Context: an optimization exercise on an open-source flow, tuned for small area and a short achievable clock period. The choices shown serve that exercise and are no tape-out recipe.
RTL that was checked went through simulation tests only; none was proved equivalent to the original.
The series may have gaps, and a smaller design here may also do less where the tests do not look.
Only the layout flow was run in runs 16 to 18; the RTL was not checked for function there.

Fig. 1: run 1, placed cells, one colour a class
Scale: 2 px per um.
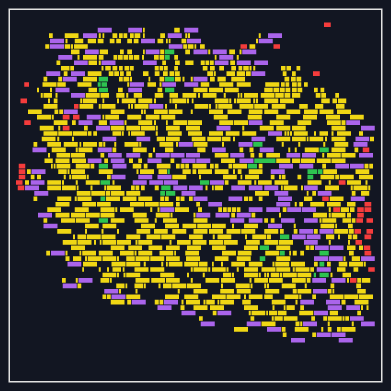
Fig. 2: run 1, wire density map
Scale: 2 px per um. 37 x 37 tiles, from dark purple (low) to yellow (high), scaled to the fullest tile. Values are wire area over tile area, all layers added.
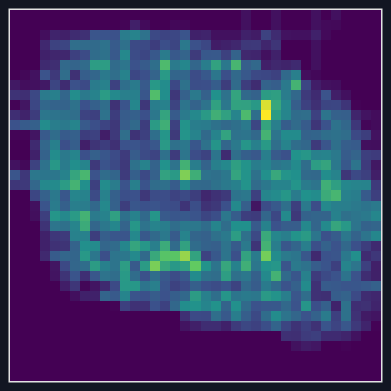
Fig. 3: run 1, signal wires by layer
Scale: 3 px per um.
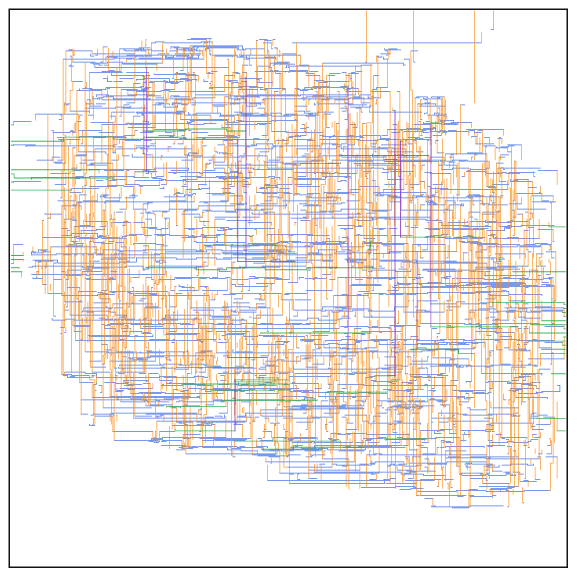
==> flow/design.v, too long to show whole: its modules and the start of the top module <==
// module iir_DF1_Biquad: 2019 lines
// module iir_fa: 4 lines
// module iir_pg: 4 lines
// module iir_gp: 4 lines
// module iir_gg: 3 lines
// module iir_sr: 3 lines
module iir_DF1_Biquad (
  input clk,
  input rst,
  input signed [15:0] din,
  output signed [15:0] dout
);
  // ...
==> flow/run.sh <==
#!/bin/bash
# synth_recipe.tcl (not shown) runs the flow's synth.tcl, then flattens the netlist and writes it again
# the make line also repeats each setting of config.mk as NAME=value (left out here)
make -C /OpenROAD-flow-scripts/flow DESIGN_CONFIG=/design/flow/config.mk WORK_HOME=/design/flow/orfs CLKGATE_MAP_FILE= SYNTH_SCRIPT=/design/flow/synth_recipe.tcl finish
==> flow/config.mk <==
export PLATFORM = sky130hd
export DESIGN_NAME = iir_DF1_Biquad
export DESIGN_NICKNAME = iir_DF1_Biquad
export VERILOG_FILES = /design/flow/design.v
export SDC_FILE = /design/flow/constraint.sdc
export NUM_CORES = 4
export LEC_CHECK = 0
export CAP_MARGIN = 20
export CORE_MARGIN = 2
export CORE_UTILIZATION = 40
export CTS_BUF_LIST = sky130_fd_sc_hd__clkbuf_8
export SLEW_MARGIN = 20
export SYNTH_HIERARCHICAL = 1
export SYNTH_MINIMUM_KEEP_SIZE = 0
==> flow/constraint.sdc <==
create_clock -name core_clock -period 11.0 [get_ports {clk}]
set_input_delay 2.2000 -clock core_clock [delete_from_list [all_inputs] [get_ports {clk}]]
set_output_delay 2.2000 -clock core_clock [all_outputs]
set_load 0.01 [all_outputs]
==> results.yml, run 1 <==
outcome:
  status: "complete, no violations"
logic_synthesis:
  postSynthCellCount: 1033
  synth_top_cell_by_area: "fa_1"
  synth_top_area_share: 0.4967
  syn_avg_cell_area_um2: 12.76
final_layout:
  mostFrequentLayoutCell: "fa_1"
clocking:
  path_clk_slew_ps: 100
  cts_setup_buffers: 0
  h-tree-depth: 4
  cts-root-buf: "clkbuf_8"
  cts_sinks: 160
  holdBufCountCts: 0
setup_path:
  arrival_ps: 4870
  critPathKind: "reg2reg"
  crit_path_max_fanout: 14
  worst_setup_path_end_kind: "flip-flop"
sta:
  setup_tns_ps: 0
  tightest_slew_ps: 1007
  final_max_slew_viol_count: 0
global_routing:
  gr-total-overflow: 0
  grt.busiest_layer: "met2"
floorplan:
  die_w_um: 185.5
drt:
  dr_wl_met3_um: 1056
Back to the opening pictures, Fig. 1:
| colour | class | cells |
|---|---|---|
| red | remaining buffers and delay cells | 34 |
| green | clock drivers and dummy loads | 32 |
| yellow | remaining logic cells | 859 |
| purple | registers | 160 |

Back to the opening pictures, Fig. 2:
fullest tile: 0.56
emptiest ninth of the die: bottom left
tiles over half the peak: 8.7%

Back to the opening pictures, Fig. 3:
| colour | layer | wire length |
|---|---|---|
| blue | M1 | 12300 um |
| purple | M4 | 490 um |
| orange | M2 | 15000 um |
| green | M3 | 1060 um |
gr usage total: 0.1908
DR WL/cell: 18.88 um
Total Routed Length: 28830 um
vias: 6981

==> run 1: per-stage QoR <==
step	util	cells	instance area, um^2
2_1_floorplan	-	1033	13180
3_3_place_gp	0.4309	1495	13980
3_5_place_dp	0.4309	1495	13980
4_1_cts	0.4425	1527	14360
5_1_grt	0.4425	1527	14360
6_report	0.4425	1527	14360
==> run 1: worst max-delay path: stages, from the launching register on <==
cell     delay [ps]
dfxtp_1         720
fa_1            540
fa_1            420
fa_1            580
fa_1            410
ha_1            310
a21o_1          190
a21o_1          180
a21o_1          150
a21o_1          350
a21o_1          250
xnor2_1         120
nor2_1          140
inv_1            50
==> run 1: area by class of cell <==
| cell class | count | area share |
|---|---|---|
| tap | 442 | 0.03851 |
| clock buffer | 19 | 0.01821 |
| inverter | 206 | 0.05385 |
| multi-input combinational | 653 | 0.6351 |
| sequential | 160 | 0.2231 |
| clock inverter | 13 | 0.007929 |
| timing repair buffer | 34 | 0.02335 |
==> run 1: kinds of logic after synthesis <==
| logic type | share of synthesized area |
|---|---|
| flops | 0.2430 |
| xor+xnor | 0.01130 |
| buf+inv | 0.06494 |
| simple gates | 0.08241 |
| fa+ha+maj | 0.5670 |
| compound gates | 0.03133 |
==> inputs of run 2 (changes only) <==
--- a/flow/config.mk
+++ b/flow/config.mk
@@ -8,7 +8,6 @@
 export CAP_MARGIN = 20
 export CORE_MARGIN = 2
 export CORE_UTILIZATION = 40
-export CTS_BUF_LIST = sky130_fd_sc_hd__clkbuf_8
 export SLEW_MARGIN = 20
 export SYNTH_HIERARCHICAL = 1
 export SYNTH_MINIMUM_KEEP_SIZE = 0
==> run 2 against run 1 <==
Against the previous run: first-iteration DRC count is 12% higher; critical path depth did not move; cell count is the same; area after synthesis unchanged; hold slack worse by 4.8 ps; critical endpoint is now yc[13]$_DFF_P_; flip-flop and latch count stayed put.
==> results.yml, run 2 <==
clocking:
  cts_sinks: 160
  h-tree-depth: 4
  path_clk_slew_ps: 70
  holdBufCountCts: 0
  cts_setup_buffers: 0
  cts-root-buf: "clkbuf_16"
final_layout:
  mostFrequentLayoutCell: "fa_1"
  multi_input_area_share: 0.6267
  largest_cell_class: "multi-input combinational cells"
  num-multi-input-gates: 653
  nonClockBufferCount: 34
  clkbuf_count: 21
  seq-cell-share: 0.2201
  clkCellAreaFrac: 0.03895
  buffer_area_frac: 0.02304
  inv_count: 206
logic_synthesis:
  synth_top_area_share: 0.4967
  postSynthCellCount: 1033
  syn_avg_cell_area_um2: 12.76
sta:
  slew_headroom: 0.3416
  setup_tns_ps: 0
setup_path:
  arrival_ps: 4830
  crit_path_max_fanout: 14
  worst_setup_path_end_kind: "flip-flop"
global_routing:
  gr-total-overflow: 0
floorplan:
  die_w_um: 185.5
outcome:
  status: "complete, no violations"
run 2: cell counts after synthesis:
No cell type changed its count.
run 2: metrics by stage:
stage	util	cell area (um^2)	setup WS (ps)	instances
CTS	0.4484	14550	6462	1527
global placement	0.4309	13980	6577	1495
floorplan	-	13180	6988	1033
finish	0.4484	14550	6490	1527
global route	0.4484	14550	6273	1527
detailed placement	0.4309	13980	6475	1495
run 2: cell families (layout without fill, tap and decap cells):
family	Yosys count	after routing	synth area share
flops	160	160	0.2430
xor+xnor	17	17	0.01130
fa+ha+maj	401	401	0.5670
compound gates	55	55	0.03133
buf+inv	220	272	0.06494
simple gates	180	180	0.08241
run 2: layer usage:
layer,track usage,part of all wire,vias to the layer above
met5,0,0,-
li1,-,-,3108
met1,0.2426,0.42,3751
met2,0.3446,0.52,117
met4,0.04603,0.017,0
met3,0.03013,0.035,23
run 2: critical path: stages (launching register included):
cell and delay, ps:
dfxtp_1 710, fa_1 540, fa_1 420, fa_1 580, fa_1 410, ha_1 310
a21o_1 190, a21o_1 180, a21o_1 150, a21o_1 350, a21o_1 250, xnor2_1 120
nor2_1 130, inv_1 50
Fig. 4: run 2, wire density map
Scale: 2 px per um. 37 x 37 tiles, from dark purple (low) to yellow (high), scaled to the fullest tile. Values are wire area over tile area, all layers added.
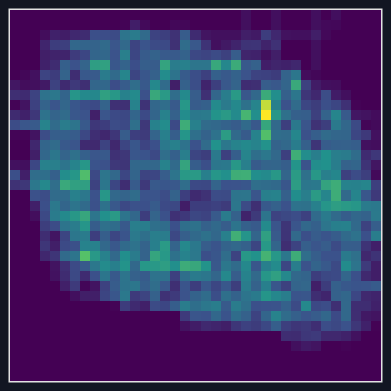
emptiest ninth of the die: bottom left
mean over tiles: 0.13
tiles over half the peak: 6.1%
fullest tile: 0.61
nearly empty tiles: 28%
vias: 6999
DR WL/cell: 18.96 um
gr usage total: 0.1919

Fig. 5: run 2, signal wires by layer
Scale: 3 px per um.
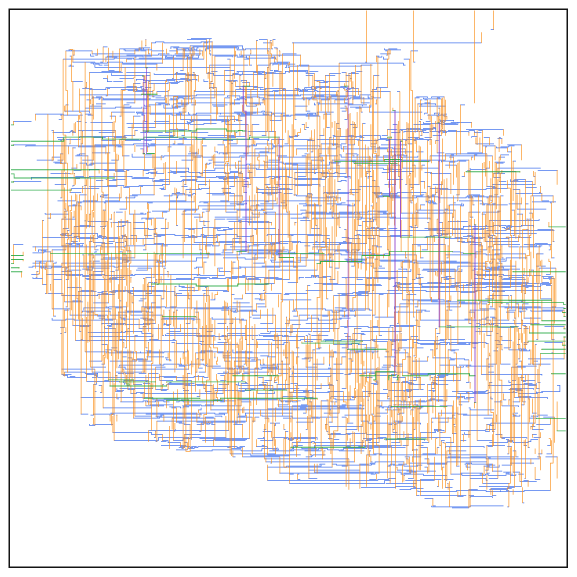
| colour | layer | wire length |
|---|---|---|
| orange | M2 | 15200 um |
| green | M3 | 1010 um |
| blue | M1 | 12200 um |
| purple | M4 | 503 um |
Total Routed Length: 28950 um

Fig. 6: run 2, logic cells by family
Scale: 4 px per um.
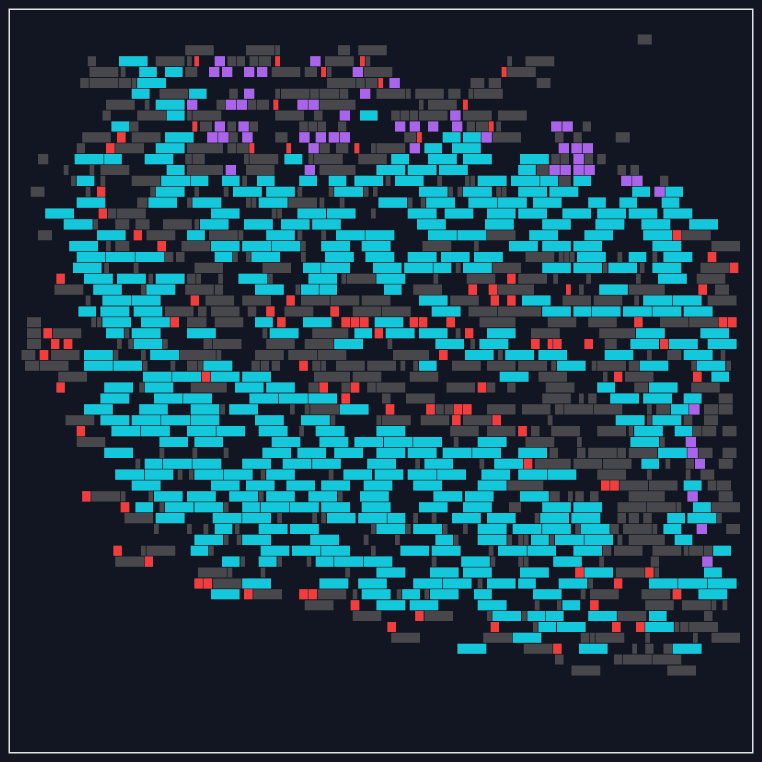
| colour | family | cells | most used |
|---|---|---|---|
| purple | non-inverting ao/oa cells | 55 | a21o_1 |
| red | nor cells | 99 | nor2b_1 |
| cyan | fa/ha/maj cells | 401 | fa_1 |

==> inputs of run 3 (changes only) <==
--- a/flow/design.v
+++ b/flow/design.v
@@ -5,6 +5,8 @@
   output signed [15:0] dout
 );
   reg [15:0] y, xa, xb;
+  reg rst_d;
+  wire rst_y;
   reg [15:0] yc;   
   reg c0_0;
   reg c1_0;
@@ -1784,234 +1786,136 @@
   iir_gg uG1032 (.gh(G1016), .ph(P1017), .gl(G1011), .g(G1032));
   iir_gg uG1033 (.gh(G1018), .ph(P1019), .gl(G1011), .g(G1033));
   iir_gg uG1034 (.gh(G1020), .ph(P1021), .gl(G1011), .g(G1034));
-  iir_sr us_sum_14 (.p(p913), .c(G1009), .rst(rst), .s(s_sum[14]));
-  iir_sr us_sum_15 (.p(p915), .c(G1010), .rst(rst), .s(s_sum[15]));
-  iir_sr us_sum_16 (.p(p917), .c(G1011), .rst(rst), .s(s_sum[16]));
-  iir_sr us_sum_17 (.p(p919), .c(G1022), .rst(rst), .s(s_sum[17]));
-  iir_sr us_sum_18 (.p(p921), .c(G1023), .rst(rst), .s(s_sum[18]));
-  iir_sr us_sum_19 (.p(p923), .c(G1024), .rst(rst), .s(s_sum[19]));
-  iir_sr us_sum_20 (.p(p925), .c(G1025), .rst(rst), .s(s_sum[20]));
-  iir_sr us_sum_21 (.p(p927), .c(G1026), .rst(rst), .s(s_sum[21]));
-  iir_sr us_sum_22 (.p(p929), .c(G1027), .rst(rst), .s(s_sum[22]));
-  iir_sr us_sum_23 (.p(p931), .c(G1028), .rst(rst), .s(s_sum[23]));
-  iir_sr us_sum_24 (.p(p933), .c(G1029), .rst(rst), .s(s_sum[24]));
-  iir_sr us_sum_25 (.p(p935), .c(G1030), .rst(rst), .s(s_sum[25]));
-  iir_sr us_sum_26 (.p(p937), .c(G1031), .rst(rst), .s(s_sum[26]));
-  iir_sr us_sum_27 (.p(p939), .c(G1032), .rst(rst), .s(s_sum[27]));
-  iir_sr us_sum_28 (.p(p941), .c(G1033), .rst(rst), .s(s_sum[28]));
-  iir_sr us_sum_29 (.p(p943), .c(G1034), .rst(rst), .s(s_sum[29]));
+  iir_sr us_sum_14 (.p(p913), .c(G1009), .rst(rst_y), .s(s_sum[14]));
+  iir_sr us_sum_15 (.p(p915), .c(G1010), .rst(rst_y), .s(s_sum[15]));
+  iir_sr us_sum_16 (.p(p917), .c(G1011), .rst(rst_y), .s(s_sum[16]));
+  iir_sr us_sum_17 (.p(p919), .c(G1022), .rst(rst_y), .s(s_sum[17]));
+  iir_sr us_sum_18 (.p(p921), .c(G1023), .rst(rst_y), .s(s_sum[18]));
+  iir_sr us_sum_19 (.p(p923), .c(G1024), .rst(rst_y), .s(s_sum[19]));
+  iir_sr us_sum_20 (.p(p925), .c(G1025), .rst(rst_y), .s(s_sum[20]));
+  iir_sr us_sum_21 (.p(p927), .c(G1026), .rst(rst_y), .s(s_sum[21]));
+  iir_sr us_sum_22 (.p(p929), .c(G1027), .rst(rst_y), .s(s_sum[22]));
+  iir_sr us_sum_23 (.p(p931), .c(G1028), .rst(rst_y), .s(s_sum[23]));
+  iir_sr us_sum_24 (.p(p933), .c(G1029), .rst(rst_y), .s(s_sum[24]));
+  iir_sr us_sum_25 (.p(p935), .c(G1030), .rst(rst_y), .s(s_sum[25]));
+  iir_sr us_sum_26 (.p(p937), .c(G1031), .rst(rst_y), .s(s_sum[26]));
+  iir_sr us_sum_27 (.p(p939), .c(G1032), .rst(rst_y), .s(s_sum[27]));
+  iir_sr us_sum_28 (.p(p941), .c(G1033), .rst(rst_y), .s(s_sum[28]));
+  iir_sr us_sum_29 (.p(p943), .c(G1034), .rst(rst_y), .s(s_sum[29]));
   always @(posedge clk) begin
     if (rst) begin
       xa <= 16'd0; xb <= 16'd0;
-      c0_0 <= 1'b1;
-      c1_0 <= 1'b1;
-      c0_1 <= 1'b0;
-      c1_1 <= 1'b1;
-      c0_2 <= 1'b0;
-      c1_2 <= 1'b1;
-      c0_3 <= 1'b1;
-      c1_3 <= 1'b1;
-      c0_4 <= 1'b1;
-      c1_4 <= 1'b1;
-      c0_5 <= 1'b1;
-      c1_5 <= 1'b0;
-      c0_6 <= 1'b0;
-      c1_6 <= 1'b1;
-      c0_7 <= 1'b1;
-      c1_7 <= 1'b0;
-      c0_8 <= 1'b0;
-      c1_8 <= 1'b1;
-      c0_9 <= 1'b1;
-      c1_9 <= 1'b1;
-      c0_10 <= 1'b0;
-      c1_10 <= 1'b1;
-      c0_11 <= 1'b1;
-      c1_11 <= 1'b0;
-      c0_12 <= 1'b0;
-      c1_12 <= 1'b1;
-      c0_13 <= 1'b1;
-      c1_13 <= 1'b1;
-      c0_14 <= 1'b1;
-      c1_14 <= 1'b1;
-      c0_15 <= 1'b0;
-      c1_15 <= 1'b1;
-      c0_16 <= 1'b0;
-      c1_16 <= 1'b1;
-      c0_17 <= 1'b0;
-      c1_17 <= 1'b1;
-      c0_18 <= 1'b1;
-      c1_18 <= 1'b1;
-      c0_19 <= 1'b0;
-      c1_19 <= 1'b1;
-      c0_20 <= 1'b0;
-      c1_20 <= 1'b1;
-      c0_21 <= 1'b0;
-      c1_21 <= 1'b1;
-      c0_22 <= 1'b1;
-      c1_22 <= 1'b1;
-      c0_23 <= 1'b0;
-      c1_23 <= 1'b0;
-      c0_24 <= 1'b1;
-      c1_24 <= 1'b0;
-      c0_25 <= 1'b0;
-      c1_25 <= 1'b0;
-      c0_26 <= 1'b1;
-      c1_26 <= 1'b0;
-      c0_27 <= 1'b1;
-      c1_27 <= 1'b1;
-      c0_28 <= 1'b1;
-      c1_28 <= 1'b1;
-      c0_29 <= 1'b1;
-      c1_29 <= 1'b1;
-      p0_0 <= 1'b1;
-      p0_1 <= 1'b1;
-      p0_2 <= 1'b1;
-      p0_3 <= 1'b1;
-      p1_3 <= 1'b0;
-      p0_4 <= 1'b1;
-      p1_4 <= 1'b0;
-      p0_5 <= 1'b1;
-      p1_5 <= 1'b0;
-      p0_6 <= 1'b0;
-      p1_6 <= 1'b0;
-      p0_7 <= 1'b0;
-      p1_7 <= 1'b0;
-      p0_8 <= 1'b0;
-      p1_8 <= 1'b0;
-      p0_9 <= 1'b0;
-      p1_9 <= 1'b0;
-      p0_10 <= 1'b0;
-      p1_10 <= 1'b0;
-      p0_11 <= 1'b0;
-      p1_11 <= 1'b0;
-      p0_12 <= 1'b0;
-      p1_12 <= 1'b0;
-      p0_13 <= 1'b0;
-      p1_13 <= 1'b0;
-      p0_14 <= 1'b0;
-      p1_14 <= 1'b0;
-      p0_15 <= 1'b0;
-      p1_15 <= 1'b0;
-      p0_16 <= 1'b0;
-      p1_16 <= 1'b0;
-      p0_17 <= 1'b0;
-      p1_17 <= 1'b0;
-      p0_18 <= 1'b0;
-      p1_18 <= 1'b0;
-      p0_19 <= 1'b0;
-      p1_19 <= 1'b0;
-      p0_20 <= 1'b0;
-      p1_20 <= 1'b1;
-      p0_21 <= 1'b0;
-      p1_21 <= 1'b0;
-      p0_22 <= 1'b1;
     end else begin
       xa <= din; xb <= xa;
-      c0_0 <= xb[0];
-      c1_0 <= yc[0];
-      c0_1 <= s485;
-      c1_1 <= yc[1];
-      c0_2 <= c486;
-      c1_2 <= s488;
-      c0_3 <= c489;
-      c1_3 <= s491;
-      c0_4 <= c492;
-      c1_4 <= s494;
-      c0_5 <= c495;
-      c1_5 <= s497;
-      c0_6 <= c498;
-      c1_6 <= s500;
-      c0_7 <= c501;
-      c1_7 <= s503;
-      c0_8 <= c504;
-      c1_8 <= s506;
-      c0_9 <= c507;
-      c1_9 <= s509;
-      c0_10 <= c510;
-      c1_10 <= s512;
-      c0_11 <= c513;
-      c1_11 <= s515;
-      c0_12 <= c516;
-      c1_12 <= s518;
-      c0_13 <= c519;
-      c1_13 <= s521;
-      c0_14 <= c522;
-      c1_14 <= s524;
-      c0_15 <= c525;
-      c1_15 <= s527;
-      c0_16 <= c528;
-      c1_16 <= s530;
-      c0_17 <= c531;
-      c1_17 <= s533;
-      c0_18 <= c534;
-      c1_18 <= s536;
-      c0_19 <= c537;
-      c1_19 <= s539;
-      c0_20 <= c540;
-      c1_20 <= s542;
-      c0_21 <= c543;
-      c1_21 <= s545;
-      c0_22 <= c546;
-      c1_22 <= s548;
-      c0_23 <= c549;
-      c1_23 <= s551;
-      c0_24 <= c552;
-      c1_24 <= s554;
-      c0_25 <= c555;
-      c1_25 <= s557;
-      c0_26 <= c558;
-      c1_26 <= s559;
-      c0_27 <= c560;
-      c1_27 <= yc[13];
-      c0_28 <= yc[13];
-      c1_28 <= yc[14];
-      c0_29 <= yc[14];
-      c1_29 <= yc[15];
-      p0_0 <= din[0];
-      p0_1 <= din[1];
-      p0_2 <= din[2];
-      p0_3 <= din[3];
-      p1_3 <= din[0];
-      p0_4 <= din[4];
-      p1_4 <= din[1];
-      p0_5 <= s25;
-      p1_5 <= din[0];
-      p0_6 <= c26;
-      p1_6 <= s28;
-      p0_7 <= c29;
-      p1_7 <= s31;
-      p0_8 <= c32;
-      p1_8 <= s34;
-      p0_9 <= c35;
-      p1_9 <= s37;
-      p0_10 <= c38;
-      p1_10 <= s40;
-      p0_11 <= c41;
-      p1_11 <= s43;
-      p0_12 <= c44;
-      p1_12 <= s46;
-      p0_13 <= c47;
-      p1_13 <= s49;
-      p0_14 <= c50;
-      p1_14 <= s52;
-      p0_15 <= c53;
-      p1_15 <= s54;
-      p0_16 <= c55;
-      p1_16 <= s56;
-      p0_17 <= c57;
-      p1_17 <= s58;
-      p0_18 <= c59;
-      p1_18 <= s61;
-      p0_19 <= c62;
-      p1_19 <= s63;
-      p0_20 <= c64;
-      p1_20 <= s65;
-      p0_21 <= c66;
-      p1_21 <= din[14];
-      p0_22 <= din[15];
     end
   end
   always @(posedge clk) begin
+    rst_d <= rst;
+    c0_0 <= xb[0];
+    c1_0 <= yc[0];
+    c0_1 <= s485;
+    c1_1 <= yc[1];
+    c0_2 <= c486;
+    c1_2 <= s488;
+    c0_3 <= c489;
+    c1_3 <= s491;
+    c0_4 <= c492;
+    c1_4 <= s494;
+    c0_5 <= c495;
+    c1_5 <= s497;
+    c0_6 <= c498;
+    c1_6 <= s500;
+    c0_7 <= c501;
+    c1_7 <= s503;
+    c0_8 <= c504;
+    c1_8 <= s506;
+    c0_9 <= c507;
+    c1_9 <= s509;
+    c0_10 <= c510;
+    c1_10 <= s512;
+    c0_11 <= c513;
+    c1_11 <= s515;
+    c0_12 <= c516;
+    c1_12 <= s518;
+    c0_13 <= c519;
+    c1_13 <= s521;
+    c0_14 <= c522;
+    c1_14 <= s524;
+    c0_15 <= c525;
+    c1_15 <= s527;
+    c0_16 <= c528;
+    c1_16 <= s530;
+    c0_17 <= c531;
+    c1_17 <= s533;
+    c0_18 <= c534;
+    c1_18 <= s536;
+    c0_19 <= c537;
+    c1_19 <= s539;
+    c0_20 <= c540;
+    c1_20 <= s542;
+    c0_21 <= c543;
+    c1_21 <= s545;
+    c0_22 <= c546;
+    c1_22 <= s548;
+    c0_23 <= c549;
+    c1_23 <= s551;
+    c0_24 <= c552;
+    c1_24 <= s554;
+    c0_25 <= c555;
+    c1_25 <= s557;
+    c0_26 <= c558;
+    c1_26 <= s559;
+    c0_27 <= c560;
+    c1_27 <= yc[13];
+    c0_28 <= yc[13];
+    c1_28 <= yc[14];
+    c0_29 <= yc[14];
+    c1_29 <= yc[15];
+    p0_0 <= din[0];
+    p0_1 <= din[1];
+    p0_2 <= din[2];
+    p0_3 <= din[3];
+    p1_3 <= din[0];
+    p0_4 <= din[4];
+    p1_4 <= din[1];
+    p0_5 <= s25;
+    p1_5 <= din[0];
+    p0_6 <= c26;
+    p1_6 <= s28;
+    p0_7 <= c29;
+    p1_7 <= s31;
+    p0_8 <= c32;
+    p1_8 <= s34;
+    p0_9 <= c35;
+    p1_9 <= s37;
+    p0_10 <= c38;
+    p1_10 <= s40;
+    p0_11 <= c41;
+    p1_11 <= s43;
+    p0_12 <= c44;
+    p1_12 <= s46;
+    p0_13 <= c47;
+    p1_13 <= s49;
+    p0_14 <= c50;
+    p1_14 <= s52;
+    p0_15 <= c53;
+    p1_15 <= s54;
+    p0_16 <= c55;
+    p1_16 <= s56;
+    p0_17 <= c57;
+    p1_17 <= s58;
+    p0_18 <= c59;
+    p1_18 <= s61;
+    p0_19 <= c62;
+    p1_19 <= s63;
+    p0_20 <= c64;
+    p1_20 <= s65;
+    p0_21 <= c66;
+    p1_21 <= din[14];
+    p0_22 <= din[15];
+  end
+  assign rst_y = rst | rst_d;
+  always @(posedge clk) begin
     y <= s_sum[29:14];
     yc <= ~s_sum[29:14];
   end
--- a/flow/config.mk
+++ b/flow/config.mk
@@ -8,6 +8,7 @@
 export CAP_MARGIN = 20
 export CORE_MARGIN = 2
 export CORE_UTILIZATION = 40
+export CTS_BUF_LIST = sky130_fd_sc_hd__clkbuf_8
 export SLEW_MARGIN = 20
 export SYNTH_HIERARCHICAL = 1
 export SYNTH_MINIMUM_KEEP_SIZE = 0
==> run 3 against run 2 <==
Against the previous run: still clean; flip-flop and latch count grew 2; hold slack worse by 140 ps; first-iteration DRC count down 21%; highest routed layer unchanged.
==> results.yml, run 3 <==
final_layout:
  num-multi-input-gates: 558
  clkbuf_count: 17
  largest_cell_class: "multi-input combinational cells"
  mostFrequentLayoutCell: "fa_1"
  n_sequential_cell: 162
  nonClockBufferCount: 34
  buffer_area_frac: 0.02453
  fin_util: 0.4479
  clkCellAreaFrac: 0.02862
  multi_input_area_share: 0.6190
  seq-cell-share: 0.2355
setup_path:
  crit_slowest_cell: "dfxtp_1"
  arrival_ps: 4890
  path_cells: "fa_1 -> fa_1 -> fa_1 -> fa_1 -> ha_1 -> and2_1 -> a21o_1 -> a21o_1 -> a21o_1 -> a21o_1 -> xnor2_1 -> nor2_1 -> inv_1"
  path_delay_family: "adder cells"
  worst_path_largest_cell_delay_ps: 710
  worst_setup_path_end_kind: "flip-flop"
  crit_cells: 13
  critPathKind: "reg2reg"
clocking:
  cts_sinks: 162
  cts-root-to-sink-buffers: 2
  cts-root-buf: "clkbuf_8"
  holdBufCountCts: 0
  path_clk_slew_ps: 100
  h-tree-depth: 4
sta:
  setup_tns_ps: 0
  final_max_slew_viol_count: 0
  tightest_slew_ps: 837.5
  slew_headroom: 0.4409
logic_synthesis:
  syn_avg_cell_area_um2: 13.51
  synth_top_cell_by_area: "fa_1"
  synth_top_area_share: 0.5209
  postSynthCellCount: 930
global_routing:
  gr-total-overflow: 0
  grt_usage: 0.1785
drt:
  wl_per_cell_um: 18.99
  vias: 6459
outcome:
  status: "complete, no violations"
floorplan:
  die_w_um: 181.3
## run 3: through the flow
step | hold slack (ps) | std cells | area (um^2) | worst slack [ps]
final | 450.1 | 1389 | 13770 | 6480
after global routing | 456.9 | 1389 | 13770 | 6226
after CTS | 456.0 | 1389 | 13770 | 6449
after detailed placement | 439.8 | 1357 | 13380 | 6463
after global placement | 439.6 | 1357 | 13380 | 6504
after floorplan | 398.8 | 930 | 12570 | 6986
## run 3: routing by layer
metal,GRT usage,up-vias,part of all wire
li1,-,2829,-
met5,0,-,0
met1,0.2204,3514,0.41
met2,0.3206,91,0.54
met3,0.02983,25,0.032
met4,0.05431,0,0.017
## run 3: logic make-up after synthesis
family | count (synthesis) | synth area share
AOI/OAI and AO/OA | 55 | 0.03286
xor gates and xnor gates | 17 | 0.01185
DFF | 162 | 0.2581
and+or+nand+nor | 85 | 0.03913
adders and majority gates | 401 | 0.5946
buffers and inverters | 210 | 0.06352
Fig. 7: run 3, wire density map
Scale: 2 px per um. 36 x 36 tiles, from dark purple (low) to yellow (high), scaled to the fullest tile. Values are wire area over tile area, all layers added.
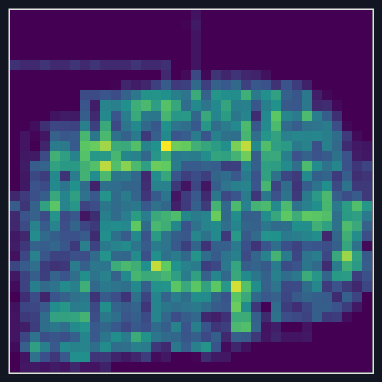
tiles over half the peak: 14%
emptiest ninth of the die: top left
mean over tiles: 0.12
nearly empty tiles: 27%
fullest tile: 0.48

Fig. 8: run 3, placed cells, one colour a class
Scale: 2 px per um.
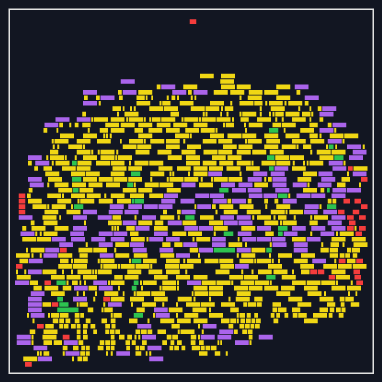
| colour | class | cells |
|---|---|---|
| red | remaining buffers and delay cells | 34 |
| yellow | remaining logic cells | 765 |
| green | clock drivers and dummy loads | 32 |
| purple | registers | 162 |

Fig. 9: run 3, signal wires by layer
Scale: 3 px per um.
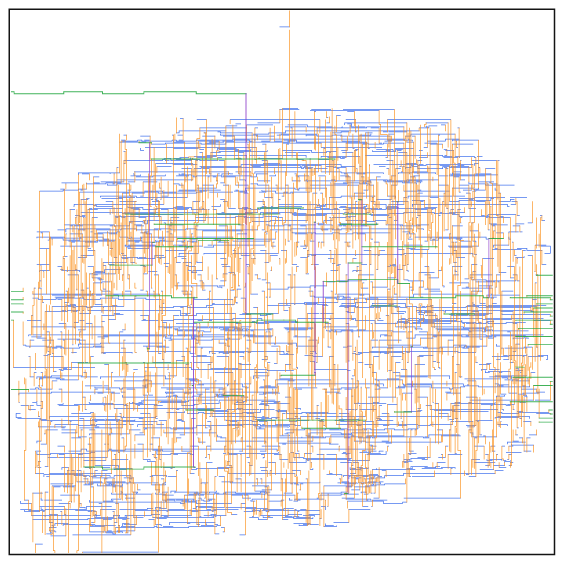
| colour | layer | wire length |
|---|---|---|
| orange | M2 | 14400 um |
| purple | M4 | 437 um |
| blue | M1 | 10700 um |
| green | M3 | 848 um |

## Run 4: large edit since run 3, in outline
flow/design.v: 1941 -> 2080 lines; modules unchanged: 5
  iir_DF1_Biquad: edited, 1923 -> 2062 lines
--- a/flow/config.mk
+++ b/flow/config.mk
@@ -9,5 +9,4 @@
 export CORE_MARGIN = 2
 export CORE_UTILIZATION = 40
-export CTS_BUF_LIST = sky130_fd_sc_hd__clkbuf_8
 export SLEW_MARGIN = 20
 export SYNTH_HIERARCHICAL = 1
==> run 4 against run 3 <==
Against the previous run: global-route usage is 2.5 points higher; design area up 6.1%; setup slack lost 56 ps; hold slack improved by 66 ps; area after synthesis grew 4.7%; clock skew is 2.0 ps lower; register-to-register slack got worse by 60 ps; routed wire length up 17%; critical endpoint is now y[15]$_DFF_P_.
==> results.yml, run 4 <==
clocking:
  cts-root-buf: "clkbuf_16"
  clkLatencyLatePin_ps: 430
  path_clk_slew_ps: 70
  cts-root-to-sink-buffers: 2
  holdBufCountCts: 0
  h-tree-depth: 4
  cts_sinks: 131
  cts_setup_buffers: 0
setup_path:
  crit_path_max_fanout: 7
  critPathKind: "reg2reg"
  arrival_ps: 4880
  worst_setup_path_end_kind: "flip-flop"
final_layout:
  design_area_mm2: 0.01462
  mostFrequentLayoutCell: "fa_1"
global_routing:
  grt_usage: 0.2033
  gr-usage-met2: 0.3436
  met3_usage: 0.03421
  met1_usage: 0.2696
  gr-total-overflow: 0
  grt.busiest_layer: "met2"
sta:
  hold_viol_final: 0
  setup_viol: 0
  setup_tns_ps: 0
  tightest_slew_ps: 958.7
drt:
  route.met2.wl_um: 15090
  totalWireLength_um: 30870
  drt-initial-drc-count: 373
  dr_wl_met3_um: 969
  wl_met1_um: 14140
  wl_per_cell_um: 19.65
  top_layer: "met4"
logic_synthesis:
  synth.area.mux_share: 0
  synth_top_area_share: 0.4973
  synth_simple_gate_area_frac: 0.1001
  synth_top_family_by_area: "adder cells"
  postSynthCellCount: 1060
  synth_compound_area_frac: 0.06502
  syn_avg_cell_area_um2: 12.42
  synthAdderAreaFrac: 0.5715
  synth-xor-area-share: 0.01065
  synth_top_cell_by_area: "fa_1"
  synth-seq-cells: 131
outcome:
  status: "complete, no violations"
placement:
  place_area_mm2: 0.01408
floorplan:
  die_w_um: 185.4
  die_height_um: 185.4
==> run 4: cell count changes after synthesis, sizes merged <==
cell,before,now
clkbuf,0,2
dfxtp,162,131
ha,74,78
and2,36,86
buf,3,10
nor2b,32,74
a21o,55,114
or2,1,41
inv,207,165
xor2,1,0
==> run 4: metrics by stage <==
stage	setup WS, ps	utilization	hold WS, ps	instances
detailed placement	6257	0.4338	501.8	1539
floorplan	6874	-	485.0	1060
CTS	6372	0.4505	516.3	1571
global placement	6260	0.4338	507.7	1539
finish	6423	0.4505	516.5	1571
global route	6196	0.4505	531.7	1571
==> run 4: critical path, stage by stage (launching register included) <==
cell and delay (ps):
dfxtp_1 730, buf_4 350, fa_1 460, fa_1 460
fa_1 520, fa_1 420, ha_1 340, and2_1 200
a21o_1 190, a21o_1 200, a21o_1 180, a21o_1 180
xnor2_1 160, nor2_1 50
==> run 4: final cells by class <==
type / count / area share
multi-input combinational: 752 / 0.6728
tap: 442 / 0.03783
sequential: 131 / 0.1794
clock buffer: 20 / 0.03124
timing repair buffer: 49 / 0.03064
inverter: 165 / 0.04237
clock inverter: 12 / 0.005734
Fig. 10: run 4, signal wires by layer
Scale: 3 px per um.
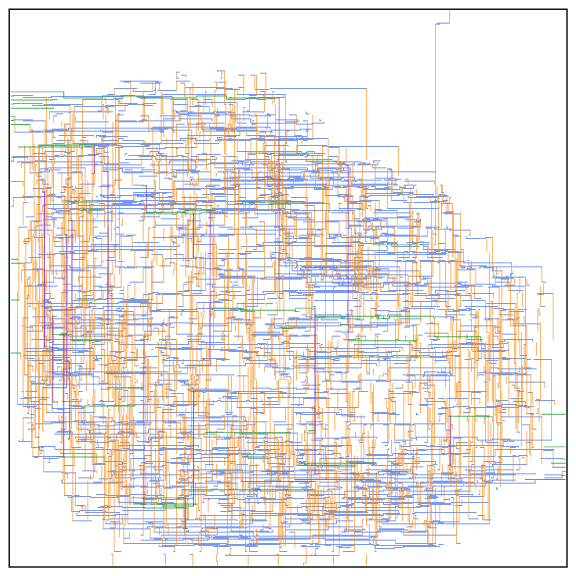
| colour | layer | wire length |
|---|---|---|
| green | M3 | 970 um |
| blue | M1 | 14100 um |
| purple | M4 | 675 um |
| orange | M2 | 15100 um |

Fig. 11: run 4, placed cells, one colour a class
Scale: 2 px per um.
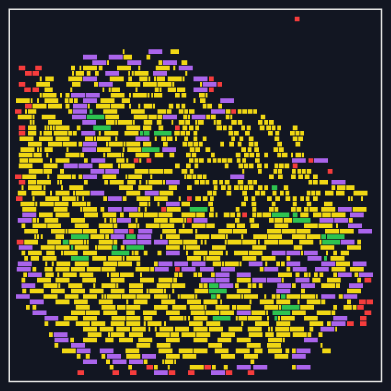
| colour | class | cells |
|---|---|---|
| yellow | remaining logic cells | 917 |
| red | remaining buffers and delay cells | 49 |
| purple | registers | 131 |
| green | clock drivers and dummy loads | 32 |

Fig. 12: run 4, logic cells by family
Scale: 4 px per um.
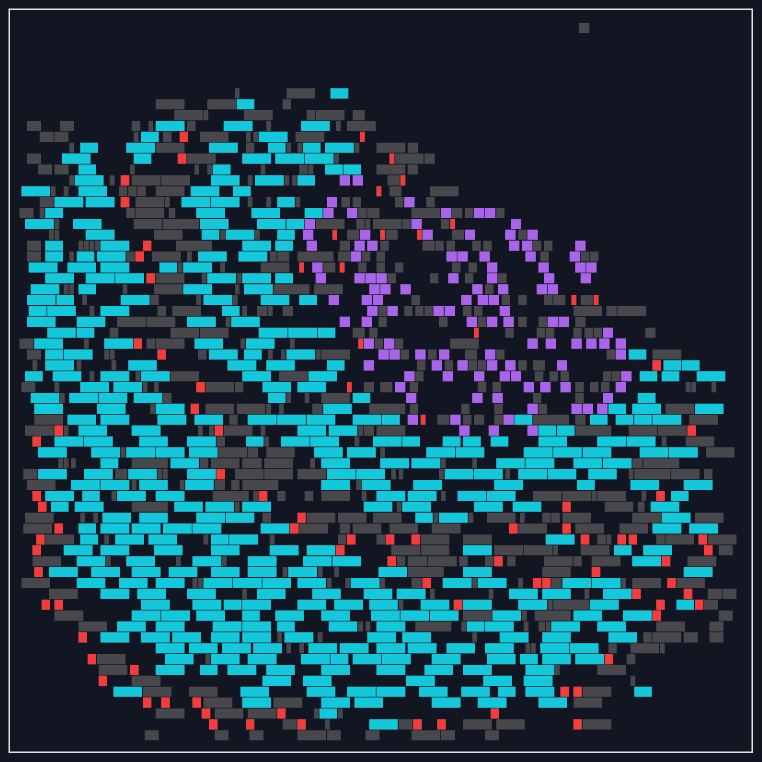
| colour | family | cells | most used |
|---|---|---|---|
| purple | non-inverting ao/oa cells | 114 | a21o_1 |
| red | nor cells | 90 | nor2b_1 |
| cyan | fa/ha/maj cells | 405 | fa_1 |

## Run 5: large edit since run 4, in outline
flow/design.v: 2080 -> 1835 lines; modules unchanged: 5
  iir_DF1_Biquad: edited, 2062 -> 1817 lines
--- a/flow/config.mk
+++ b/flow/config.mk
@@ -9,4 +9,5 @@
 export CORE_MARGIN = 2
 export CORE_UTILIZATION = 40
+export CTS_BUF_LIST = sky130_fd_sc_hd__clkbuf_8
 export SLEW_MARGIN = 20
 export SYNTH_HIERARCHICAL = 1
==> run 5 against run 4 <==
Against the previous run: still clean; first-iteration DRC count decreased by 28%; setup slack worse by 280 ps; highest routed layer unchanged.
==> results.yml, run 5 <==
logic_synthesis:
  synthAdderAreaFrac: 0.6348
  synth_top_area_share: 0.5524
  postSynthCellCount: 861
  synth.area.mux_share: 0
  synth-seq-cells: 132
  syn_avg_cell_area_um2: 13.76
  synth_top_cell_by_area: "fa_1"
  synth_top_family_by_area: "adder cells"
  synth_simple_gate_area_frac: 0.04150
floorplan:
  die_height_um: 176.1
  die_w_um: 176.1
global_routing:
  grt.busiest_layer: "met2"
  met1_usage: 0.2280
  gr-usage-met2: 0.3312
clocking:
  h-tree-depth: 4
  path_clk_slew_ps: 90
  cts-root-to-sink-buffers: 2
  cts_setup_buffers: 0
  cts-root-buf: "clkbuf_8"
  clkLatencyLatePin_ps: 450
outcome:
  status: "complete, no violations"
sta:
  slew_headroom: 0.2745
  hold_viol_final: 0
  setup_viol: 0
  tightest_slew_ps: 1087
  setup_tns_ps: 0
setup_path:
  crit_cells: 13
  worst_path_largest_cell_delay_ps: 1050
  crit_slowest_cell: "dfxtp_1"
  path_delay_family: "adder cells"
drt:
  route.met2.wl_um: 14030
  wl_met1_um: 10370
  top_layer: "met4"
  wl_per_cell_um: 19.42
  dr_wl_met3_um: 1032
final_layout:
  design_area_mm2: 0.01318
==> run 5: cell types whose count changed in the layout (fill, tap and decap cells not counted), sizes merged, moves of 2 or more <==
cell,previous run,this run
buf,17,14
nor2b,74,32
a21o,114,55
clkinvlp,5,2
inv,166,170
bufinv,0,3
clkbuf,20,18
or2,41,1
clkinv,6,3
and2,86,36
==> run 5: final cells by class <==
class	count	share of cell area
Multi-Input combinational cell	561	0.6502
Sequential cell	132	0.2007
Inverter	165	0.04701
Tap cell	390	0.03704
Timing Repair Buffer	47	0.03305
Clock buffer	18	0.01880
Clock inverter	13	0.01320
==> run 5: metrics by stage <==
step / setup WS [ps] / hold WS (ps) / util / cells
after global routing: 5876 / 486.0 / 0.4481 / 1326
after global placement: 6249 / 464.4 / 0.4337 / 1295
final: 6144 / 465.2 / 0.4481 / 1326
after floorplan: 6744 / 398.8 / - / 861
after detailed placement: 6139 / 463.6 / 0.4337 / 1295
after CTS: 6138 / 478.7 / 0.4481 / 1326
Fig. 13: run 5, wire density map
Scale: 2 px per um. 35 x 35 tiles, from dark purple (low) to yellow (high), scaled to the fullest tile. Values are wire area over tile area, all layers added.
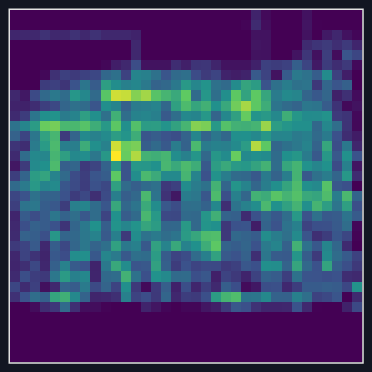
densest ninth of the die: middle
mean over tiles: 0.13
fullest tile: 0.50
nearly empty tiles: 28%
tiles over half the peak: 16%

Fig. 14: run 5, placed cells, one colour a class
Scale: 3 px per um.
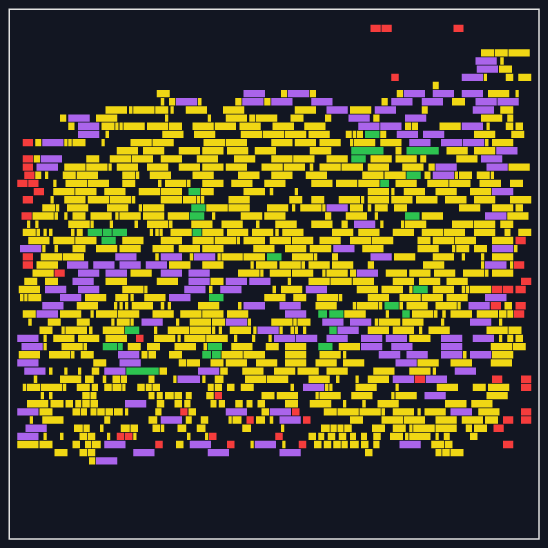
| colour | class | cells |
|---|---|---|
| purple | registers | 132 |
| green | clock drivers and dummy loads | 31 |
| red | remaining buffers and delay cells | 47 |
| yellow | remaining logic cells | 726 |

Fig. 15: run 5, logic cells by family
Scale: 4 px per um.
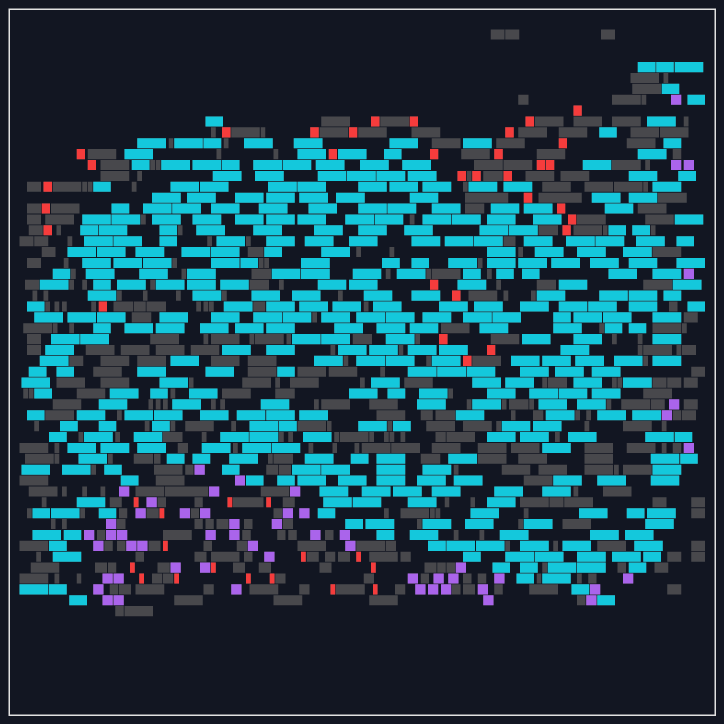
| colour | family | cells | most used |
|---|---|---|---|
| purple | non-inverting ao/oa cells | 55 | a21o_1 |
| cyan | fa/ha/maj cells | 405 | fa_1 |
| red | nor cells | 48 | nor2b_1 |

--- run 6: outline of the changes from run 5 ---
flow/design.v: 1835 -> 1877 lines; modules unchanged: 5
  iir_DF1_Biquad: edited, 1817 -> 1851 lines
  iir_pgn: new, 4 lines
  iir_pgm: new, 4 lines
==> module iir_pgn as of run 6 <==
module iir_pgn (input a, input b, output g, output p);
  assign g = ~(a | b);
  assign p = a ^ b;
endmodule
==> module iir_pgm as of run 6 <==
module iir_pgm (input a, input b, output g, output p);
  assign g = a & ~b;
  assign p = ~(a ^ b);
endmodule
==> flow/flow/run.sh (new file) <==
#!/bin/bash
# The standard layout (standard.sh, standard synthesis unchanged) with two
# settings changed: clock tree synthesis inserts no dummy loads, and the port
# buffers are buf_2 cells instead of the default delay buffers.
set -euo pipefail
export CTS_ARGS="-sink_clustering_enable -repair_clock_nets -buf_list sky130_fd_sc_hd__clkbuf_8 -dont_use_dummy_load"
export BUFFER_PORTS_ARGS="-buffer_cell sky130_fd_sc_hd__buf_2"
bash standard.sh > standard.log 2>&1
==> flow/standard.sh (new file) <==
#!/bin/bash
# synth_recipe.tcl (not shown) runs the flow's synth.tcl, then flattens the netlist and writes it again
# the make line also repeats each setting of config.mk as NAME=value (left out here)
make -C /OpenROAD-flow-scripts/flow DESIGN_CONFIG=/design/flow/config.mk WORK_HOME=/design/flow/orfs CLKGATE_MAP_FILE= SYNTH_SCRIPT=/design/flow/synth_recipe.tcl "${@:-finish}"
--- a/flow/config.mk
+++ b/flow/config.mk
@@ -8,6 +8,7 @@
 export CAP_MARGIN = 20
 export CORE_MARGIN = 2
-export CORE_UTILIZATION = 40
+export CORE_UTILIZATION = 60
 export CTS_BUF_LIST = sky130_fd_sc_hd__clkbuf_8
+export PLACE_DENSITY = 0.8
 export SLEW_MARGIN = 20
 export SYNTH_HIERARCHICAL = 1
removed: flow/run.sh
==> run 6 against run 5 <==
Against the previous run: utilization is 20 points higher; setup slack better by 420 ps; non-clock buffer count is 13 lower; hold slack worse by 3.5 ps; synthesized cell count is 9.4% higher; critical path type unchanged; design area is 0.28% lower; clock-buffer cell count is 1 lower; flip-flop and latch count is 16 higher.
==> results.yml, run 6 <==
logic_synthesis:
  synth-seq-cells: 148
  synth.area.mux_share: 0
  synth_top_cell_by_area: "fa_1"
  synth_top_family_by_area: "adder cells"
  synth_simple_gate_area_frac: 0.03961
  postSynthCellCount: 942
final_layout:
  fin_util: 0.6472
clocking:
  cts_setup_buffers: 0
  holdBufCountCts: 0
  path_clk_slew_ps: 90
  h-tree-depth: 4
  cts-root-to-sink-buffers: 2
placement:
  place_area_mm2: 0.01290
drt:
  wl_per_cell_um: 21.63
setup_path:
  crit_path_max_fanout: 14
  worst_path_largest_cell_delay_ps: 590
  path_delay_family: "adder cells"
  worst_setup_path_end_kind: "flip-flop"
  path_cells: "fa_1 -> fa_1 -> fa_1 -> inv_1 -> fa_1 -> inv_1 -> ha_1 -> and2_1 -> and2_1 -> and2_1 -> a21o_1 -> a21o_1 -> xnor2_1 -> nor2_1 -> inv_1"
  crit_cells: 15
outcome:
  status: "complete, no violations"
global_routing:
  gr-total-overflow: 0
sta:
  slew_headroom: 0.4240
  final_max_slew_viol_count: 0
floorplan:
  die_height_um: 147.8
-- run 6: cell count changes after synthesis --
cell | before | now
inv_1 | 165 | 230
dfxtp_1 | 132 | 148
-- run 6: layer usage --
metal  track usage  wire length [um]  vias up
met1        0.3289              9628     3584
met5             0                 0        -
met4        0.1229              1309        0
met3       0.06543              2049       95
met2        0.4774             14260      269
li1              -                 -     2832
-- run 6: cell type report --
class,instances,share of cell area
multi-input cells,561,0.6521
well taps,270,0.02571
repair buffers,34,0.01314
flip-flops and latches,148,0.2255
clock buffers,17,0.01781
inverters,230,0.06571
-- run 6: per-stage QoR --
step           worst slack, ps  cells
2_1_floorplan             7020    942
3_3_place_gp              6675   1243
3_5_place_dp              6553   1243
4_1_cts                   6548   1260
5_1_grt                   6389   1260
6_report                  6563   1260
-- run 6: logic make-up after synthesis --
logic type,Yosys count
buffers and inverters,233
XOR/XNOR,16
flip-flops,148
AO/OA/AOI/OAI,55
adder cells (fa/ha/maj),405
AND/OR/NAND/NOR,85
Fig. 16: run 6, signal wires by layer
Scale: 4 px per um.
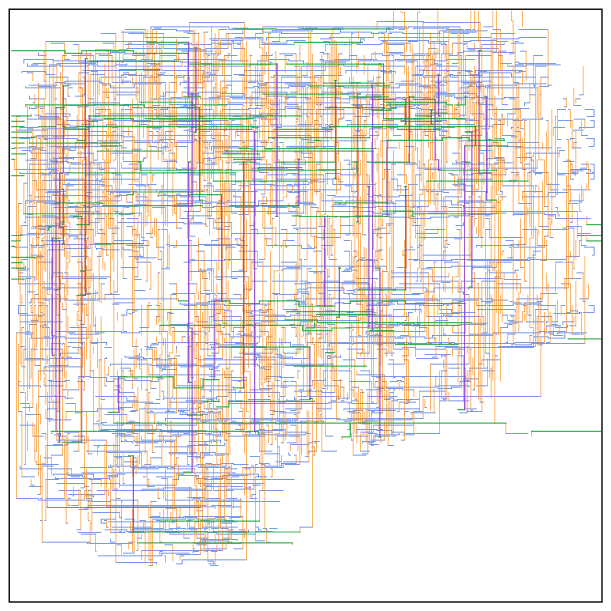
| colour | layer | wire length |
|---|---|---|
| orange | M2 | 14300 um |
| purple | M4 | 1310 um |
| blue | M1 | 9630 um |
| green | M3 | 2050 um |
gr usage total: 0.2750
Total Routed Length: 27250 um
vias: 6780

Fig. 17: run 6, wire density map
Scale: 2 px per um. 30 x 30 tiles, from dark purple (low) to yellow (high), scaled to the fullest tile. Values are wire area over tile area, all layers added.
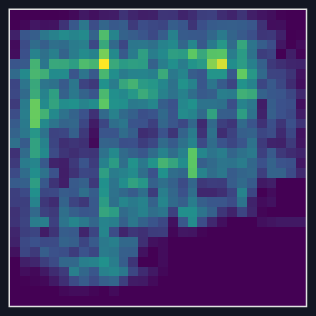
tiles over half the peak: 9.1%
mean over tiles: 0.21
emptiest ninth of the die: bottom right
fullest tile: 0.83
nearly empty tiles: 20%

Fig. 18: run 6, placed cells, one colour a class
Scale: 3 px per um.
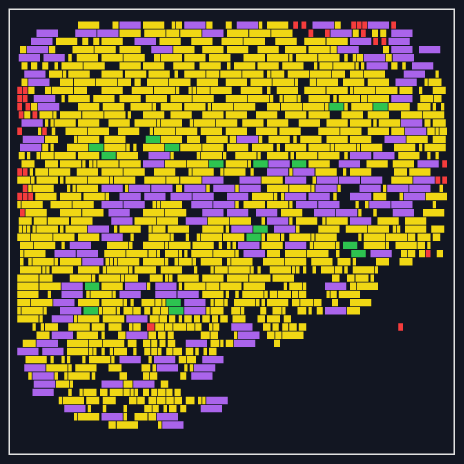
| colour | class | cells |
|---|---|---|
| purple | registers | 148 |
| green | clock-net drivers | 17 |
| red | remaining buffers and delay cells | 34 |
| yellow | remaining logic cells | 791 |

==> inputs of run 7 (changes only) <==
==> flow/run.sh (new file) <==
#!/bin/bash
# synth_recipe.tcl (not shown) runs the flow's synth.tcl, then flattens the netlist and writes it again
# the make line also repeats each setting of config.mk as NAME=value (left out here)
make -C /OpenROAD-flow-scripts/flow DESIGN_CONFIG=/design/flow/config.mk WORK_HOME=/design/flow/orfs CLKGATE_MAP_FILE= SYNTH_SCRIPT=/design/flow/synth_recipe.tcl finish
removed: flow/flow/run.sh
removed: flow/standard.sh
==> run 7 against run 6 <==
Against the previous run: still clean on timing, DRC and antenna; non-clock buffer count grew 1; clock-buffer cell count grew 1; critical path depth is the same; via count shrank 0.43%; flip-flop and latch count is the same; hold slack gained 17 ps; design area grew 2.6%; global-route usage shrank 0.11 points; cell count grew 1.3%.
==> results.yml, run 7 <==
sta:
  hold_viol_final: 0
  final_max_slew_viol_count: 0
  setup_viol: 0
  holdWs_ps: 479.0
  tightest_slew_ps: 851.5
global_routing:
  met1_usage: 0.3160
  gr-usage-met2: 0.4912
  grt_usage: 0.2739
  met3_usage: 0.06358
clocking:
  holdBufCountCts: 0
  path_clk_slew_ps: 100
  cts_setup_buffers: 0
  cts-root-buf: "clkbuf_8"
  cts-root-to-sink-buffers: 2
drt:
  wl_met1_um: 9531
  drt-initial-drc-count: 309
  top_layer: "met4"
  dr_wl_met3_um: 1790
final_layout:
  mostFrequentLayoutCell: "fa_1"
  num-multi-input-gates: 561
  nonClockBufferCount: 35
  n_sequential_cell: 148
  buffer_area_frac: 0.02561
  clkCellAreaFrac: 0.03025
  clkbuf_count: 18
floorplan:
  taps: 270
  die_height_um: 147.8
logic_synthesis:
  postSynthCellCount: 942
setup_path:
  worst_setup_path_end_kind: "flip-flop"
  crit_path_max_fanout: 14
  path_delay_family: "adder cells"
  path_cells: "fa_1 -> inv_1 -> fa_1 -> fa_1 -> inv_1 -> fa_1 -> ha_1 -> and2_1 -> a21o_1 -> a21o_1 -> a21o_1 -> a21o_1 -> xnor2_1 -> nor2_1 -> inv_1"
placement:
  post-place-ws_ps: 6468
outcome:
  status: "complete, no violations"
==> run 7: worst register-to-register path, delay by kind of cell, from the launching register on <==
kind | cells | cell delay (ps)
xor gates and xnor gates | 1 | 140
DFF | 1 | 620
adders and majority gates | 5 | 2130
and+or+nand+nor | 2 | 320
AOI/OAI and AO/OA | 4 | 970
buffers and inverters | 3 | 200
==> run 7: cell families after synthesis <==
family,count (synthesis),share of synthesized area
and+or+nand+nor,85,0.03961
xor gates and xnor gates,16,0.01129
AOI/OAI and AO/OA,55,0.03326
adders and majority gates,405,0.6059
buffers and inverters,233,0.07126
DFF,148,0.2387
==> run 7: per-stage QoR <==
stage / area, um^2 / instances / util
after floorplan: 12410 / 942 / -
after global placement: 13080 / 1244 / 0.6442
after detailed placement: 13080 / 1244 / 0.6442
after CTS: 13480 / 1276 / 0.6643
after global routing: 13480 / 1276 / 0.6643
final: 13480 / 1276 / 0.6643
Fig. 19: run 7, signal wires by layer
Scale: 4 px per um.
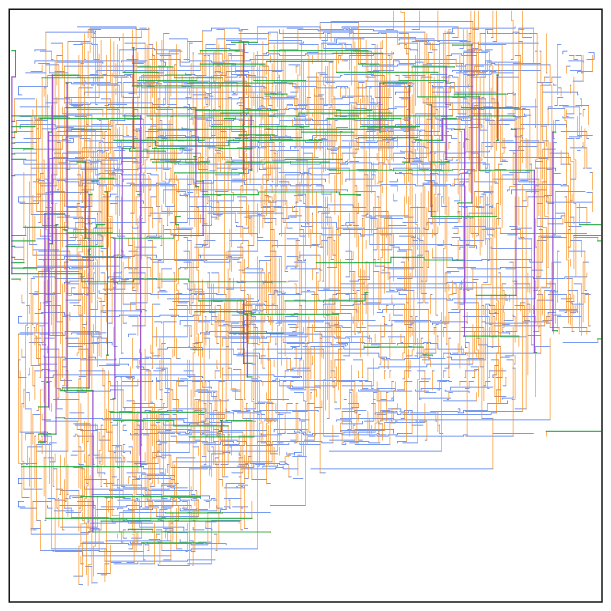
| colour | layer | wire length |
|---|---|---|
| blue | M1 | 9530 um |
| orange | M2 | 14700 um |
| green | M3 | 1790 um |
| purple | M4 | 1140 um |

Fig. 20: run 7, placed cells, one colour a class
Scale: 3 px per um.
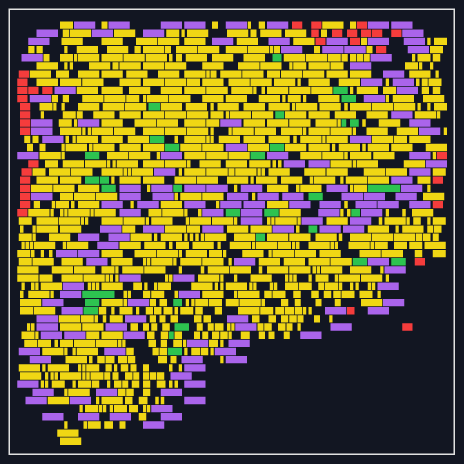
| colour | class | cells |
|---|---|---|
| red | remaining buffers and delay cells | 35 |
| green | clock drivers and dummy loads | 32 |
| purple | registers | 148 |
| yellow | remaining logic cells | 791 |

Fig. 21: run 7, wire density map
Scale: 2 px per um. 30 x 30 tiles, from dark purple (low) to yellow (high), scaled to the fullest tile. Values are wire area over tile area, all layers added.
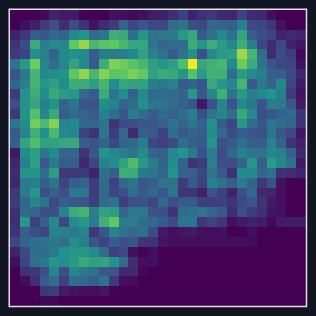
emptiest ninth of the die: bottom right
densest ninth of the die: top middle
nearly empty tiles: 17%
mean over tiles: 0.20
fullest tile: 0.72
tiles over half the peak: 16%

==> inputs of run 8 (changes only) <==
==> flow/flow/run.sh (new file) <==
#!/bin/bash
# The standard layout (standard.sh, standard synthesis unchanged) with a few
# settings changed: clock tree synthesis inserts no dummy loads, the port buffers are
# buf_2 cells instead of the default delay buffers, and timing repair aims for a
# setup slack of 6.7 ns rather than 0.
set -euo pipefail
export CTS_ARGS="-sink_clustering_enable -repair_clock_nets -buf_list sky130_fd_sc_hd__clkbuf_8 -dont_use_dummy_load"
export BUFFER_PORTS_ARGS="-buffer_cell sky130_fd_sc_hd__buf_2"
export SETUP_SLACK_MARGIN=6.7
bash standard.sh > standard.log 2>&1
==> flow/standard.sh (new file) <==
#!/bin/bash
# synth_recipe.tcl (not shown) runs the flow's synth.tcl, then flattens the netlist and writes it again
# the make line also repeats each setting of config.mk as NAME=value (left out here)
make -C /OpenROAD-flow-scripts/flow DESIGN_CONFIG=/design/flow/config.mk WORK_HOME=/design/flow/orfs CLKGATE_MAP_FILE= SYNTH_SCRIPT=/design/flow/synth_recipe.tcl "${@:-finish}"
removed: flow/run.sh
==> run 8 against run 7 <==
Against the previous run: still clean; cell count is 1.3% lower; non-clock buffer count is 1 lower; routed wire length is 0.10% lower; sequential share of layout area is 0.72 points higher; synthesized cell count stayed put; design area is 2.3% lower; clock skew is 5.2 ps higher.
==> results.yml, run 8 <==
outcome:
  status: "complete, no violations"
drt:
  drt-initial-drc-count: 406
  vias: 6778
logic_synthesis:
  synth_top_area_share: 0.5273
  synth_top_family_by_area: "adder cells"
  synth-seq-cells: 148
  synthAdderAreaFrac: 0.6059
  synth_simple_gate_area_frac: 0.03961
global_routing:
  grt_usage: 0.2751
  gr-total-overflow: 0
sta:
  hold_viol_final: 0
  tightest_slew_ps: 829.6
clocking:
  path_clk_slew_ps: 90
  cts-root-to-sink-buffers: 2
  cts_sinks: 148
  cts-root-buf: "clkbuf_8"
setup_path:
  crit_slowest_cell: "dfxtp_1"
  worst_setup_path_end_kind: "flip-flop"
  worst_path_largest_cell_delay_ps: 860
  crit_path_max_fanout: 8
placement:
  place_area_mm2: 0.01290
final_layout:
  design_area_mm2: 0.01318
-- run 8: cell counts after synthesis --
Identical to the previous run, type by type.
-- run 8: what timing repair did --
item,CTS,global route
hold buffers,0,0
setup endpoints to repair,26,31
resized for setup,9,13
pin swaps,0,1
-- run 8: logic make-up (layout without fill, tap and decap cells) --
family | count (synthesis) | count (layout)
buf+inv | 233 | 281
fa+ha+maj | 405 | 405
xor+xnor | 16 | 16
compound gates | 55 | 55
simple gates | 85 | 85
flops | 148 | 148
-- run 8: final cells by class --
cell class | instances | share of cell area
Multi-Input combinational cell | 561 | 0.6511
Tap cell | 270 | 0.02563
Inverter | 230 | 0.06550
Clock buffer | 17 | 0.01775
Sequential cell | 148 | 0.2269
Timing Repair Buffer | 34 | 0.01310
-- run 8: per-layer routing --
layer  vias to the layer above  global-route usage  routed length [um]
li1                       2831                   -                   -
met1                      3573              0.3291                9687
met2                       280              0.4774               14230
met3                        94             0.06543                1941
met4                         0              0.1229                1297
met5                         -                   0                   0
-- run 8: worst reg2reg max path, delay by kind of cell (launching register included) --
kind                     cells  cell delay (ps)
buffers and inverters        1              110
adder cells (fa/ha/maj)      7             3090
flip-flops                   1              860
Fig. 22: run 8, wire density map
Scale: 2 px per um. 30 x 30 tiles, from dark purple (low) to yellow (high), scaled to the fullest tile. Values are wire area over tile area, all layers added.
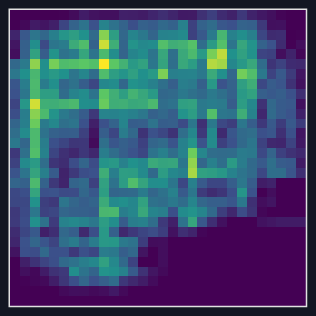
mean over tiles: 0.21
nearly empty tiles: 20%
tiles over half the peak: 16%
fullest tile: 0.73

Fig. 23: run 8, placed cells, one colour a class
Scale: 3 px per um.
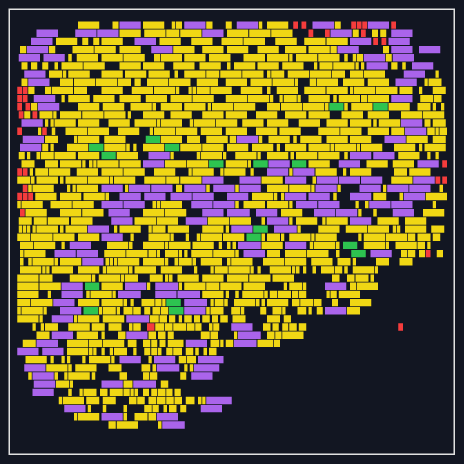
| colour | class | cells |
|---|---|---|
| purple | registers | 148 |
| yellow | remaining logic cells | 791 |
| green | clock-net drivers | 17 |
| red | remaining buffers and delay cells | 34 |

Fig. 24: run 8, logic cells by family
Scale: 4 px per um.
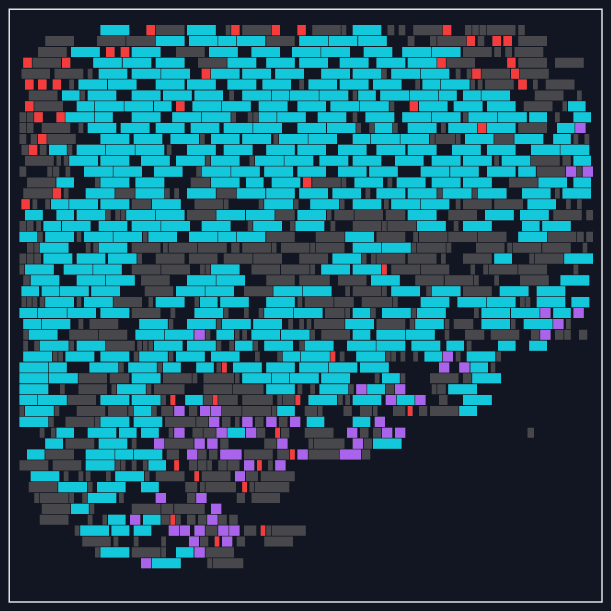
| colour | family | cells | most used |
|---|---|---|---|
| purple | non-inverting ao/oa cells | 55 | a21o_1 |
| cyan | fa/ha/maj cells | 405 | fa_1 |
| red | nor cells | 48 | nor2b_1 |
most common cell after layout, fill and taps aside: fa_1
Final Non-Filler Cells: 1260
fraction of area in multi-input gates: 0.6511

==> inputs of run 9 (changes only) <==
==> flow/flow/run.sh (replaced) <==
#!/bin/bash
# The standard layout (standard.sh, standard synthesis unchanged) with a few
# settings changed: clock tree synthesis inserts no dummy loads, the port buffers are
# buf_2 cells instead of the default delay buffers, and timing repair aims for a
# setup slack of 7.2 ns rather than 0.
set -euo pipefail
export CTS_ARGS="-sink_clustering_enable -repair_clock_nets -buf_list sky130_fd_sc_hd__clkbuf_8 -dont_use_dummy_load"
export BUFFER_PORTS_ARGS="-buffer_cell sky130_fd_sc_hd__buf_2"
export SETUP_SLACK_MARGIN=7.2
bash standard.sh > standard.log 2>&1
==> run 9 against run 8 <==
Against the previous run: still clean on timing, DRC and antenna; design area is 3.3% higher; non-clock buffer count grew 19; via count increased by 2.1%; setup slack about the same; hold slack lost 9.0 ps; synthesized cell count did not move; clock skew is 8.5 ps higher.
==> results.yml, run 9 <==
placement:
  place_area_mm2: 0.01292
  post-place-ws_ps: 6601
  dp_cells: 1243
logic_synthesis:
  synth_top_cell_by_area: "fa_1"
  synth_top_family_by_area: "adder cells"
  synthTopCellsByArea: "fa_1 53%, dfxtp_1 24%, ha_1 7.9%"
  synthAdderAreaFrac: 0.6059
  synth.area.mux_share: 0
  synth_top_area_share: 0.5273
  synth-xor-area-share: 0.01129
  syn_avg_cell_area_um2: 13.18
  synth_simple_gate_area_frac: 0.03961
  synth-seq-cells: 148
  synth_compound_area_frac: 0.03326
setup_path:
  arrival_ps: 4560
  crit_path_max_fanout: 6
  worst_setup_path_end_kind: "flip-flop"
final_layout:
  insertedDiodeCount: 0
  mostFrequentLayoutCell: "fa_1"
sta:
  setup_tns_ps: 0
  hold_viol_final: 0
  slew_headroom: 0.4885
  final_max_slew_viol_count: 0
  setup_viol: 0
  holdWs_ps: 452.6
  tightest_slew_ps: 767.3
global_routing:
  grt.busiest_layer: "met2"
  gr-total-overflow: 0
  met1_usage: 0.3244
  gr-usage-met2: 0.4830
  grt_pass1_vias: 8014
drt:
  route.met2.wl_um: 14970
  top_layer: "met4"
  drt-initial-drc-count: 388
  dr_wl_met3_um: 1558
  wl_met1_um: 10190
  totalWireLength_um: 28000
clocking:
  clkLatencyLatePin_ps: 470
  cts-root-buf: "clkbuf_8"
  h-tree-depth: 4
  holdBufCountCts: 0
  cts_sinks: 148
  path_clk_slew_ps: 90
floorplan:
  die_height_um: 147.8
  die_w_um: 147.8
outcome:
  status: "complete, no violations"
==> run 9: repair_timing <==
action | 4_1_cts | 5_1_grt
pin swaps | 9 | 12
cloned | 1 | 0
gates resized for setup | 55 | 35
setup buffers | 16 | 3
setup endpoints to repair | 51 | 51
==> run 9: area by class of cell <==
type                       instances  area [um^2]
tap                              270        337.8
timing repair buffer              53        339.1
inverter                         230        863.3
fill                            1402         6681
multi-input combinational        562         8775
clock buffer                      17        234.0
sequential                       148         3069
==> run 9: critical path, cell delays in order (launching register included) <==
cell,delay [ps]
dfxtp_4,350
fa_1,530
inv_1,50
fa_1,450
fa_1,490
inv_1,50
fa_1,530
ha_4,210
and2_4,150
a21o_1,170
a21o_1,230
a21o_4,230
a21o_1,210
xnor2_2,140
nor2_2,180
buf_4,150
Fig. 25: run 9, signal wires by layer
Scale: 4 px per um.
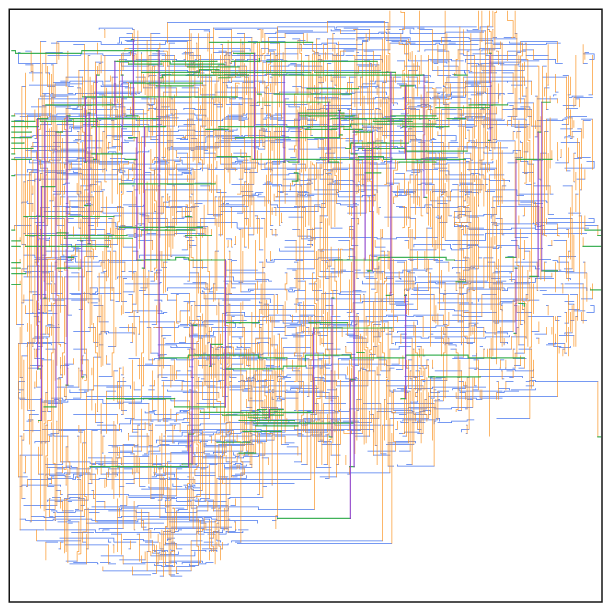
| colour | layer | wire length |
|---|---|---|
| blue | M1 | 10200 um |
| green | M3 | 1560 um |
| orange | M2 | 15000 um |
| purple | M4 | 1280 um |
vias: 6919
DR WL/cell: 21.87 um
gr usage total: 0.2757

Fig. 26: run 9, logic cells by family
Scale: 4 px per um.
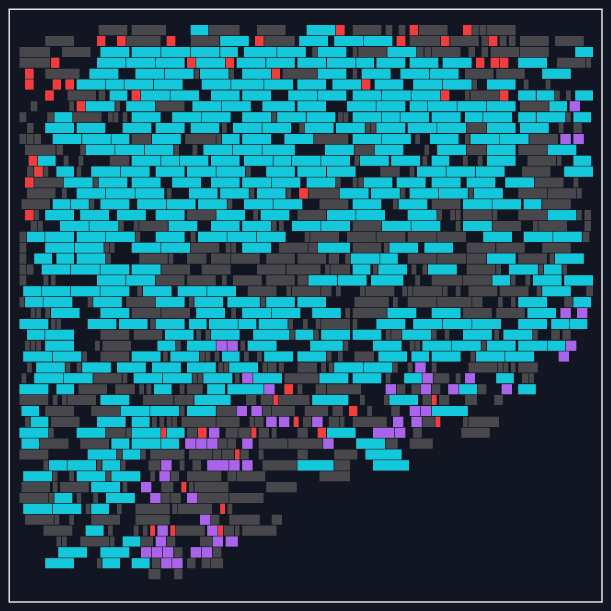
| colour | family | cells | most used |
|---|---|---|---|
| cyan | fa/ha/maj cells | 405 | fa_1 |
| purple | non-inverting ao/oa cells | 56 | a21o_1 |
| red | nor cells | 48 | nor2b_1 |

Fig. 27: run 9, placed cells, one colour a class
Scale: 3 px per um.
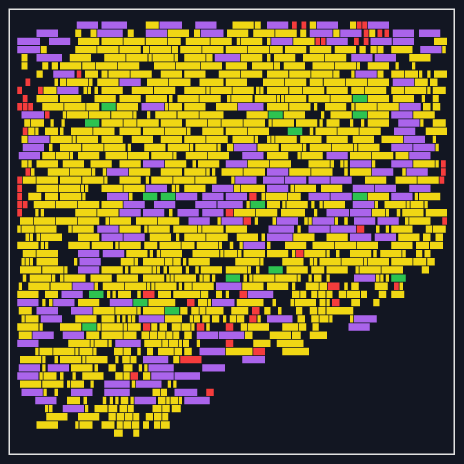
| colour | class | cells |
|---|---|---|
| purple | registers | 148 |
| yellow | remaining logic cells | 792 |
| green | clock-net drivers | 17 |
| red | remaining buffers and delay cells | 53 |
Final Util: 0.6709
Design Area, Final: 0.01362 mm^2

==> inputs of run 10 (changes only) <==
==> flow/flow/run.sh (replaced) <==
#!/bin/bash
# The standard layout (standard.sh, standard synthesis unchanged) with a few
# settings changed: clock tree synthesis inserts no dummy loads, the port buffers are
# buf_2 cells instead of the default delay buffers, and timing repair aims for a
# setup slack of 6.85 ns rather than 0.
set -euo pipefail
export CTS_ARGS="-sink_clustering_enable -repair_clock_nets -buf_list sky130_fd_sc_hd__clkbuf_8 -dont_use_dummy_load"
export BUFFER_PORTS_ARGS="-buffer_cell sky130_fd_sc_hd__buf_2"
export SETUP_SLACK_MARGIN=6.85
bash standard.sh > standard.log 2>&1
==> run 10 against run 9 <==
Against the previous run: utilization decreased by 1.2 points; maximum frequency increased by 1.6%; routed wire length increased by 2.0%; first-iteration DRC count increased by 18%; still clean on timing, DRC and antenna; largest cell class unchanged; flip-flop and latch count unchanged; hold slack improved by 7.6 ps.
==> results.yml, run 10 <==
outcome:
  status: "complete, no violations"
final_layout:
  design_area_mm2: 0.01338
  fillers: 1426
  n_sequential_cell: 148
  insertedDiodeCount: 0
  inv_count: 230
  fin_util: 0.6593
  register_area_mm2: 0.003018
  nonClockBufferCount: 49
  clkCellAreaFrac: 0.01748
  seq-cell-share: 0.2255
  buffer_area_frac: 0.02131
  largest_cell_class: "multi-input combinational cells"
  clkbuf_count: 17
logic_synthesis:
  postSynthCellCount: 942
  syn_avg_cell_area_um2: 13.18
  synth_top_area_share: 0.5273
  synthTopCellsByArea: "fa_1 53%, dfxtp_1 24%, ha_1 7.9%"
  synth-seq-cells: 148
setup_path:
  worst_path_largest_cell_delay_ps: 830
  crit_slowest_cell: "dfxtp_1"
  crit_cells: 7
  arrival_ps: 4410
  critPathKind: "reg2reg"
  path_delay_family: "adder cells"
  path_common_cell: "fa_1"
  path_cells: "inv_1 -> fa_1 -> fa_1 -> fa_1 -> fa_1 -> fa_1 -> fa_1"
  worst_setup_path_end_kind: "flip-flop"
placement:
  dp_cells: 1243
clocking:
  path_clk_slew_ps: 90
  cts-root-to-sink-buffers: 2
  clkLatencyLatePin_ps: 460
  h-tree-depth: 4
sta:
  setup_viol: 0
  setup_tns_ps: 0
  tightest_slew_ps: 863.6
  hold_viol_final: 0
floorplan:
  taps: 270
  die_w_um: 147.8
drt:
  vias: 6943
global_routing:
  grt_pass1_vias: 8122
## run 10: per-layer routing
| metal | global-route usage | vias to the layer above | routed length (um) | share of wire |
|---|---|---|---|---|
| met2 | 0.4781 | 311 | 15090 | 0.53 |
| met5 | 0 | - | 0 | 0 |
| met3 | 0.06543 | 97 | 2116 | 0.074 |
| li1 | - | 2867 | - | - |
| met1 | 0.3291 | 3668 | 10040 | 0.35 |
| met4 | 0.1229 | 0 | 1317 | 0.046 |
## run 10: cells by family after synthesis
kind of cell / Yosys count / share of synthesized area
compound gates: 55 / 0.03326
xor+xnor: 16 / 0.01129
flops: 148 / 0.2387
buf+inv: 233 / 0.07126
simple gates: 85 / 0.03961
fa+ha+maj: 405 / 0.6059
## run 10: what timing repair did
action | in CTS | in global routing
gates cloned | 0 | 1
pin swaps | 1 | 6
endpoints found under the setup margin | 34 | 34
setup buffers | 0 | 15
resized for setup | 23 | 24
Fig. 28: run 10, wire density map
Scale: 2 px per um. 30 x 30 tiles, from dark purple (low) to yellow (high), scaled to the fullest tile. Values are wire area over tile area, all layers added.
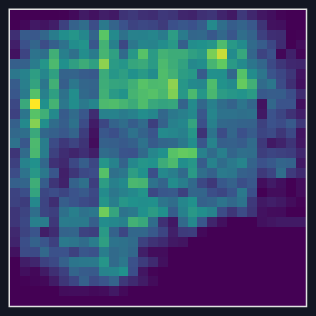
fullest tile: 0.78
emptiest ninth of the die: bottom right
tiles over half the peak: 15%
nearly empty tiles: 18%

Fig. 29: run 10, logic cells by family
Scale: 4 px per um.
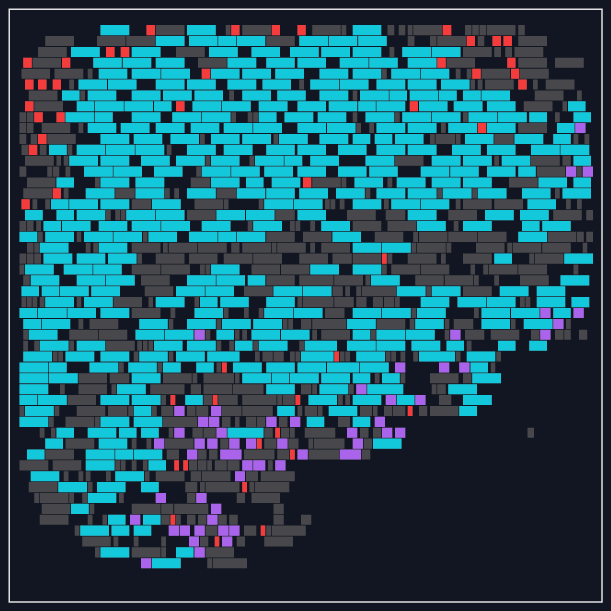
| colour | family | cells | most used |
|---|---|---|---|
| purple | non-inverting ao/oa cells | 56 | a21o_1 |
| red | nor cells | 48 | nor2b_1 |
| cyan | fa/ha/maj cells | 405 | fa_1 |
Final Non-Filler Cells: 1276
fraction of area in multi-input gates: 0.6460

Fig. 30: run 10, signal wires by layer
Scale: 4 px per um.
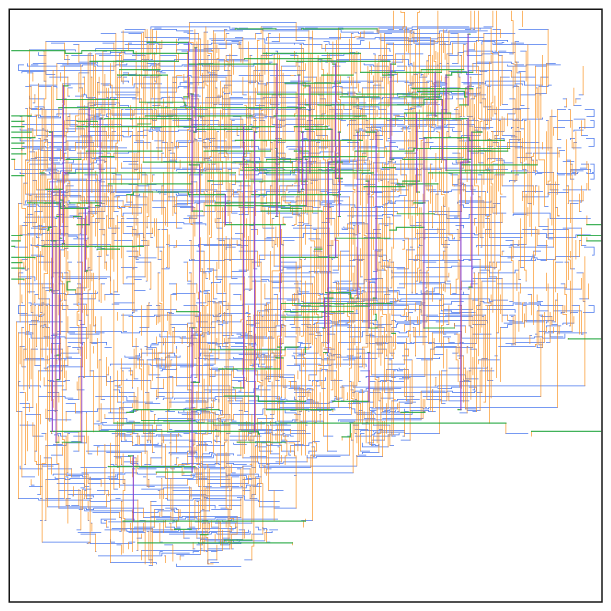
| colour | layer | wire length |
|---|---|---|
| green | M3 | 2120 um |
| purple | M4 | 1320 um |
| blue | M1 | 10000 um |
| orange | M2 | 15100 um |
gr usage total: 0.2753
Total Routed Length: 28570 um

==> run 11: too many edits to list; what changed since run 10 <==
flow/design.v: 1877 -> 1947 lines; modules unchanged: 7
  iir_DF1_Biquad: edited, 1851 -> 1921 lines
==> flow/run.sh (new file) <==
#!/bin/bash
# synth_recipe.tcl (not shown) runs the flow's synth.tcl, then flattens the netlist and writes it again
# the make line also repeats each setting of config.mk as NAME=value (left out here)
make -C /OpenROAD-flow-scripts/flow DESIGN_CONFIG=/design/flow/config.mk WORK_HOME=/design/flow/orfs CLKGATE_MAP_FILE= SYNTH_SCRIPT=/design/flow/synth_recipe.tcl finish
--- a/flow/config.mk
+++ b/flow/config.mk
@@ -8,7 +8,6 @@
 export CAP_MARGIN = 20
 export CORE_MARGIN = 2
-export CORE_UTILIZATION = 60
-export CTS_BUF_LIST = sky130_fd_sc_hd__clkbuf_8
-export PLACE_DENSITY = 0.8
+export CORE_UTILIZATION = 40
+export CTS_BUF_LIST = sky130_fd_sc_hd__clkbuf_4 sky130_fd_sc_hd__clkbuf_8
 export SLEW_MARGIN = 20
 export SYNTH_HIERARCHICAL = 1
removed: flow/flow/run.sh
removed: flow/standard.sh
==> run 11 against run 10 <==
Against the previous run: utilization is 22 points lower; sequential share of layout area rose by 0.78 points; still clean on timing, DRC and antenna; hold slack got worse by 7.9 ps; cell count rose by 11%; flip-flop and latch count grew 14.
==> results.yml, run 11 <==
logic_synthesis:
  synth_top_area_share: 0.5185
  synth-xor-area-share: 0.01179
  synthAdderAreaFrac: 0.5929
  synth-seq-cells: 162
  synthTopCellsByArea: "fa_1 52%, dfxtp_1 26%, ha_1 7.4%"
  syn_avg_cell_area_um2: 13.39
  synth.area.mux_share: 0
  synth_simple_gate_area_frac: 0.03895
  postSynthCellCount: 943
  synth_compound_area_frac: 0.03271
  synth_top_family_by_area: "adder cells"
sta:
  fin_ws_ps: 6567
  slew_headroom: 0.4310
  hold_viol_final: 0
  final_max_slew_viol_count: 0
  tightest_slew_ps: 852.4
setup_path:
  critPathKind: "reg2reg"
  worst_setup_path_end_kind: "flip-flop"
  path_delay_family: "adder cells"
  crit_cells: 16
  cp_num_buf_inv: 4
  worst_path_largest_cell_delay_ps: 620
final_layout:
  fillers: 2867
  multiInputGateArea_mm2: 0.008538
  mostFrequentLayoutCell: "fa_1"
  register_area_mm2: 0.003243
floorplan:
  die_w_um: 181.7
  die_height_um: 181.7
drt:
  drt-initial-drc-count: 276
clocking:
  cts_sinks: 162
  cts-root-to-sink-buffers: 2
  h-tree-depth: 4
  path_clk_slew_ps: 100
  clkLatencyLatePin_ps: 460
  cts-root-buf: "clkbuf_8"
  cts_setup_buffers: 0
  cts_resized: 0
global_routing:
  grt_pass1_vias: 7715
placement:
  post-place-ws_ps: 6565
  place_area_mm2: 0.01346
outcome:
  status: "complete, no violations"
run 11: changes by cell type after synthesis, sizes merged:
cell and delta:
dfxtp +14, inv -11, xor2 +1, ha -3
run 11: cell type report:
type / count / share of cell area
Multi-Input combinational cell: 559 / 0.6141
Sequential cell: 162 / 0.2332
Inverter: 219 / 0.05912
Tap cell: 402 / 0.03617
Timing Repair Buffer: 36 / 0.02538
Clock buffer: 18 / 0.01737
Clock inverter: 14 / 0.01467
run 11: routing by layer:
| layer | vias up | part of all wire | track usage |
|---|---|---|---|
| li1 | 2863 | - | - |
| met1 | 3550 | 0.41 | 0.2228 |
| met2 | 118 | 0.53 | 0.3200 |
| met3 | 19 | 0.039 | 0.03570 |
| met4 | 0 | 0.012 | 0.03154 |
| met5 | - | 0 | 0 |
run 11: logic make-up (layout without fill, tap and decap cells):
kind of cell / Yosys count / after routing
DFF: 162 / 162
xor gates and xnor gates: 17 / 17
and+or+nand+nor: 85 / 85
AOI/OAI and AO/OA: 55 / 55
adders and majority gates: 402 / 402
buffers and inverters: 222 / 287
Fig. 31: run 11, signal wires by layer
Scale: 3 px per um.
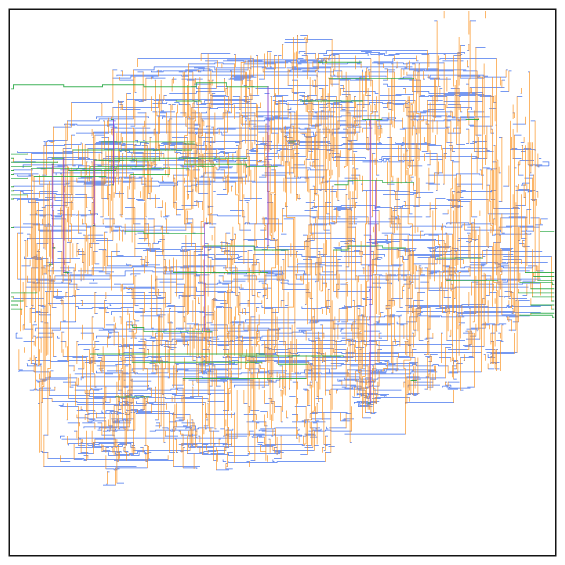
| colour | layer | wire length |
|---|---|---|
| green | M3 | 1040 um |
| orange | M2 | 14300 um |
| blue | M1 | 11100 um |
| purple | M4 | 321 um |
Total Routed Length: 26830 um
vias: 6550
DR WL/cell: 19.03 um

Fig. 32: run 11, wire density map
Scale: 2 px per um. 36 x 36 tiles, from dark purple (low) to yellow (high), scaled to the fullest tile. Values are wire area over tile area, all layers added.
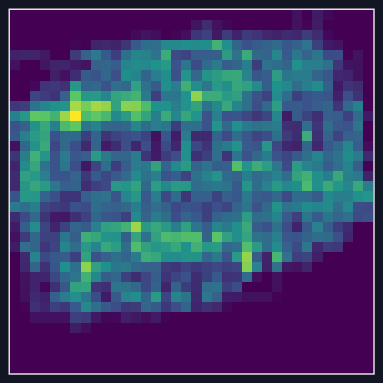
densest ninth of the die: middle
fullest tile: 0.53
nearly empty tiles: 30%
tiles over half the peak: 13%
emptiest ninth of the die: bottom right
gr usage total: 0.1772

Fig. 33: run 11, placed cells, one colour a class
Scale: 2 px per um.
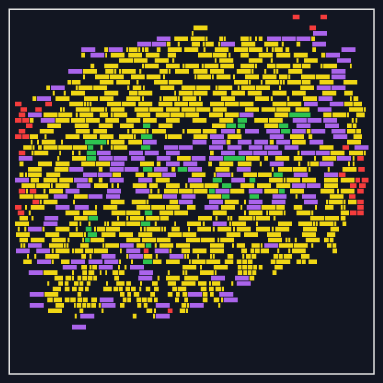
| colour | class | cells |
|---|---|---|
| red | remaining buffers and delay cells | 36 |
| yellow | remaining logic cells | 778 |
| purple | registers | 162 |
| green | clock drivers and dummy loads | 32 |
Design Area, Final: 0.01390 mm^2
core box area: 0.03131 mm^2
Seq/total area: 0.2332
Final Util: 0.4441

==> inputs of run 12 (changes only) <==
--- a/flow/config.mk
+++ b/flow/config.mk
@@ -8,7 +8,7 @@
 export CAP_MARGIN = 20
 export CORE_MARGIN = 2
 export CORE_UTILIZATION = 40
-export CTS_BUF_LIST = sky130_fd_sc_hd__clkbuf_4 sky130_fd_sc_hd__clkbuf_8
+export CTS_BUF_LIST = sky130_fd_sc_hd__clkbuf_8
 export SLEW_MARGIN = 20
 export SYNTH_HIERARCHICAL = 1
 export SYNTH_MINIMUM_KEEP_SIZE = 0
==> run 12 against run 11 <==
Against the previous run: clock-buffer cell count down 1; largest cell class unchanged; still clean on timing, DRC and antenna; clock skew is 0.74 ps lower; setup slack improved by 3.7 ps; global-route usage unchanged; highest routed layer unchanged.
==> results.yml, run 12 <==
logic_synthesis:
  synth-xor-area-share: 0.01179
  synth_compound_area_frac: 0.03271
  synth_top_area_share: 0.5185
  synthAdderAreaFrac: 0.5929
  postSynthCellCount: 943
  syn_avg_cell_area_um2: 13.39
  synth_simple_gate_area_frac: 0.03895
  synth_top_cell_by_area: "fa_1"
  synth.area.mux_share: 0
  synthTopCellsByArea: "fa_1 52%, dfxtp_1 26%, ha_1 7.4%"
  synth_top_family_by_area: "adder cells"
  synth-seq-cells: 162
placement:
  dp_cells: 1378
  post-place-ws_ps: 6565
  place_area_mm2: 0.01346
  dp_hpwl_um: 22910
sta:
  tightest_slew_ps: 851.6
  hold_viol_final: 0
  setup_viol: 0
  setup_tns_ps: 0
  slew_headroom: 0.4315
  holdWs_ps: 452.4
  post-route-min-period_ps: 4429
  fin_ws_ps: 6571
global_routing:
  gr-total-overflow: 0
  grt_pass1_vias: 7715
  grt_usage: 0.1772
final_layout:
  insertedDiodeCount: 0
  mostFrequentLayoutCell: "fa_1"
floorplan:
  coreArea_mm2: 0.03131
  die_w_um: 181.7
outcome:
  status: "complete, no violations"
drt:
  vias: 6557
  totalWireLength_um: 26820
  drt-initial-drc-count: 276
  wl_per_cell_um: 19.02
clocking:
  path_clk_slew_ps: 100
  cts_setup_buffers: 0
  cts_sinks: 162
  h-tree-depth: 4
  clkLatencyLatePin_ps: 450
  holdBufCountCts: 0
  cts_resized: 0
  tritoncts: "done"
  cts-root-buf: "clkbuf_8"
setup_path:
  arrival_ps: 4770
  worst_setup_path_end_kind: "flip-flop"
==> run 12: cell counts after synthesis <==
No cell type changed its count.
==> run 12: layer usage <==
| layer | up-vias | global-route usage | routed length, um |
|---|---|---|---|
| met5 | - | 0 | 0 |
| met4 | 0 | 0.03154 | 335 |
| met3 | 21 | 0.03570 | 971 |
| met2 | 114 | 0.3200 | 14330 |
| met1 | 3559 | 0.2228 | 11180 |
| li1 | 2863 | - | - |
==> run 12: worst max-delay path, cell delays in order, from the launching register on <==
cell and delay (ps):
dfxtp_1 610, inv_1 130, ha_1 340, fa_1 470, fa_1 550, inv_1 50
fa_1 470, inv_1 40, ha_1 250, and2_1 150, a21o_1 180, a21o_1 180
a21o_1 340, a21o_1 250, xnor2_1 120, nor2_1 110, inv_1 70
==> run 12: cell type report <==
cell class,count,area [um^2]
inverters,219,822.0
fillers,2869,17410
clock buffers,17,234.0
repair buffers,36,352.8
clock inverters,15,207.7
well taps,402,503.0
multi-input cells,559,8538
flip-flops and latches,162,3243
Fig. 34: run 12, placed cells, one colour a class
Scale: 2 px per um.
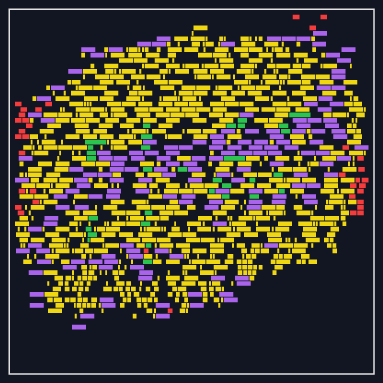
| colour | class | cells |
|---|---|---|
| red | remaining buffers and delay cells | 36 |
| green | clock drivers and dummy loads | 32 |
| yellow | remaining logic cells | 778 |
| purple | registers | 162 |
Seq/total area: 0.2333
Row Count: 65
Design Area, Final: 0.01390 mm^2
Final Util: 0.4440

Fig. 35: run 12, signal wires by layer
Scale: 3 px per um.
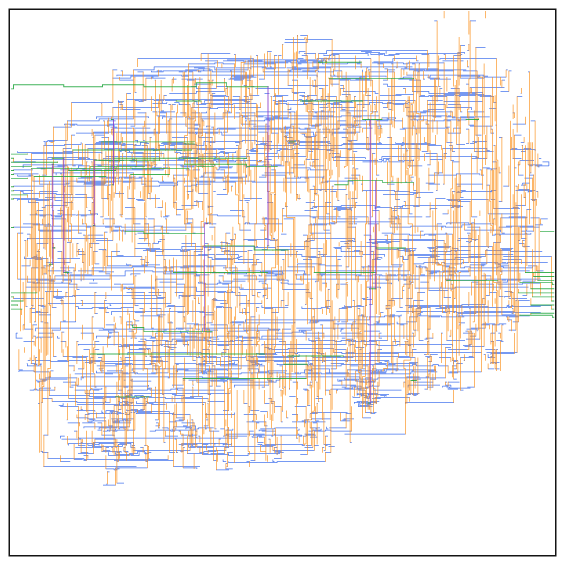
| colour | layer | wire length |
|---|---|---|
| blue | M1 | 11200 um |
| orange | M2 | 14300 um |
| green | M3 | 972 um |
| purple | M4 | 336 um |

Fig. 36: run 12, logic cells by family
Scale: 4 px per um.
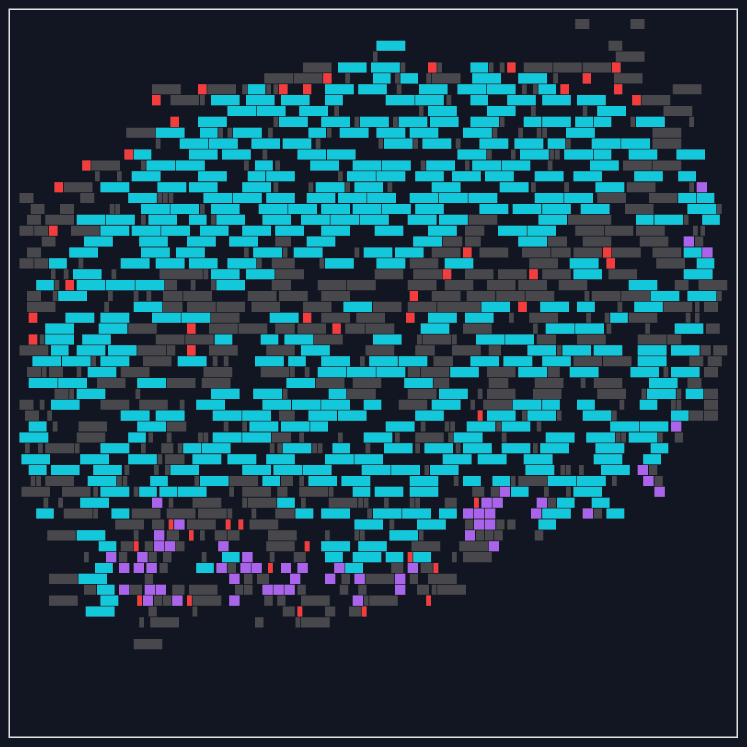
| colour | family | cells | most used |
|---|---|---|---|
| cyan | fa/ha/maj cells | 402 | fa_1 |
| red | nor cells | 48 | nor2b_1 |
| purple | non-inverting ao/oa cells | 55 | a21o_1 |
fraction of area in multi-input gates: 0.6142
Final Non-Filler Cells: 1410

==> inputs of run 13 (changes only) <==
--- a/flow/config.mk
+++ b/flow/config.mk
@@ -9,6 +9,8 @@
 export CORE_MARGIN = 2
 export CORE_UTILIZATION = 40
 export CTS_BUF_LIST = sky130_fd_sc_hd__clkbuf_8
+export CTS_CLUSTER_DIAMETER = 200
+export CTS_CLUSTER_SIZE = 40
 export SLEW_MARGIN = 20
 export SYNTH_HIERARCHICAL = 1
 export SYNTH_MINIMUM_KEEP_SIZE = 0
==> run 13 against run 12 <==
Against the previous run: clock-buffer cell count unchanged; clock skew unchanged; global-route usage unchanged; sequential share of layout area unchanged; design area unchanged; synthesized cell count unchanged; critical path type unchanged.
==> results.yml, run 13 <==
floorplan:
  taps: 402
  die_height_um: 181.7
global_routing:
  grt_usage: 0.1772
  grt_pass1_vias: 7715
  gr-total-overflow: 0
clocking:
  cts_setup_buffers: 0
  cts-root-to-sink-buffers: 2
  tritoncts: "done"
  h-tree-depth: 4
  cts_sinks: 162
  cts-root-buf: "clkbuf_8"
outcome:
  status: "complete, no violations"
final_layout:
  num-multi-input-gates: 559
  design_area_mm2: 0.01390
  inv_count: 219
  clkbuf_count: 17
  n_sequential_cell: 162
drt:
  totalWireLength_um: 26820
  route.met2.wl_um: 14330
setup_path:
  arrival_ps: 4770
  worst_setup_path_end_kind: "flip-flop"
logic_synthesis:
  syn_avg_cell_area_um2: 13.39
  synth_top_cell_by_area: "fa_1"
sta:
  tightest_slew_ps: 851.6
  hold_viol_final: 0
  setup_tns_ps: 0
## run 13: cell counts in the layout (fill, tap and decap cells not counted)
No cell type changed its count.
## run 13: metrics by stage
stage          utilization  std cells  setup WS [ps]
4_1_cts             0.4440       1410           6537
3_3_place_gp        0.4299       1378           6597
2_1_floorplan            -        943           7098
5_1_grt             0.4440       1410           6335
6_report            0.4440       1410           6571
3_5_place_dp        0.4299       1378           6565
## run 13: logic make-up (layout without fill, tap and decap cells)
family	Yosys count	in the layout	share of synthesized area
AND/OR/NAND/NOR	85	85	0.03895
XOR/XNOR	17	17	0.01179
AO/OA/AOI/OAI	55	55	0.03271
flip-flops	162	162	0.2569
adder cells (fa/ha/maj)	402	402	0.5929
buffers and inverters	222	287	0.06680
Fig. 37: run 13, wire density map
Scale: 2 px per um. 36 x 36 tiles, from dark purple (low) to yellow (high), scaled to the fullest tile. Values are wire area over tile area, all layers added.
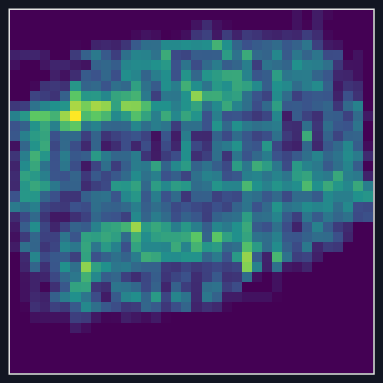
mean over tiles: 0.12
tiles over half the peak: 12%
nearly empty tiles: 30%

==> inputs of run 14 (changes only) <==
--- a/flow/config.mk
+++ b/flow/config.mk
@@ -7,10 +7,9 @@
 export LEC_CHECK = 0
 export CAP_MARGIN = 20
 export CORE_MARGIN = 2
-export CORE_UTILIZATION = 40
+export CORE_UTILIZATION = 60
 export CTS_BUF_LIST = sky130_fd_sc_hd__clkbuf_8
-export CTS_CLUSTER_DIAMETER = 200
-export CTS_CLUSTER_SIZE = 40
+export PLACE_DENSITY = 0.8
 export SLEW_MARGIN = 20
 export SYNTH_HIERARCHICAL = 1
 export SYNTH_MINIMUM_KEEP_SIZE = 0
==> run 14 against run 13 <==
Against the previous run: area after synthesis unchanged; routed wire length decreased by 0.62%; still clean; sequential share of layout area increased by 0.41 points; flip-flop and latch count unchanged; clock-buffer cell count increased by 1; via count increased by 3.1%; critical endpoint is now y[6]$_DFF_P_; maximum frequency decreased by 0.53%; synthesized cell count unchanged.
==> results.yml, run 14 <==
logic_synthesis:
  synth-seq-cells: 162
  synth_top_cell_by_area: "fa_1"
  synth_top_area_share: 0.5185
  synth_top_family_by_area: "adder cells"
  synth.area.mux_share: 0
  synthAdderAreaFrac: 0.5929
  syn_avg_cell_area_um2: 13.39
  synthTopCellsByArea: "fa_1 52%, dfxtp_1 26%, ha_1 7.4%"
placement:
  dp_hpwl_um: 22300
clocking:
  path_clk_slew_ps: 100
  h-tree-depth: 4
  cts_resized: 0
  cts-root-to-sink-buffers: 2
  tritoncts: "done"
  cts-root-buf: "clkbuf_8"
  cts_sinks: 162
  holdBufCountCts: 0
sta:
  post-route-min-period_ps: 4452
  hold_viol_final: 0
  tightest_slew_ps: 859.4
  holdWs_ps: 454.3
  setup_viol: 0
drt:
  drt-initial-drc-count: 287
  totalWireLength_um: 26650
  wl_per_cell_um: 20.77
floorplan:
  coreArea_mm2: 0.02082
setup_path:
  crit_path_max_fanout: 14
  arrival_ps: 4750
  critPathKind: "reg2reg"
global_routing:
  grt_pass1_vias: 8006
outcome:
  status: "complete, no violations"
## run 14: cell counts after synthesis
No cell type changed its count.
## run 14: cell type report
class,instances,area (um^2)
well taps,275,344.1
flip-flops and latches,162,3243
clock inverters,14,115.1
clock buffers,18,247.7
fillers,1526,7159
repair buffers,36,352.8
inverters,219,822.0
multi-input cells,559,8538
## run 14: critical path, cell delays in order (launching register included)
cell and delay (ps):
dfxtp_1 680, fa_1 540, fa_1 460, fa_1 510, fa_1 410, ha_1 330, and2_1 190, and2_1 160
and2_1 150, a21o_1 360, a21o_1 240, xnor2_1 180, nor2_1 80
## run 14: per-stage QoR
stage,std cells,instance area [um^2],setup slack [ps],util
floorplan,943,12620,7098,-
global placement,1251,13300,6678,0.6387
detailed placement,1251,13300,6590,0.6387
CTS,1283,13660,6567,0.6562
global route,1283,13660,6372,0.6562
finish,1283,13660,6548,0.6562
## run 14: per-layer routing
layer  up-vias  GRT usage  share of wire
met2       204     0.4664           0.53
met1      3624     0.3141           0.37
li1       2867          -              -
met4         0     0.1171          0.041
met5         -          0              0
met3        67    0.05749          0.053
Fig. 38: run 14, logic cells by family
Scale: 4 px per um.
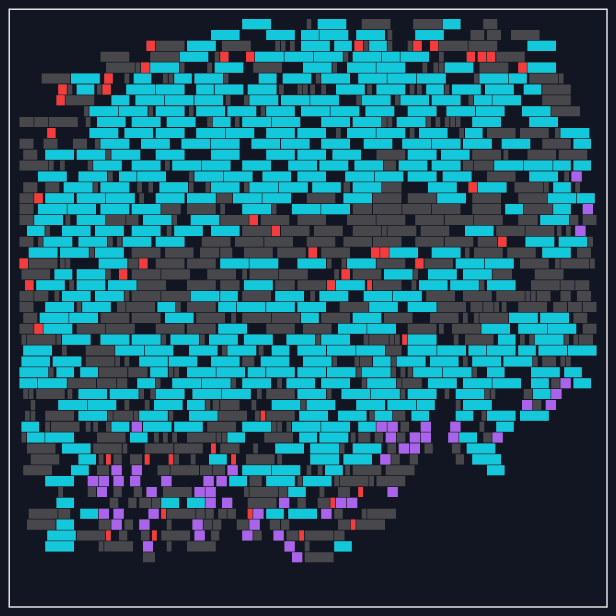
| colour | family | cells | most used |
|---|---|---|---|
| cyan | fa/ha/maj cells | 402 | fa_1 |
| purple | non-inverting ao/oa cells | 55 | a21o_1 |
| red | nor cells | 48 | nor2b_1 |

Fig. 39: run 14, wire density map
Scale: 2 px per um. 30 x 30 tiles, from dark purple (low) to yellow (high), scaled to the fullest tile. Values are wire area over tile area, all layers added.
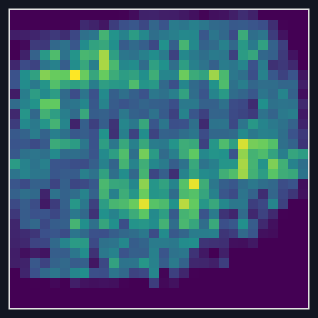
emptiest ninth of the die: bottom right
nearly empty tiles: 18%
mean over tiles: 0.19
densest ninth of the die: middle
tiles over half the peak: 19%

Fig. 40: run 14, placed cells, one colour a class
Scale: 3 px per um.
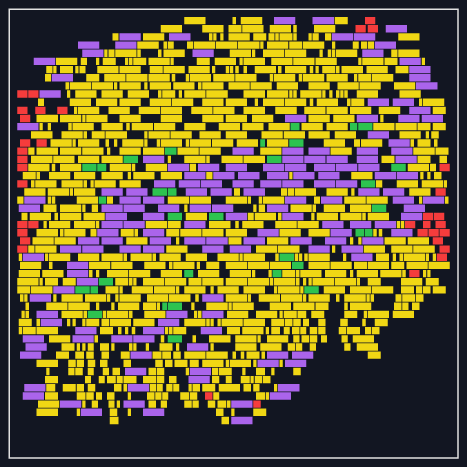
| colour | class | cells |
|---|---|---|
| green | clock drivers and dummy loads | 32 |
| red | remaining buffers and delay cells | 36 |
| yellow | remaining logic cells | 778 |
| purple | registers | 162 |

==> inputs of run 15 (changes only) <==
--- a/flow/config.mk
+++ b/flow/config.mk
@@ -7,9 +7,9 @@
 export LEC_CHECK = 0
 export CAP_MARGIN = 20
 export CORE_MARGIN = 2
-export CORE_UTILIZATION = 60
+export CORE_UTILIZATION = 70
 export CTS_BUF_LIST = sky130_fd_sc_hd__clkbuf_8
-export PLACE_DENSITY = 0.8
+export PLACE_DENSITY = 0.9
 export SLEW_MARGIN = 20
 export SYNTH_HIERARCHICAL = 1
 export SYNTH_MINIMUM_KEEP_SIZE = 0
==> run 15 against run 14 <==
Against the previous run: still clean; maximum frequency down 3.5%; global-route usage up 8.4 points; critical path depth up 3; hold slack worse by 5.4 ps; synthesized cell count unchanged; flip-flop and latch count unchanged.
==> results.yml, run 15 <==
global_routing:
  gr-total-overflow: 0
  met3_usage: 0.07620
  grt.busiest_layer: "met2"
  grt_usage: 0.3487
final_layout:
  mostFrequentLayoutCell: "fa_1"
floorplan:
  coreArea_mm2: 0.01784
  die_height_um: 138.3
drt:
  wl_per_cell_um: 24.59
  vias: 7192
  drt-initial-drc-count: 413
  totalWireLength_um: 30370
setup_path:
  crit_path_max_fanout: 14
  path_cells: "inv_1 -> ha_1 -> fa_1 -> fa_1 -> inv_1 -> fa_1 -> inv_1 -> ha_1 -> and2_1 -> a21o_1 -> a21o_1 -> a21o_1 -> a21o_1 -> xnor2_1 -> nor2_1"
  path_delay_family: "adder cells"
sta:
  setup_viol: 0
  post-route-min-period_ps: 4612
  hold_viol_final: 0
clocking:
  cts_resized: 0
  h-tree-depth: 4
  cts-root-to-sink-buffers: 2
logic_synthesis:
  synth_top_cell_by_area: "fa_1"
outcome:
  status: "complete, no violations"
-- run 15: logic make-up (layout without fill, tap and decap cells) --
family          Yosys count  count (layout)  synth area share
fa+ha+maj               402             402            0.5929
buf+inv                 222             285           0.06680
flops                   162             162            0.2569
xor+xnor                 17              17           0.01179
simple gates             85              85           0.03895
compound gates           55              55           0.03271
-- run 15: final cells by class --
type	count	area [um^2]	share of cell area
Tap cell	229	286.5	0.02094
Inverter	219	822.0	0.06009
Sequential cell	162	3243	0.2371
Timing Repair Buffer	35	345.3	0.02524
Multi-Input combinational cell	559	8538	0.6241
Clock buffer	17	234.0	0.01710
Clock inverter	14	211.5	0.01546
-- run 15: metrics by stage --
stage	util	setup WS [ps]	std cells	instance area, um^2
after floorplan	-	7098	943	12620
after global placement	0.7418	6727	1204	13240
after detailed placement	0.7418	6566	1204	13240
after CTS	0.7668	6476	1235	13680
after global routing	0.7668	6246	1235	13680
final	0.7668	6388	1235	13680
-- run 15: layer usage --
metal  vias up  share of wire
li1       2859              -
met1      3796           0.33
met2       364           0.53
met3       173          0.059
met4         0          0.088
met5         -              0
Fig. 41: run 15, wire density map
Scale: 3 px per um. 28 x 28 tiles, from dark purple (low) to yellow (high), scaled to the fullest tile. Values are wire area over tile area, all layers added.
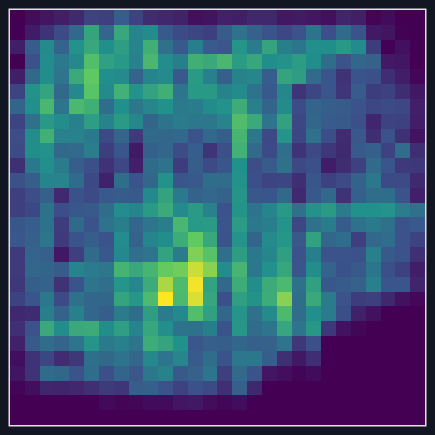
mean over tiles: 0.27
emptiest ninth of the die: bottom right
densest ninth of the die: middle
fullest tile: 0.89
nearly empty tiles: 13%
tiles over half the peak: 16%

Fig. 42: run 15, logic cells by family
Scale: 4 px per um.
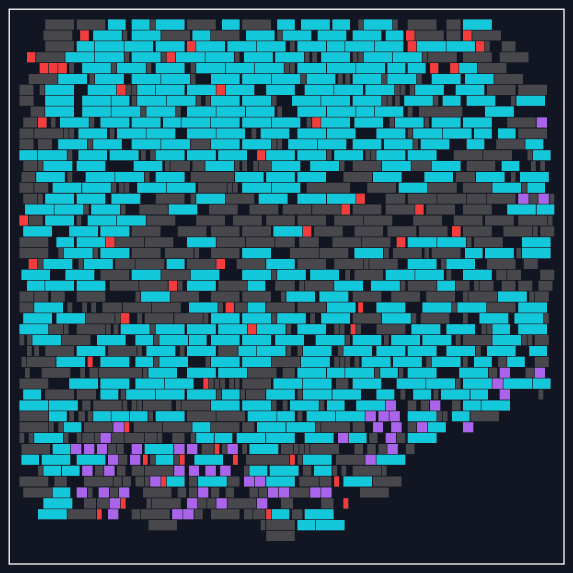
| colour | family | cells | most used | where |
|---|---|---|---|---|
| red | nor cells | 48 | nor2b_1 | widely spread |
| cyan | fa/ha/maj cells | 402 | fa_1 | widely spread |
| purple | non-inverting ao/oa cells | 55 | a21o_1 | a horizontal strip, bottom |
fraction of area in multi-input gates: 0.6241
Final Non-Filler Cells: 1235

Fig. 43: run 15, placed cells, one colour a class
Scale: 3 px per um.
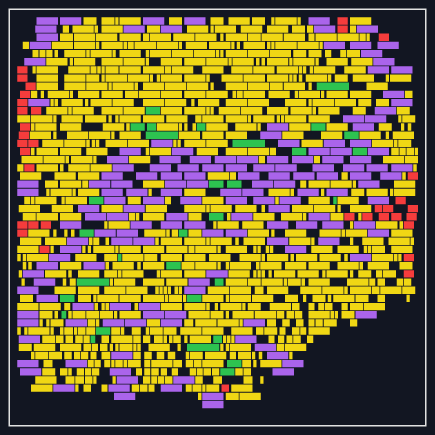
| colour | class | cells |
|---|---|---|
| red | remaining buffers and delay cells | 35 |
| green | clock drivers and dummy loads | 31 |
| yellow | remaining logic cells | 778 |
| purple | registers | 162 |

--- run 16: outline of the changes from run 15 ---
flow/design.v: 1947 -> 1929 lines; modules unchanged: 7
  iir_DF1_Biquad: edited, 1921 -> 1899 lines
  iir_ha: new, 4 lines
==> module iir_ha as of run 16 <==
module iir_ha (input a, input b, output s, output c);
  assign s = a ^ b;
  assign c = a & b;
endmodule
==> flow/flow/run.sh (new file) <==
#!/bin/bash
# The standard layout (standard.sh, standard synthesis unchanged) with a few
# settings changed: clock tree synthesis inserts no dummy loads, the port buffers are
# buf_2 cells instead of the default delay buffers, and timing repair aims for a
# setup slack of 7.0 ns rather than 0.
set -euo pipefail
export CTS_ARGS="-sink_clustering_enable -repair_clock_nets -buf_list sky130_fd_sc_hd__clkbuf_8 -dont_use_dummy_load"
export BUFFER_PORTS_ARGS="-buffer_cell sky130_fd_sc_hd__buf_2"
export SETUP_SLACK_MARGIN=7.0
bash standard.sh > standard.log 2>&1
==> flow/standard.sh (new file) <==
#!/bin/bash
# synth_recipe.tcl (not shown) runs the flow's synth.tcl, then flattens the netlist and writes it again
# the make line also repeats each setting of config.mk as NAME=value (left out here)
make -C /OpenROAD-flow-scripts/flow DESIGN_CONFIG=/design/flow/config.mk WORK_HOME=/design/flow/orfs CLKGATE_MAP_FILE= SYNTH_SCRIPT=/design/flow/synth_recipe.tcl "${@:-finish}"
--- a/flow/config.mk
+++ b/flow/config.mk
@@ -8,7 +8,7 @@
 export CAP_MARGIN = 20
 export CORE_MARGIN = 2
-export CORE_UTILIZATION = 70
+export CORE_UTILIZATION = 60
 export CTS_BUF_LIST = sky130_fd_sc_hd__clkbuf_8
-export PLACE_DENSITY = 0.9
+export PLACE_DENSITY = 0.8
 export SLEW_MARGIN = 20
 export SYNTH_HIERARCHICAL = 1
removed: flow/run.sh
==> run 16 against run 15 <==
Against the previous run: maximum frequency grew 13%; first-iteration DRC count is 14% higher; sequential share of layout area is 1.5 points lower; global-route usage decreased by 6.4 points; flip-flop and latch count shrank 14; clock-buffer cell count is the same; area after synthesis fell by 2.5%.
==> results.yml, run 16 <==
global_routing:
  gr-usage-met2: 0.4722
  grt_pass1_vias: 8108
  gr-total-overflow: 0
logic_synthesis:
  synth_top_cell_by_area: "fa_1"
  synth_compound_area_frac: 0.03353
  synth-seq-cells: 148
  synth_top_family_by_area: "adder cells"
  syn_avg_cell_area_um2: 13.64
  synth-xor-area-share: 0.01138
  synthAdderAreaFrac: 0.6109
  synth_top_area_share: 0.5316
outcome:
  status: "complete, no violations"
clocking:
  cts-root-buf: "clkbuf_8"
  cts_sinks: 148
  holdBufCountCts: 0
  cts-root-to-sink-buffers: 2
  path_clk_slew_ps: 90
  tritoncts: "done"
  clkLatencyLatePin_ps: 450
  h-tree-depth: 4
drt:
  vias: 7032
  totalWireLength_um: 29350
  route.met2.wl_um: 15340
  top_layer: "met4"
setup_path:
  arrival_ps: 4410
  worst_setup_path_end_kind: "flip-flop"
  path_common_cell: "a21o_1"
  worst_path_largest_cell_delay_ps: 520
  crit_slowest_cell: "fa_1"
  critPathKind: "reg2reg"
  cp_num_buf_inv: 2
  path_cells: "fa_1 -> fa_2 -> inv_2 -> fa_1 -> fa_1 -> ha_4 -> nor2_2 -> a21o_1 -> a21o_1 -> a21o_1 -> a21o_4 -> a21o_1 -> xnor2_2 -> nor2_1 -> inv_1"
sta:
  fin_ws_ps: 6914
  tightest_slew_ps: 799.2
  setup_tns_ps: 0
  holdWs_ps: 461.2
  hold_viol_final: 0
final_layout:
  fin_util: 0.6762
  design_area_mm2: 0.01364
  mostFrequentLayoutCell: "fa_1"
  multiInputGateArea_mm2: 0.009036
  insertedDiodeCount: 0
  register_area_mm2: 0.003034
floorplan:
  coreArea_mm2: 0.02017
  die_w_um: 147.3
  num_rows: 52
placement:
  dp_cells: 1208
-- run 16: changes by cell type in the layout (fill, tap and decap cells not counted), moves of 9 or more --
cell             delta
buf_4              +27
dfxtp_1            -39
dfxtp_4            +16
inv_1              -72
ha_1               -13
clkdlybuf4s50_1    -33
nor2_1             +15
ha_4               +16
buf_2              +33
dfxtp_2             +9
and2_1              +9
-- run 16: final cells by class --
cell class	instances	share of cell area
Clock buffer	17	0.01716
Inverter	151	0.04156
Multi-Input combinational cell	602	0.6626
Sequential cell	148	0.2225
Tap cell	270	0.02477
Timing Repair Buffer	65	0.03147
-- run 16: timing repair --
| item | CTS | global route |
|---|---|---|
| pin swaps | 10 | 21 |
| cloned | 1 | 0 |
| gates resized for setup | 56 | 32 |
| buffers inserted | 12 | 15 |
| setup endpoints to repair | 42 | 39 |
Fig. 44: run 16, signal wires by layer
Scale: 4 px per um.
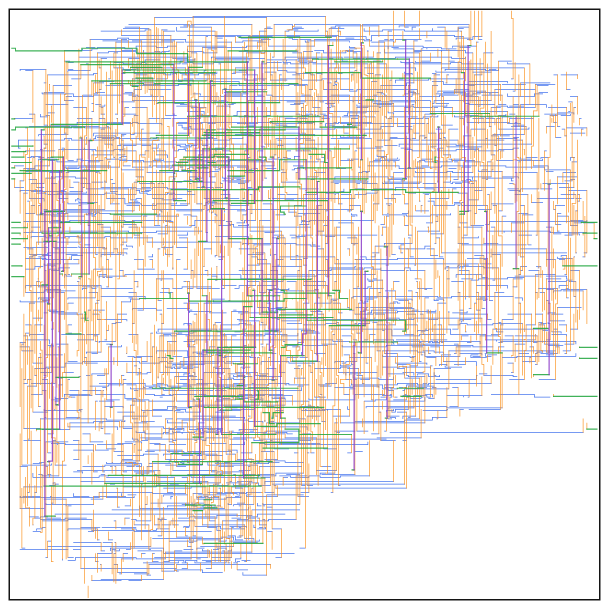
| colour | layer | wire length |
|---|---|---|
| blue | M1 | 10400 um |
| green | M3 | 1900 um |
| purple | M4 | 1730 um |
| orange | M2 | 15300 um |
gr usage total: 0.2844
DR WL/cell: 23.42 um

Fig. 45: run 16, wire density map
Scale: 2 px per um. 29 x 29 tiles, from dark purple (low) to yellow (high), scaled to the fullest tile. Values are wire area over tile area, all layers added.
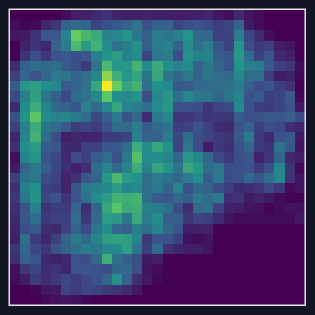
tiles over half the peak: 9.4%
mean over tiles: 0.22
fullest tile: 0.91

Fig. 46: run 16, placed cells, one colour a class
Scale: 3 px per um.
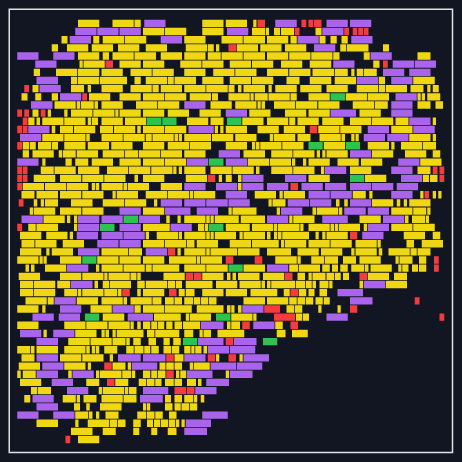
| colour | class | cells |
|---|---|---|
| yellow | remaining logic cells | 753 |
| red | remaining buffers and delay cells | 65 |
| green | clock-net drivers | 17 |
| purple | registers | 148 |

==> inputs of run 17 (changes only) <==
==> flow/flow/run.sh (replaced) <==
#!/bin/bash
# The standard layout (standard.sh, standard synthesis unchanged) with a few
# settings changed: clock tree synthesis inserts no dummy loads, the port buffers are
# buf_2 cells instead of the default delay buffers, and timing repair aims for a
# setup slack of 6.7 ns rather than 0.
set -euo pipefail
export CTS_ARGS="-sink_clustering_enable -repair_clock_nets -buf_list sky130_fd_sc_hd__clkbuf_8 -dont_use_dummy_load"
export BUFFER_PORTS_ARGS="-buffer_cell sky130_fd_sc_hd__buf_2"
export SETUP_SLACK_MARGIN=6.7
bash standard.sh > standard.log 2>&1
==> run 17 against run 16 <==
Against the previous run: routed wire length down 8.7%; highest routed layer unchanged; first-iteration DRC count shrank 16%; critical path depth shrank 1; flip-flop and latch count unchanged; non-clock buffer count shrank 27; setup slack lost 49 ps; largest cell class unchanged; hold slack improved by 3.5 ps; maximum frequency shrank 1.2%; synthesized cell count unchanged; utilization fell by 2.6 points.
==> results.yml, run 17 <==
clocking:
  h-tree-depth: 4
  clkLatencyLatePin_ps: 450
  tritoncts: "done"
  path_clk_slew_ps: 80
  cts_setup_buffers: 0
  cts-root-to-sink-buffers: 2
  cts-root-buf: "clkbuf_8"
  cts_sinks: 148
  holdBufCountCts: 0
final_layout:
  mostFrequentLayoutCell: "fa_1"
  insertedDiodeCount: 0
  stdcell_count: 1225
logic_synthesis:
  synth_top_cell_by_area: "fa_1"
  synth_top_area_share: 0.5316
  synth-seq-cells: 148
sta:
  fin_ws_ps: 6865
  holdWs_ps: 464.7
  setup_viol: 0
  slew_headroom: 0.4416
  post-route-min-period_ps: 4135
  final_max_slew_viol_count: 0
  hold_viol_final: 0
  tightest_slew_ps: 836.5
setup_path:
  cp_num_buf_inv: 2
  path_common_cell: "fa_1"
  critPathKind: "reg2reg"
  worst_setup_path_end_kind: "flip-flop"
  worst_path_largest_cell_delay_ps: 520
  crit_slowest_cell: "fa_1"
  crit_path_max_fanout: 14
  arrival_ps: 4460
  crit_cells: 14
global_routing:
  grt_pass1_vias: 7907
placement:
  post-place-ws_ps: 6476
  place_area_mm2: 0.01283
  dp_cells: 1208
outcome:
  status: "complete, no violations"
floorplan:
  die_w_um: 147.3
  die_height_um: 147.3
drt:
  drt-initial-drc-count: 396
## run 17: cell families (layout without fill, tap and decap cells)
logic type	Yosys count	count (layout)	synth area share
AND/OR/NAND/NOR	125	125	0.05588
buffers and inverters	154	206	0.04775
flip-flops	148	148	0.2406
XOR/XNOR	16	16	0.01138
AO/OA/AOI/OAI	55	55	0.03353
adder cells (fa/ha/maj)	405	405	0.6109
## run 17: layout make-up
class / count / area (um^2)
Sequential cell: 148 / 2999
Multi-Input combinational cell: 601 / 8772
Timing Repair Buffer: 38 / 202.7
Clock buffer: 17 / 234.0
Inverter: 151 / 566.8
Fill cell: 1473 / 7057
Tap cell: 270 / 337.8
## run 17: metal layers
metal,GRT usage,wire length [um],up-vias
met5,0,0,-
met4,0.1365,1355,0
met3,0.06739,1664,91
met2,0.4710,14060,240
met1,0.3289,9708,3477
li1,-,-,2781
## run 17: repair_timing
action / 4_1_cts / 5_1_grt
endpoints found under the setup margin: 26 / 24
resized for setup: 12 / 14
pin swaps: 0 / 1
Fig. 47: run 17, wire density map
Scale: 2 px per um. 29 x 29 tiles, from dark purple (low) to yellow (high), scaled to the fullest tile. Values are wire area over tile area, all layers added.
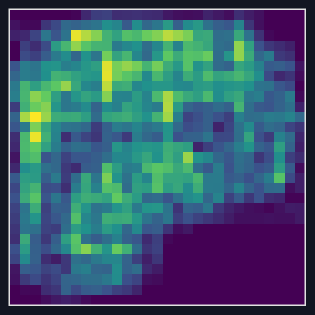
tiles over half the peak: 27%
densest ninth of the die: top middle
nearly empty tiles: 18%
emptiest ninth of the die: bottom right
mean over tiles: 0.20
fullest tile: 0.61
DR WL/cell: 21.86 um
vias: 6589
Total Routed Length: 26780 um
gr usage total: 0.2755

Fig. 48: run 17, logic cells by family
Scale: 4 px per um.
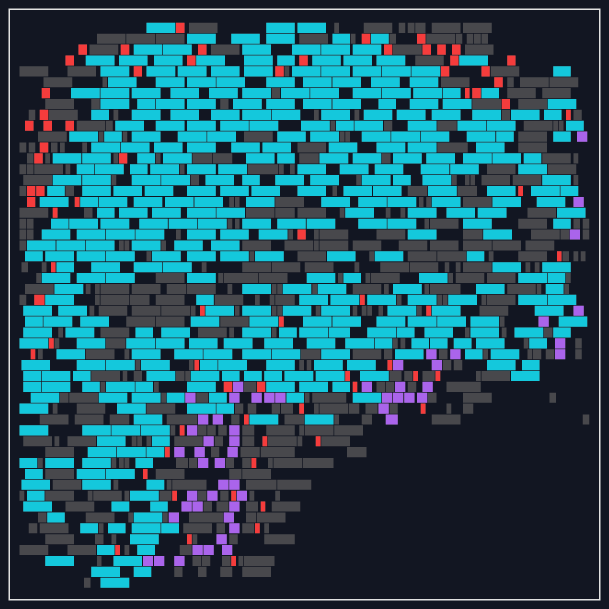
| colour | family | cells | most used |
|---|---|---|---|
| red | nor cells | 72 | nor2_1 |
| cyan | fa/ha/maj cells | 405 | fa_1 |
| purple | non-inverting ao/oa cells | 55 | a21o_1 |

Fig. 49: run 17, placed cells, one colour a class
Scale: 3 px per um.
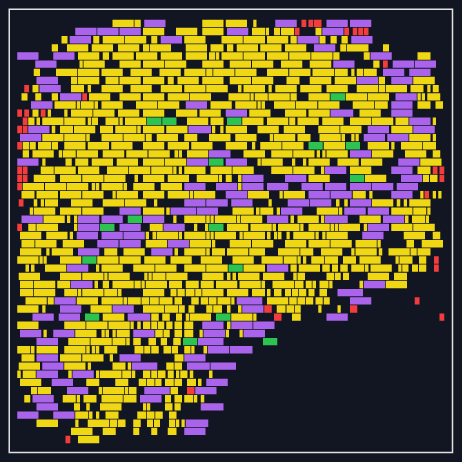
| colour | class | cells |
|---|---|---|
| green | clock-net drivers | 17 |
| red | remaining buffers and delay cells | 38 |
| yellow | remaining logic cells | 752 |
| purple | registers | 148 |
Design Area, Final: 0.01311 mm^2
Seq/total area: 0.2287
core box area: 0.02017 mm^2
Final Util: 0.6501
Row Count: 52

==> inputs of run 18 (changes only) <==
==> flow/flow/run.sh (replaced) <==
#!/bin/bash
# The standard layout (standard.sh, standard synthesis unchanged) with a few
# settings changed: clock tree synthesis inserts no dummy loads, the port buffers are
# buf_2 cells instead of the default delay buffers, and timing repair aims for a
# setup slack of 6.6 ns rather than 0.
set -euo pipefail
export CTS_ARGS="-sink_clustering_enable -repair_clock_nets -buf_list sky130_fd_sc_hd__clkbuf_8 -dont_use_dummy_load"
export BUFFER_PORTS_ARGS="-buffer_cell sky130_fd_sc_hd__buf_2"
export SETUP_SLACK_MARGIN=6.6
bash standard.sh > standard.log 2>&1
==> run 18 against run 17 <==
Against the previous run: register-to-register slack worse by 120 ps; global-route usage about the same; first-iteration DRC count down 0.25%; die area unchanged; utilization down 0.12 points; critical path depth up 1; area after synthesis unchanged; synthesized cell count unchanged; via count up 0.62%; clock skew down 1.2 ps.
==> results.yml, run 18 <==
drt:
  totalWireLength_um: 26840
  vias: 6630
  dr_wl_met3_um: 1586
  drt-initial-drc-count: 395
  top_layer: "met4"
sta:
  final_max_slew_viol_count: 0
  hold_viol_final: 0
  setup_tns_ps: 0
  holdWs_ps: 467.4
  fin_ws_ps: 6749
  post-route-min-period_ps: 4251
  tightest_slew_ps: 845.8
placement:
  place_area_mm2: 0.01283
  post-place-ws_ps: 6476
outcome:
  status: "complete, no violations"
global_routing:
  grt_pass1_vias: 7910
  grt_usage: 0.2756
  gr-total-overflow: 0
final_layout:
  register_area_mm2: 0.002983
  multiInputGateArea_mm2: 0.008765
  fillers: 1481
  mostFrequentLayoutCell: "fa_1"
setup_path:
  worst_path_largest_cell_delay_ps: 480
  path_cells: "fa_1 -> fa_1 -> inv_1 -> fa_1 -> fa_1 -> ha_1 -> nor2_1 -> a21o_1 -> a21o_1 -> a21o_1 -> a21o_2 -> a21o_1 -> xnor2_1 -> nor2_1 -> inv_1"
  crit_slowest_cell: "dfxtp_2"
  path_delay_family: "adder cells"
  crit_path_max_fanout: 14
  worst_setup_path_end_kind: "flip-flop"
  cp_num_buf_inv: 2
floorplan:
  die_w_um: 147.3
logic_synthesis:
  syn_avg_cell_area_um2: 13.64
  synthTopCellsByArea: "fa_1 53%, dfxtp_1 24%, ha_1 7.9%"
  synth_top_cell_by_area: "fa_1"
  synth_top_area_share: 0.5316
  synth-seq-cells: 148
  postSynthCellCount: 903
clocking:
  h-tree-depth: 4
  cts-root-to-sink-buffers: 2
  clkLatencyLatePin_ps: 450
  cts_sinks: 148
  tritoncts: "done"
  cts_setup_buffers: 0
  cts-root-buf: "clkbuf_8"
  path_clk_slew_ps: 80
[run 18: cell count changes in the layout (fill, tap and decap cells not counted), moves of 2 or more]
cell | before | now
nor2_2 | 2 | 0
nor2_1 | 35 | 37
dfxtp_1 | 133 | 136
dfxtp_2 | 8 | 10
dfxtp_4 | 7 | 2
[run 18: logic make-up (layout without fill, tap and decap cells)]
group	after synthesis	after routing	synth area share
and+or+nand+nor	125	125	0.05588
xor gates and xnor gates	16	16	0.01138
DFF	148	148	0.2406
buffers and inverters	154	206	0.04775
AOI/OAI and AO/OA	55	55	0.03353
adders and majority gates	405	405	0.6109
[run 18: layout make-up]
type / instances / share of cell area
multi-input combinational: 601 / 0.6696
sequential: 148 / 0.2279
clock buffer: 17 / 0.01788
timing repair buffer: 38 / 0.01549
inverter: 151 / 0.04330
tap: 270 / 0.02581
[run 18: repair_timing]
action                                  CTS  global route
hold endpoints to repair                  0             0
resized for setup                         4            11
hold buffers                              0             0
endpoints found under the setup margin   20            26
[run 18: metal layers]
layer | global-route usage | vias to the layer above
met5 | 0 | -
met4 | 0.1365 | 0
met3 | 0.06739 | 90
met2 | 0.4710 | 234
met1 | 0.3291 | 3525
li1 | - | 2781
Fig. 50: run 18, placed cells, one colour a class
Scale: 3 px per um.
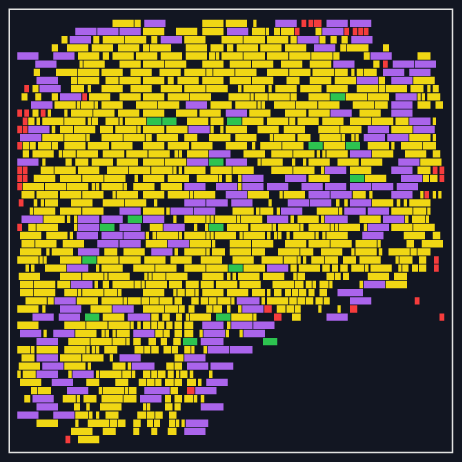
| colour | class | cells |
|---|---|---|
| yellow | remaining logic cells | 752 |
| red | remaining buffers and delay cells | 38 |
| green | clock-net drivers | 17 |
| purple | registers | 148 |
Design Area, Final: 0.01309 mm^2
Seq/total area: 0.2279
Final Util: 0.6489

Fig. 51: run 18, logic cells by family
Scale: 4 px per um.
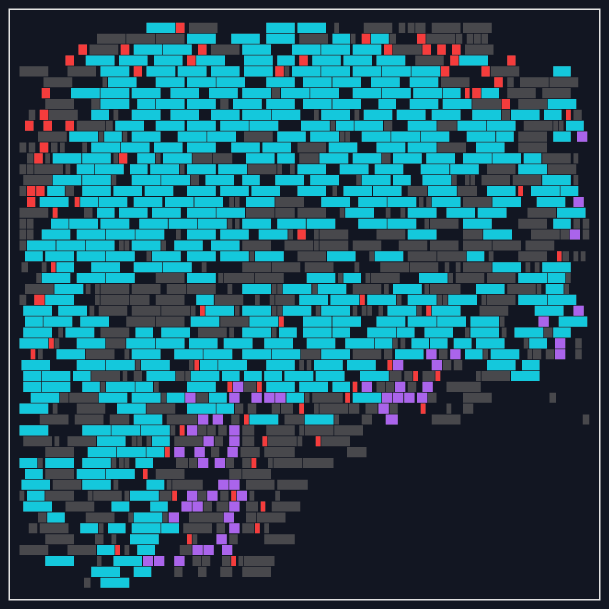
| colour | family | cells | most used |
|---|---|---|---|
| purple | non-inverting ao/oa cells | 55 | a21o_1 |
| red | nor cells | 72 | nor2_1 |
| cyan | fa/ha/maj cells | 405 | fa_1 |
fraction of area in multi-input gates: 0.6696
Final Non-Filler Cells: 1225

Fig. 52: run 18, signal wires by layer
Scale: 4 px per um.
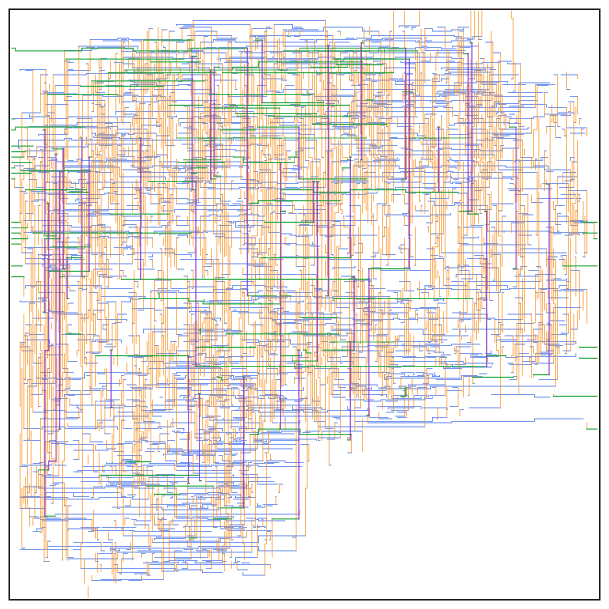
| colour | layer | wire length |
|---|---|---|
| orange | M2 | 14100 um |
| purple | M4 | 1400 um |
| green | M3 | 1590 um |
| blue | M1 | 9800 um |

[port drivers added, routing unchanged]
No port has a modelled driver above. Below, the same layouts with a new extraction and two added sets of constraints.
Step 1 assumes that a clkbuf_16 drives the clock port and a buf_2 every other input.
Step 2 moves the port delays by t, midway between the first and last clock arrival at a register: inputs arrive t later, outputs are due t later. That takes back most of the time a late clock gives input paths.
Three values: ideal ports, drivers, drivers and shift; two values: the first two.
| run | t (ns) | setup slack, ns | worst register clock-pin slew, ns | pins driven straight from the clock port |
|---|---|---|---|---|
| run 1 | 0.496 | 6.492 / 6.492 / 6.492 | 0.10 / 0.10 | 1 |
| run 2 | 0.475 | 6.490 / 6.490 / 6.490 | 0.07 / 0.07 | 1 |
| run 3 | 0.515 | 6.480 / 6.480 / 6.480 | 0.10 / 0.10 | 1 |
| run 4 | 0.476 | 6.423 / 6.423 / 6.270 | 0.07 / 0.07 | 1 |
| run 5 | 0.490 | 6.144 / 6.144 / 6.144 | 0.09 / 0.09 | 1 |
| run 6 | 0.482 | 6.563 / 6.563 / 6.563 | 0.09 / 0.09 | 1 |
| run 7 | 0.491 | 6.550 / 6.550 / 6.453 | 0.10 / 0.10 | 1 |
| run 8 | 0.476 | 6.827 / 6.827 / 6.827 | 0.09 / 0.09 | 1 |
| run 9 | 0.502 | 6.827 / 6.827 / 6.827 | 0.10 / 0.10 | 1 |
| run 10 | 0.481 | 6.894 / 6.894 / 6.894 | 0.09 / 0.09 | 1 |
| run 11 | 0.488 | 6.567 / 6.567 / 6.567 | 0.11 / 0.11 | 1 |
| run 12 | 0.487 | 6.571 / 6.571 / 6.571 | 0.11 / 0.11 | 1 |
| run 13 | 0.487 | 6.571 / 6.571 / 6.571 | 0.11 / 0.11 | 1 |
| run 14 | 0.495 | 6.548 / 6.548 / 6.548 | 0.10 / 0.10 | 1 |
| run 15 | 0.499 | 6.388 / 6.388 / 6.388 | 0.10 / 0.10 | 1 |
| run 16 | 0.484 | 6.914 / 6.914 / 6.855 | 0.09 / 0.09 | 1 |
| run 17 | 0.480 | 6.865 / 6.865 / 6.865 | 0.09 / 0.09 | 1 |
| run 18 | 0.480 | 6.749 / 6.749 / 6.749 | 0.09 / 0.09 | 1 |
After both steps every run listed still meets setup and hold. For run 4, which loses most, drivers alone change the setup slack by 0.000 ns; drivers and shift together by -0.153 ns.
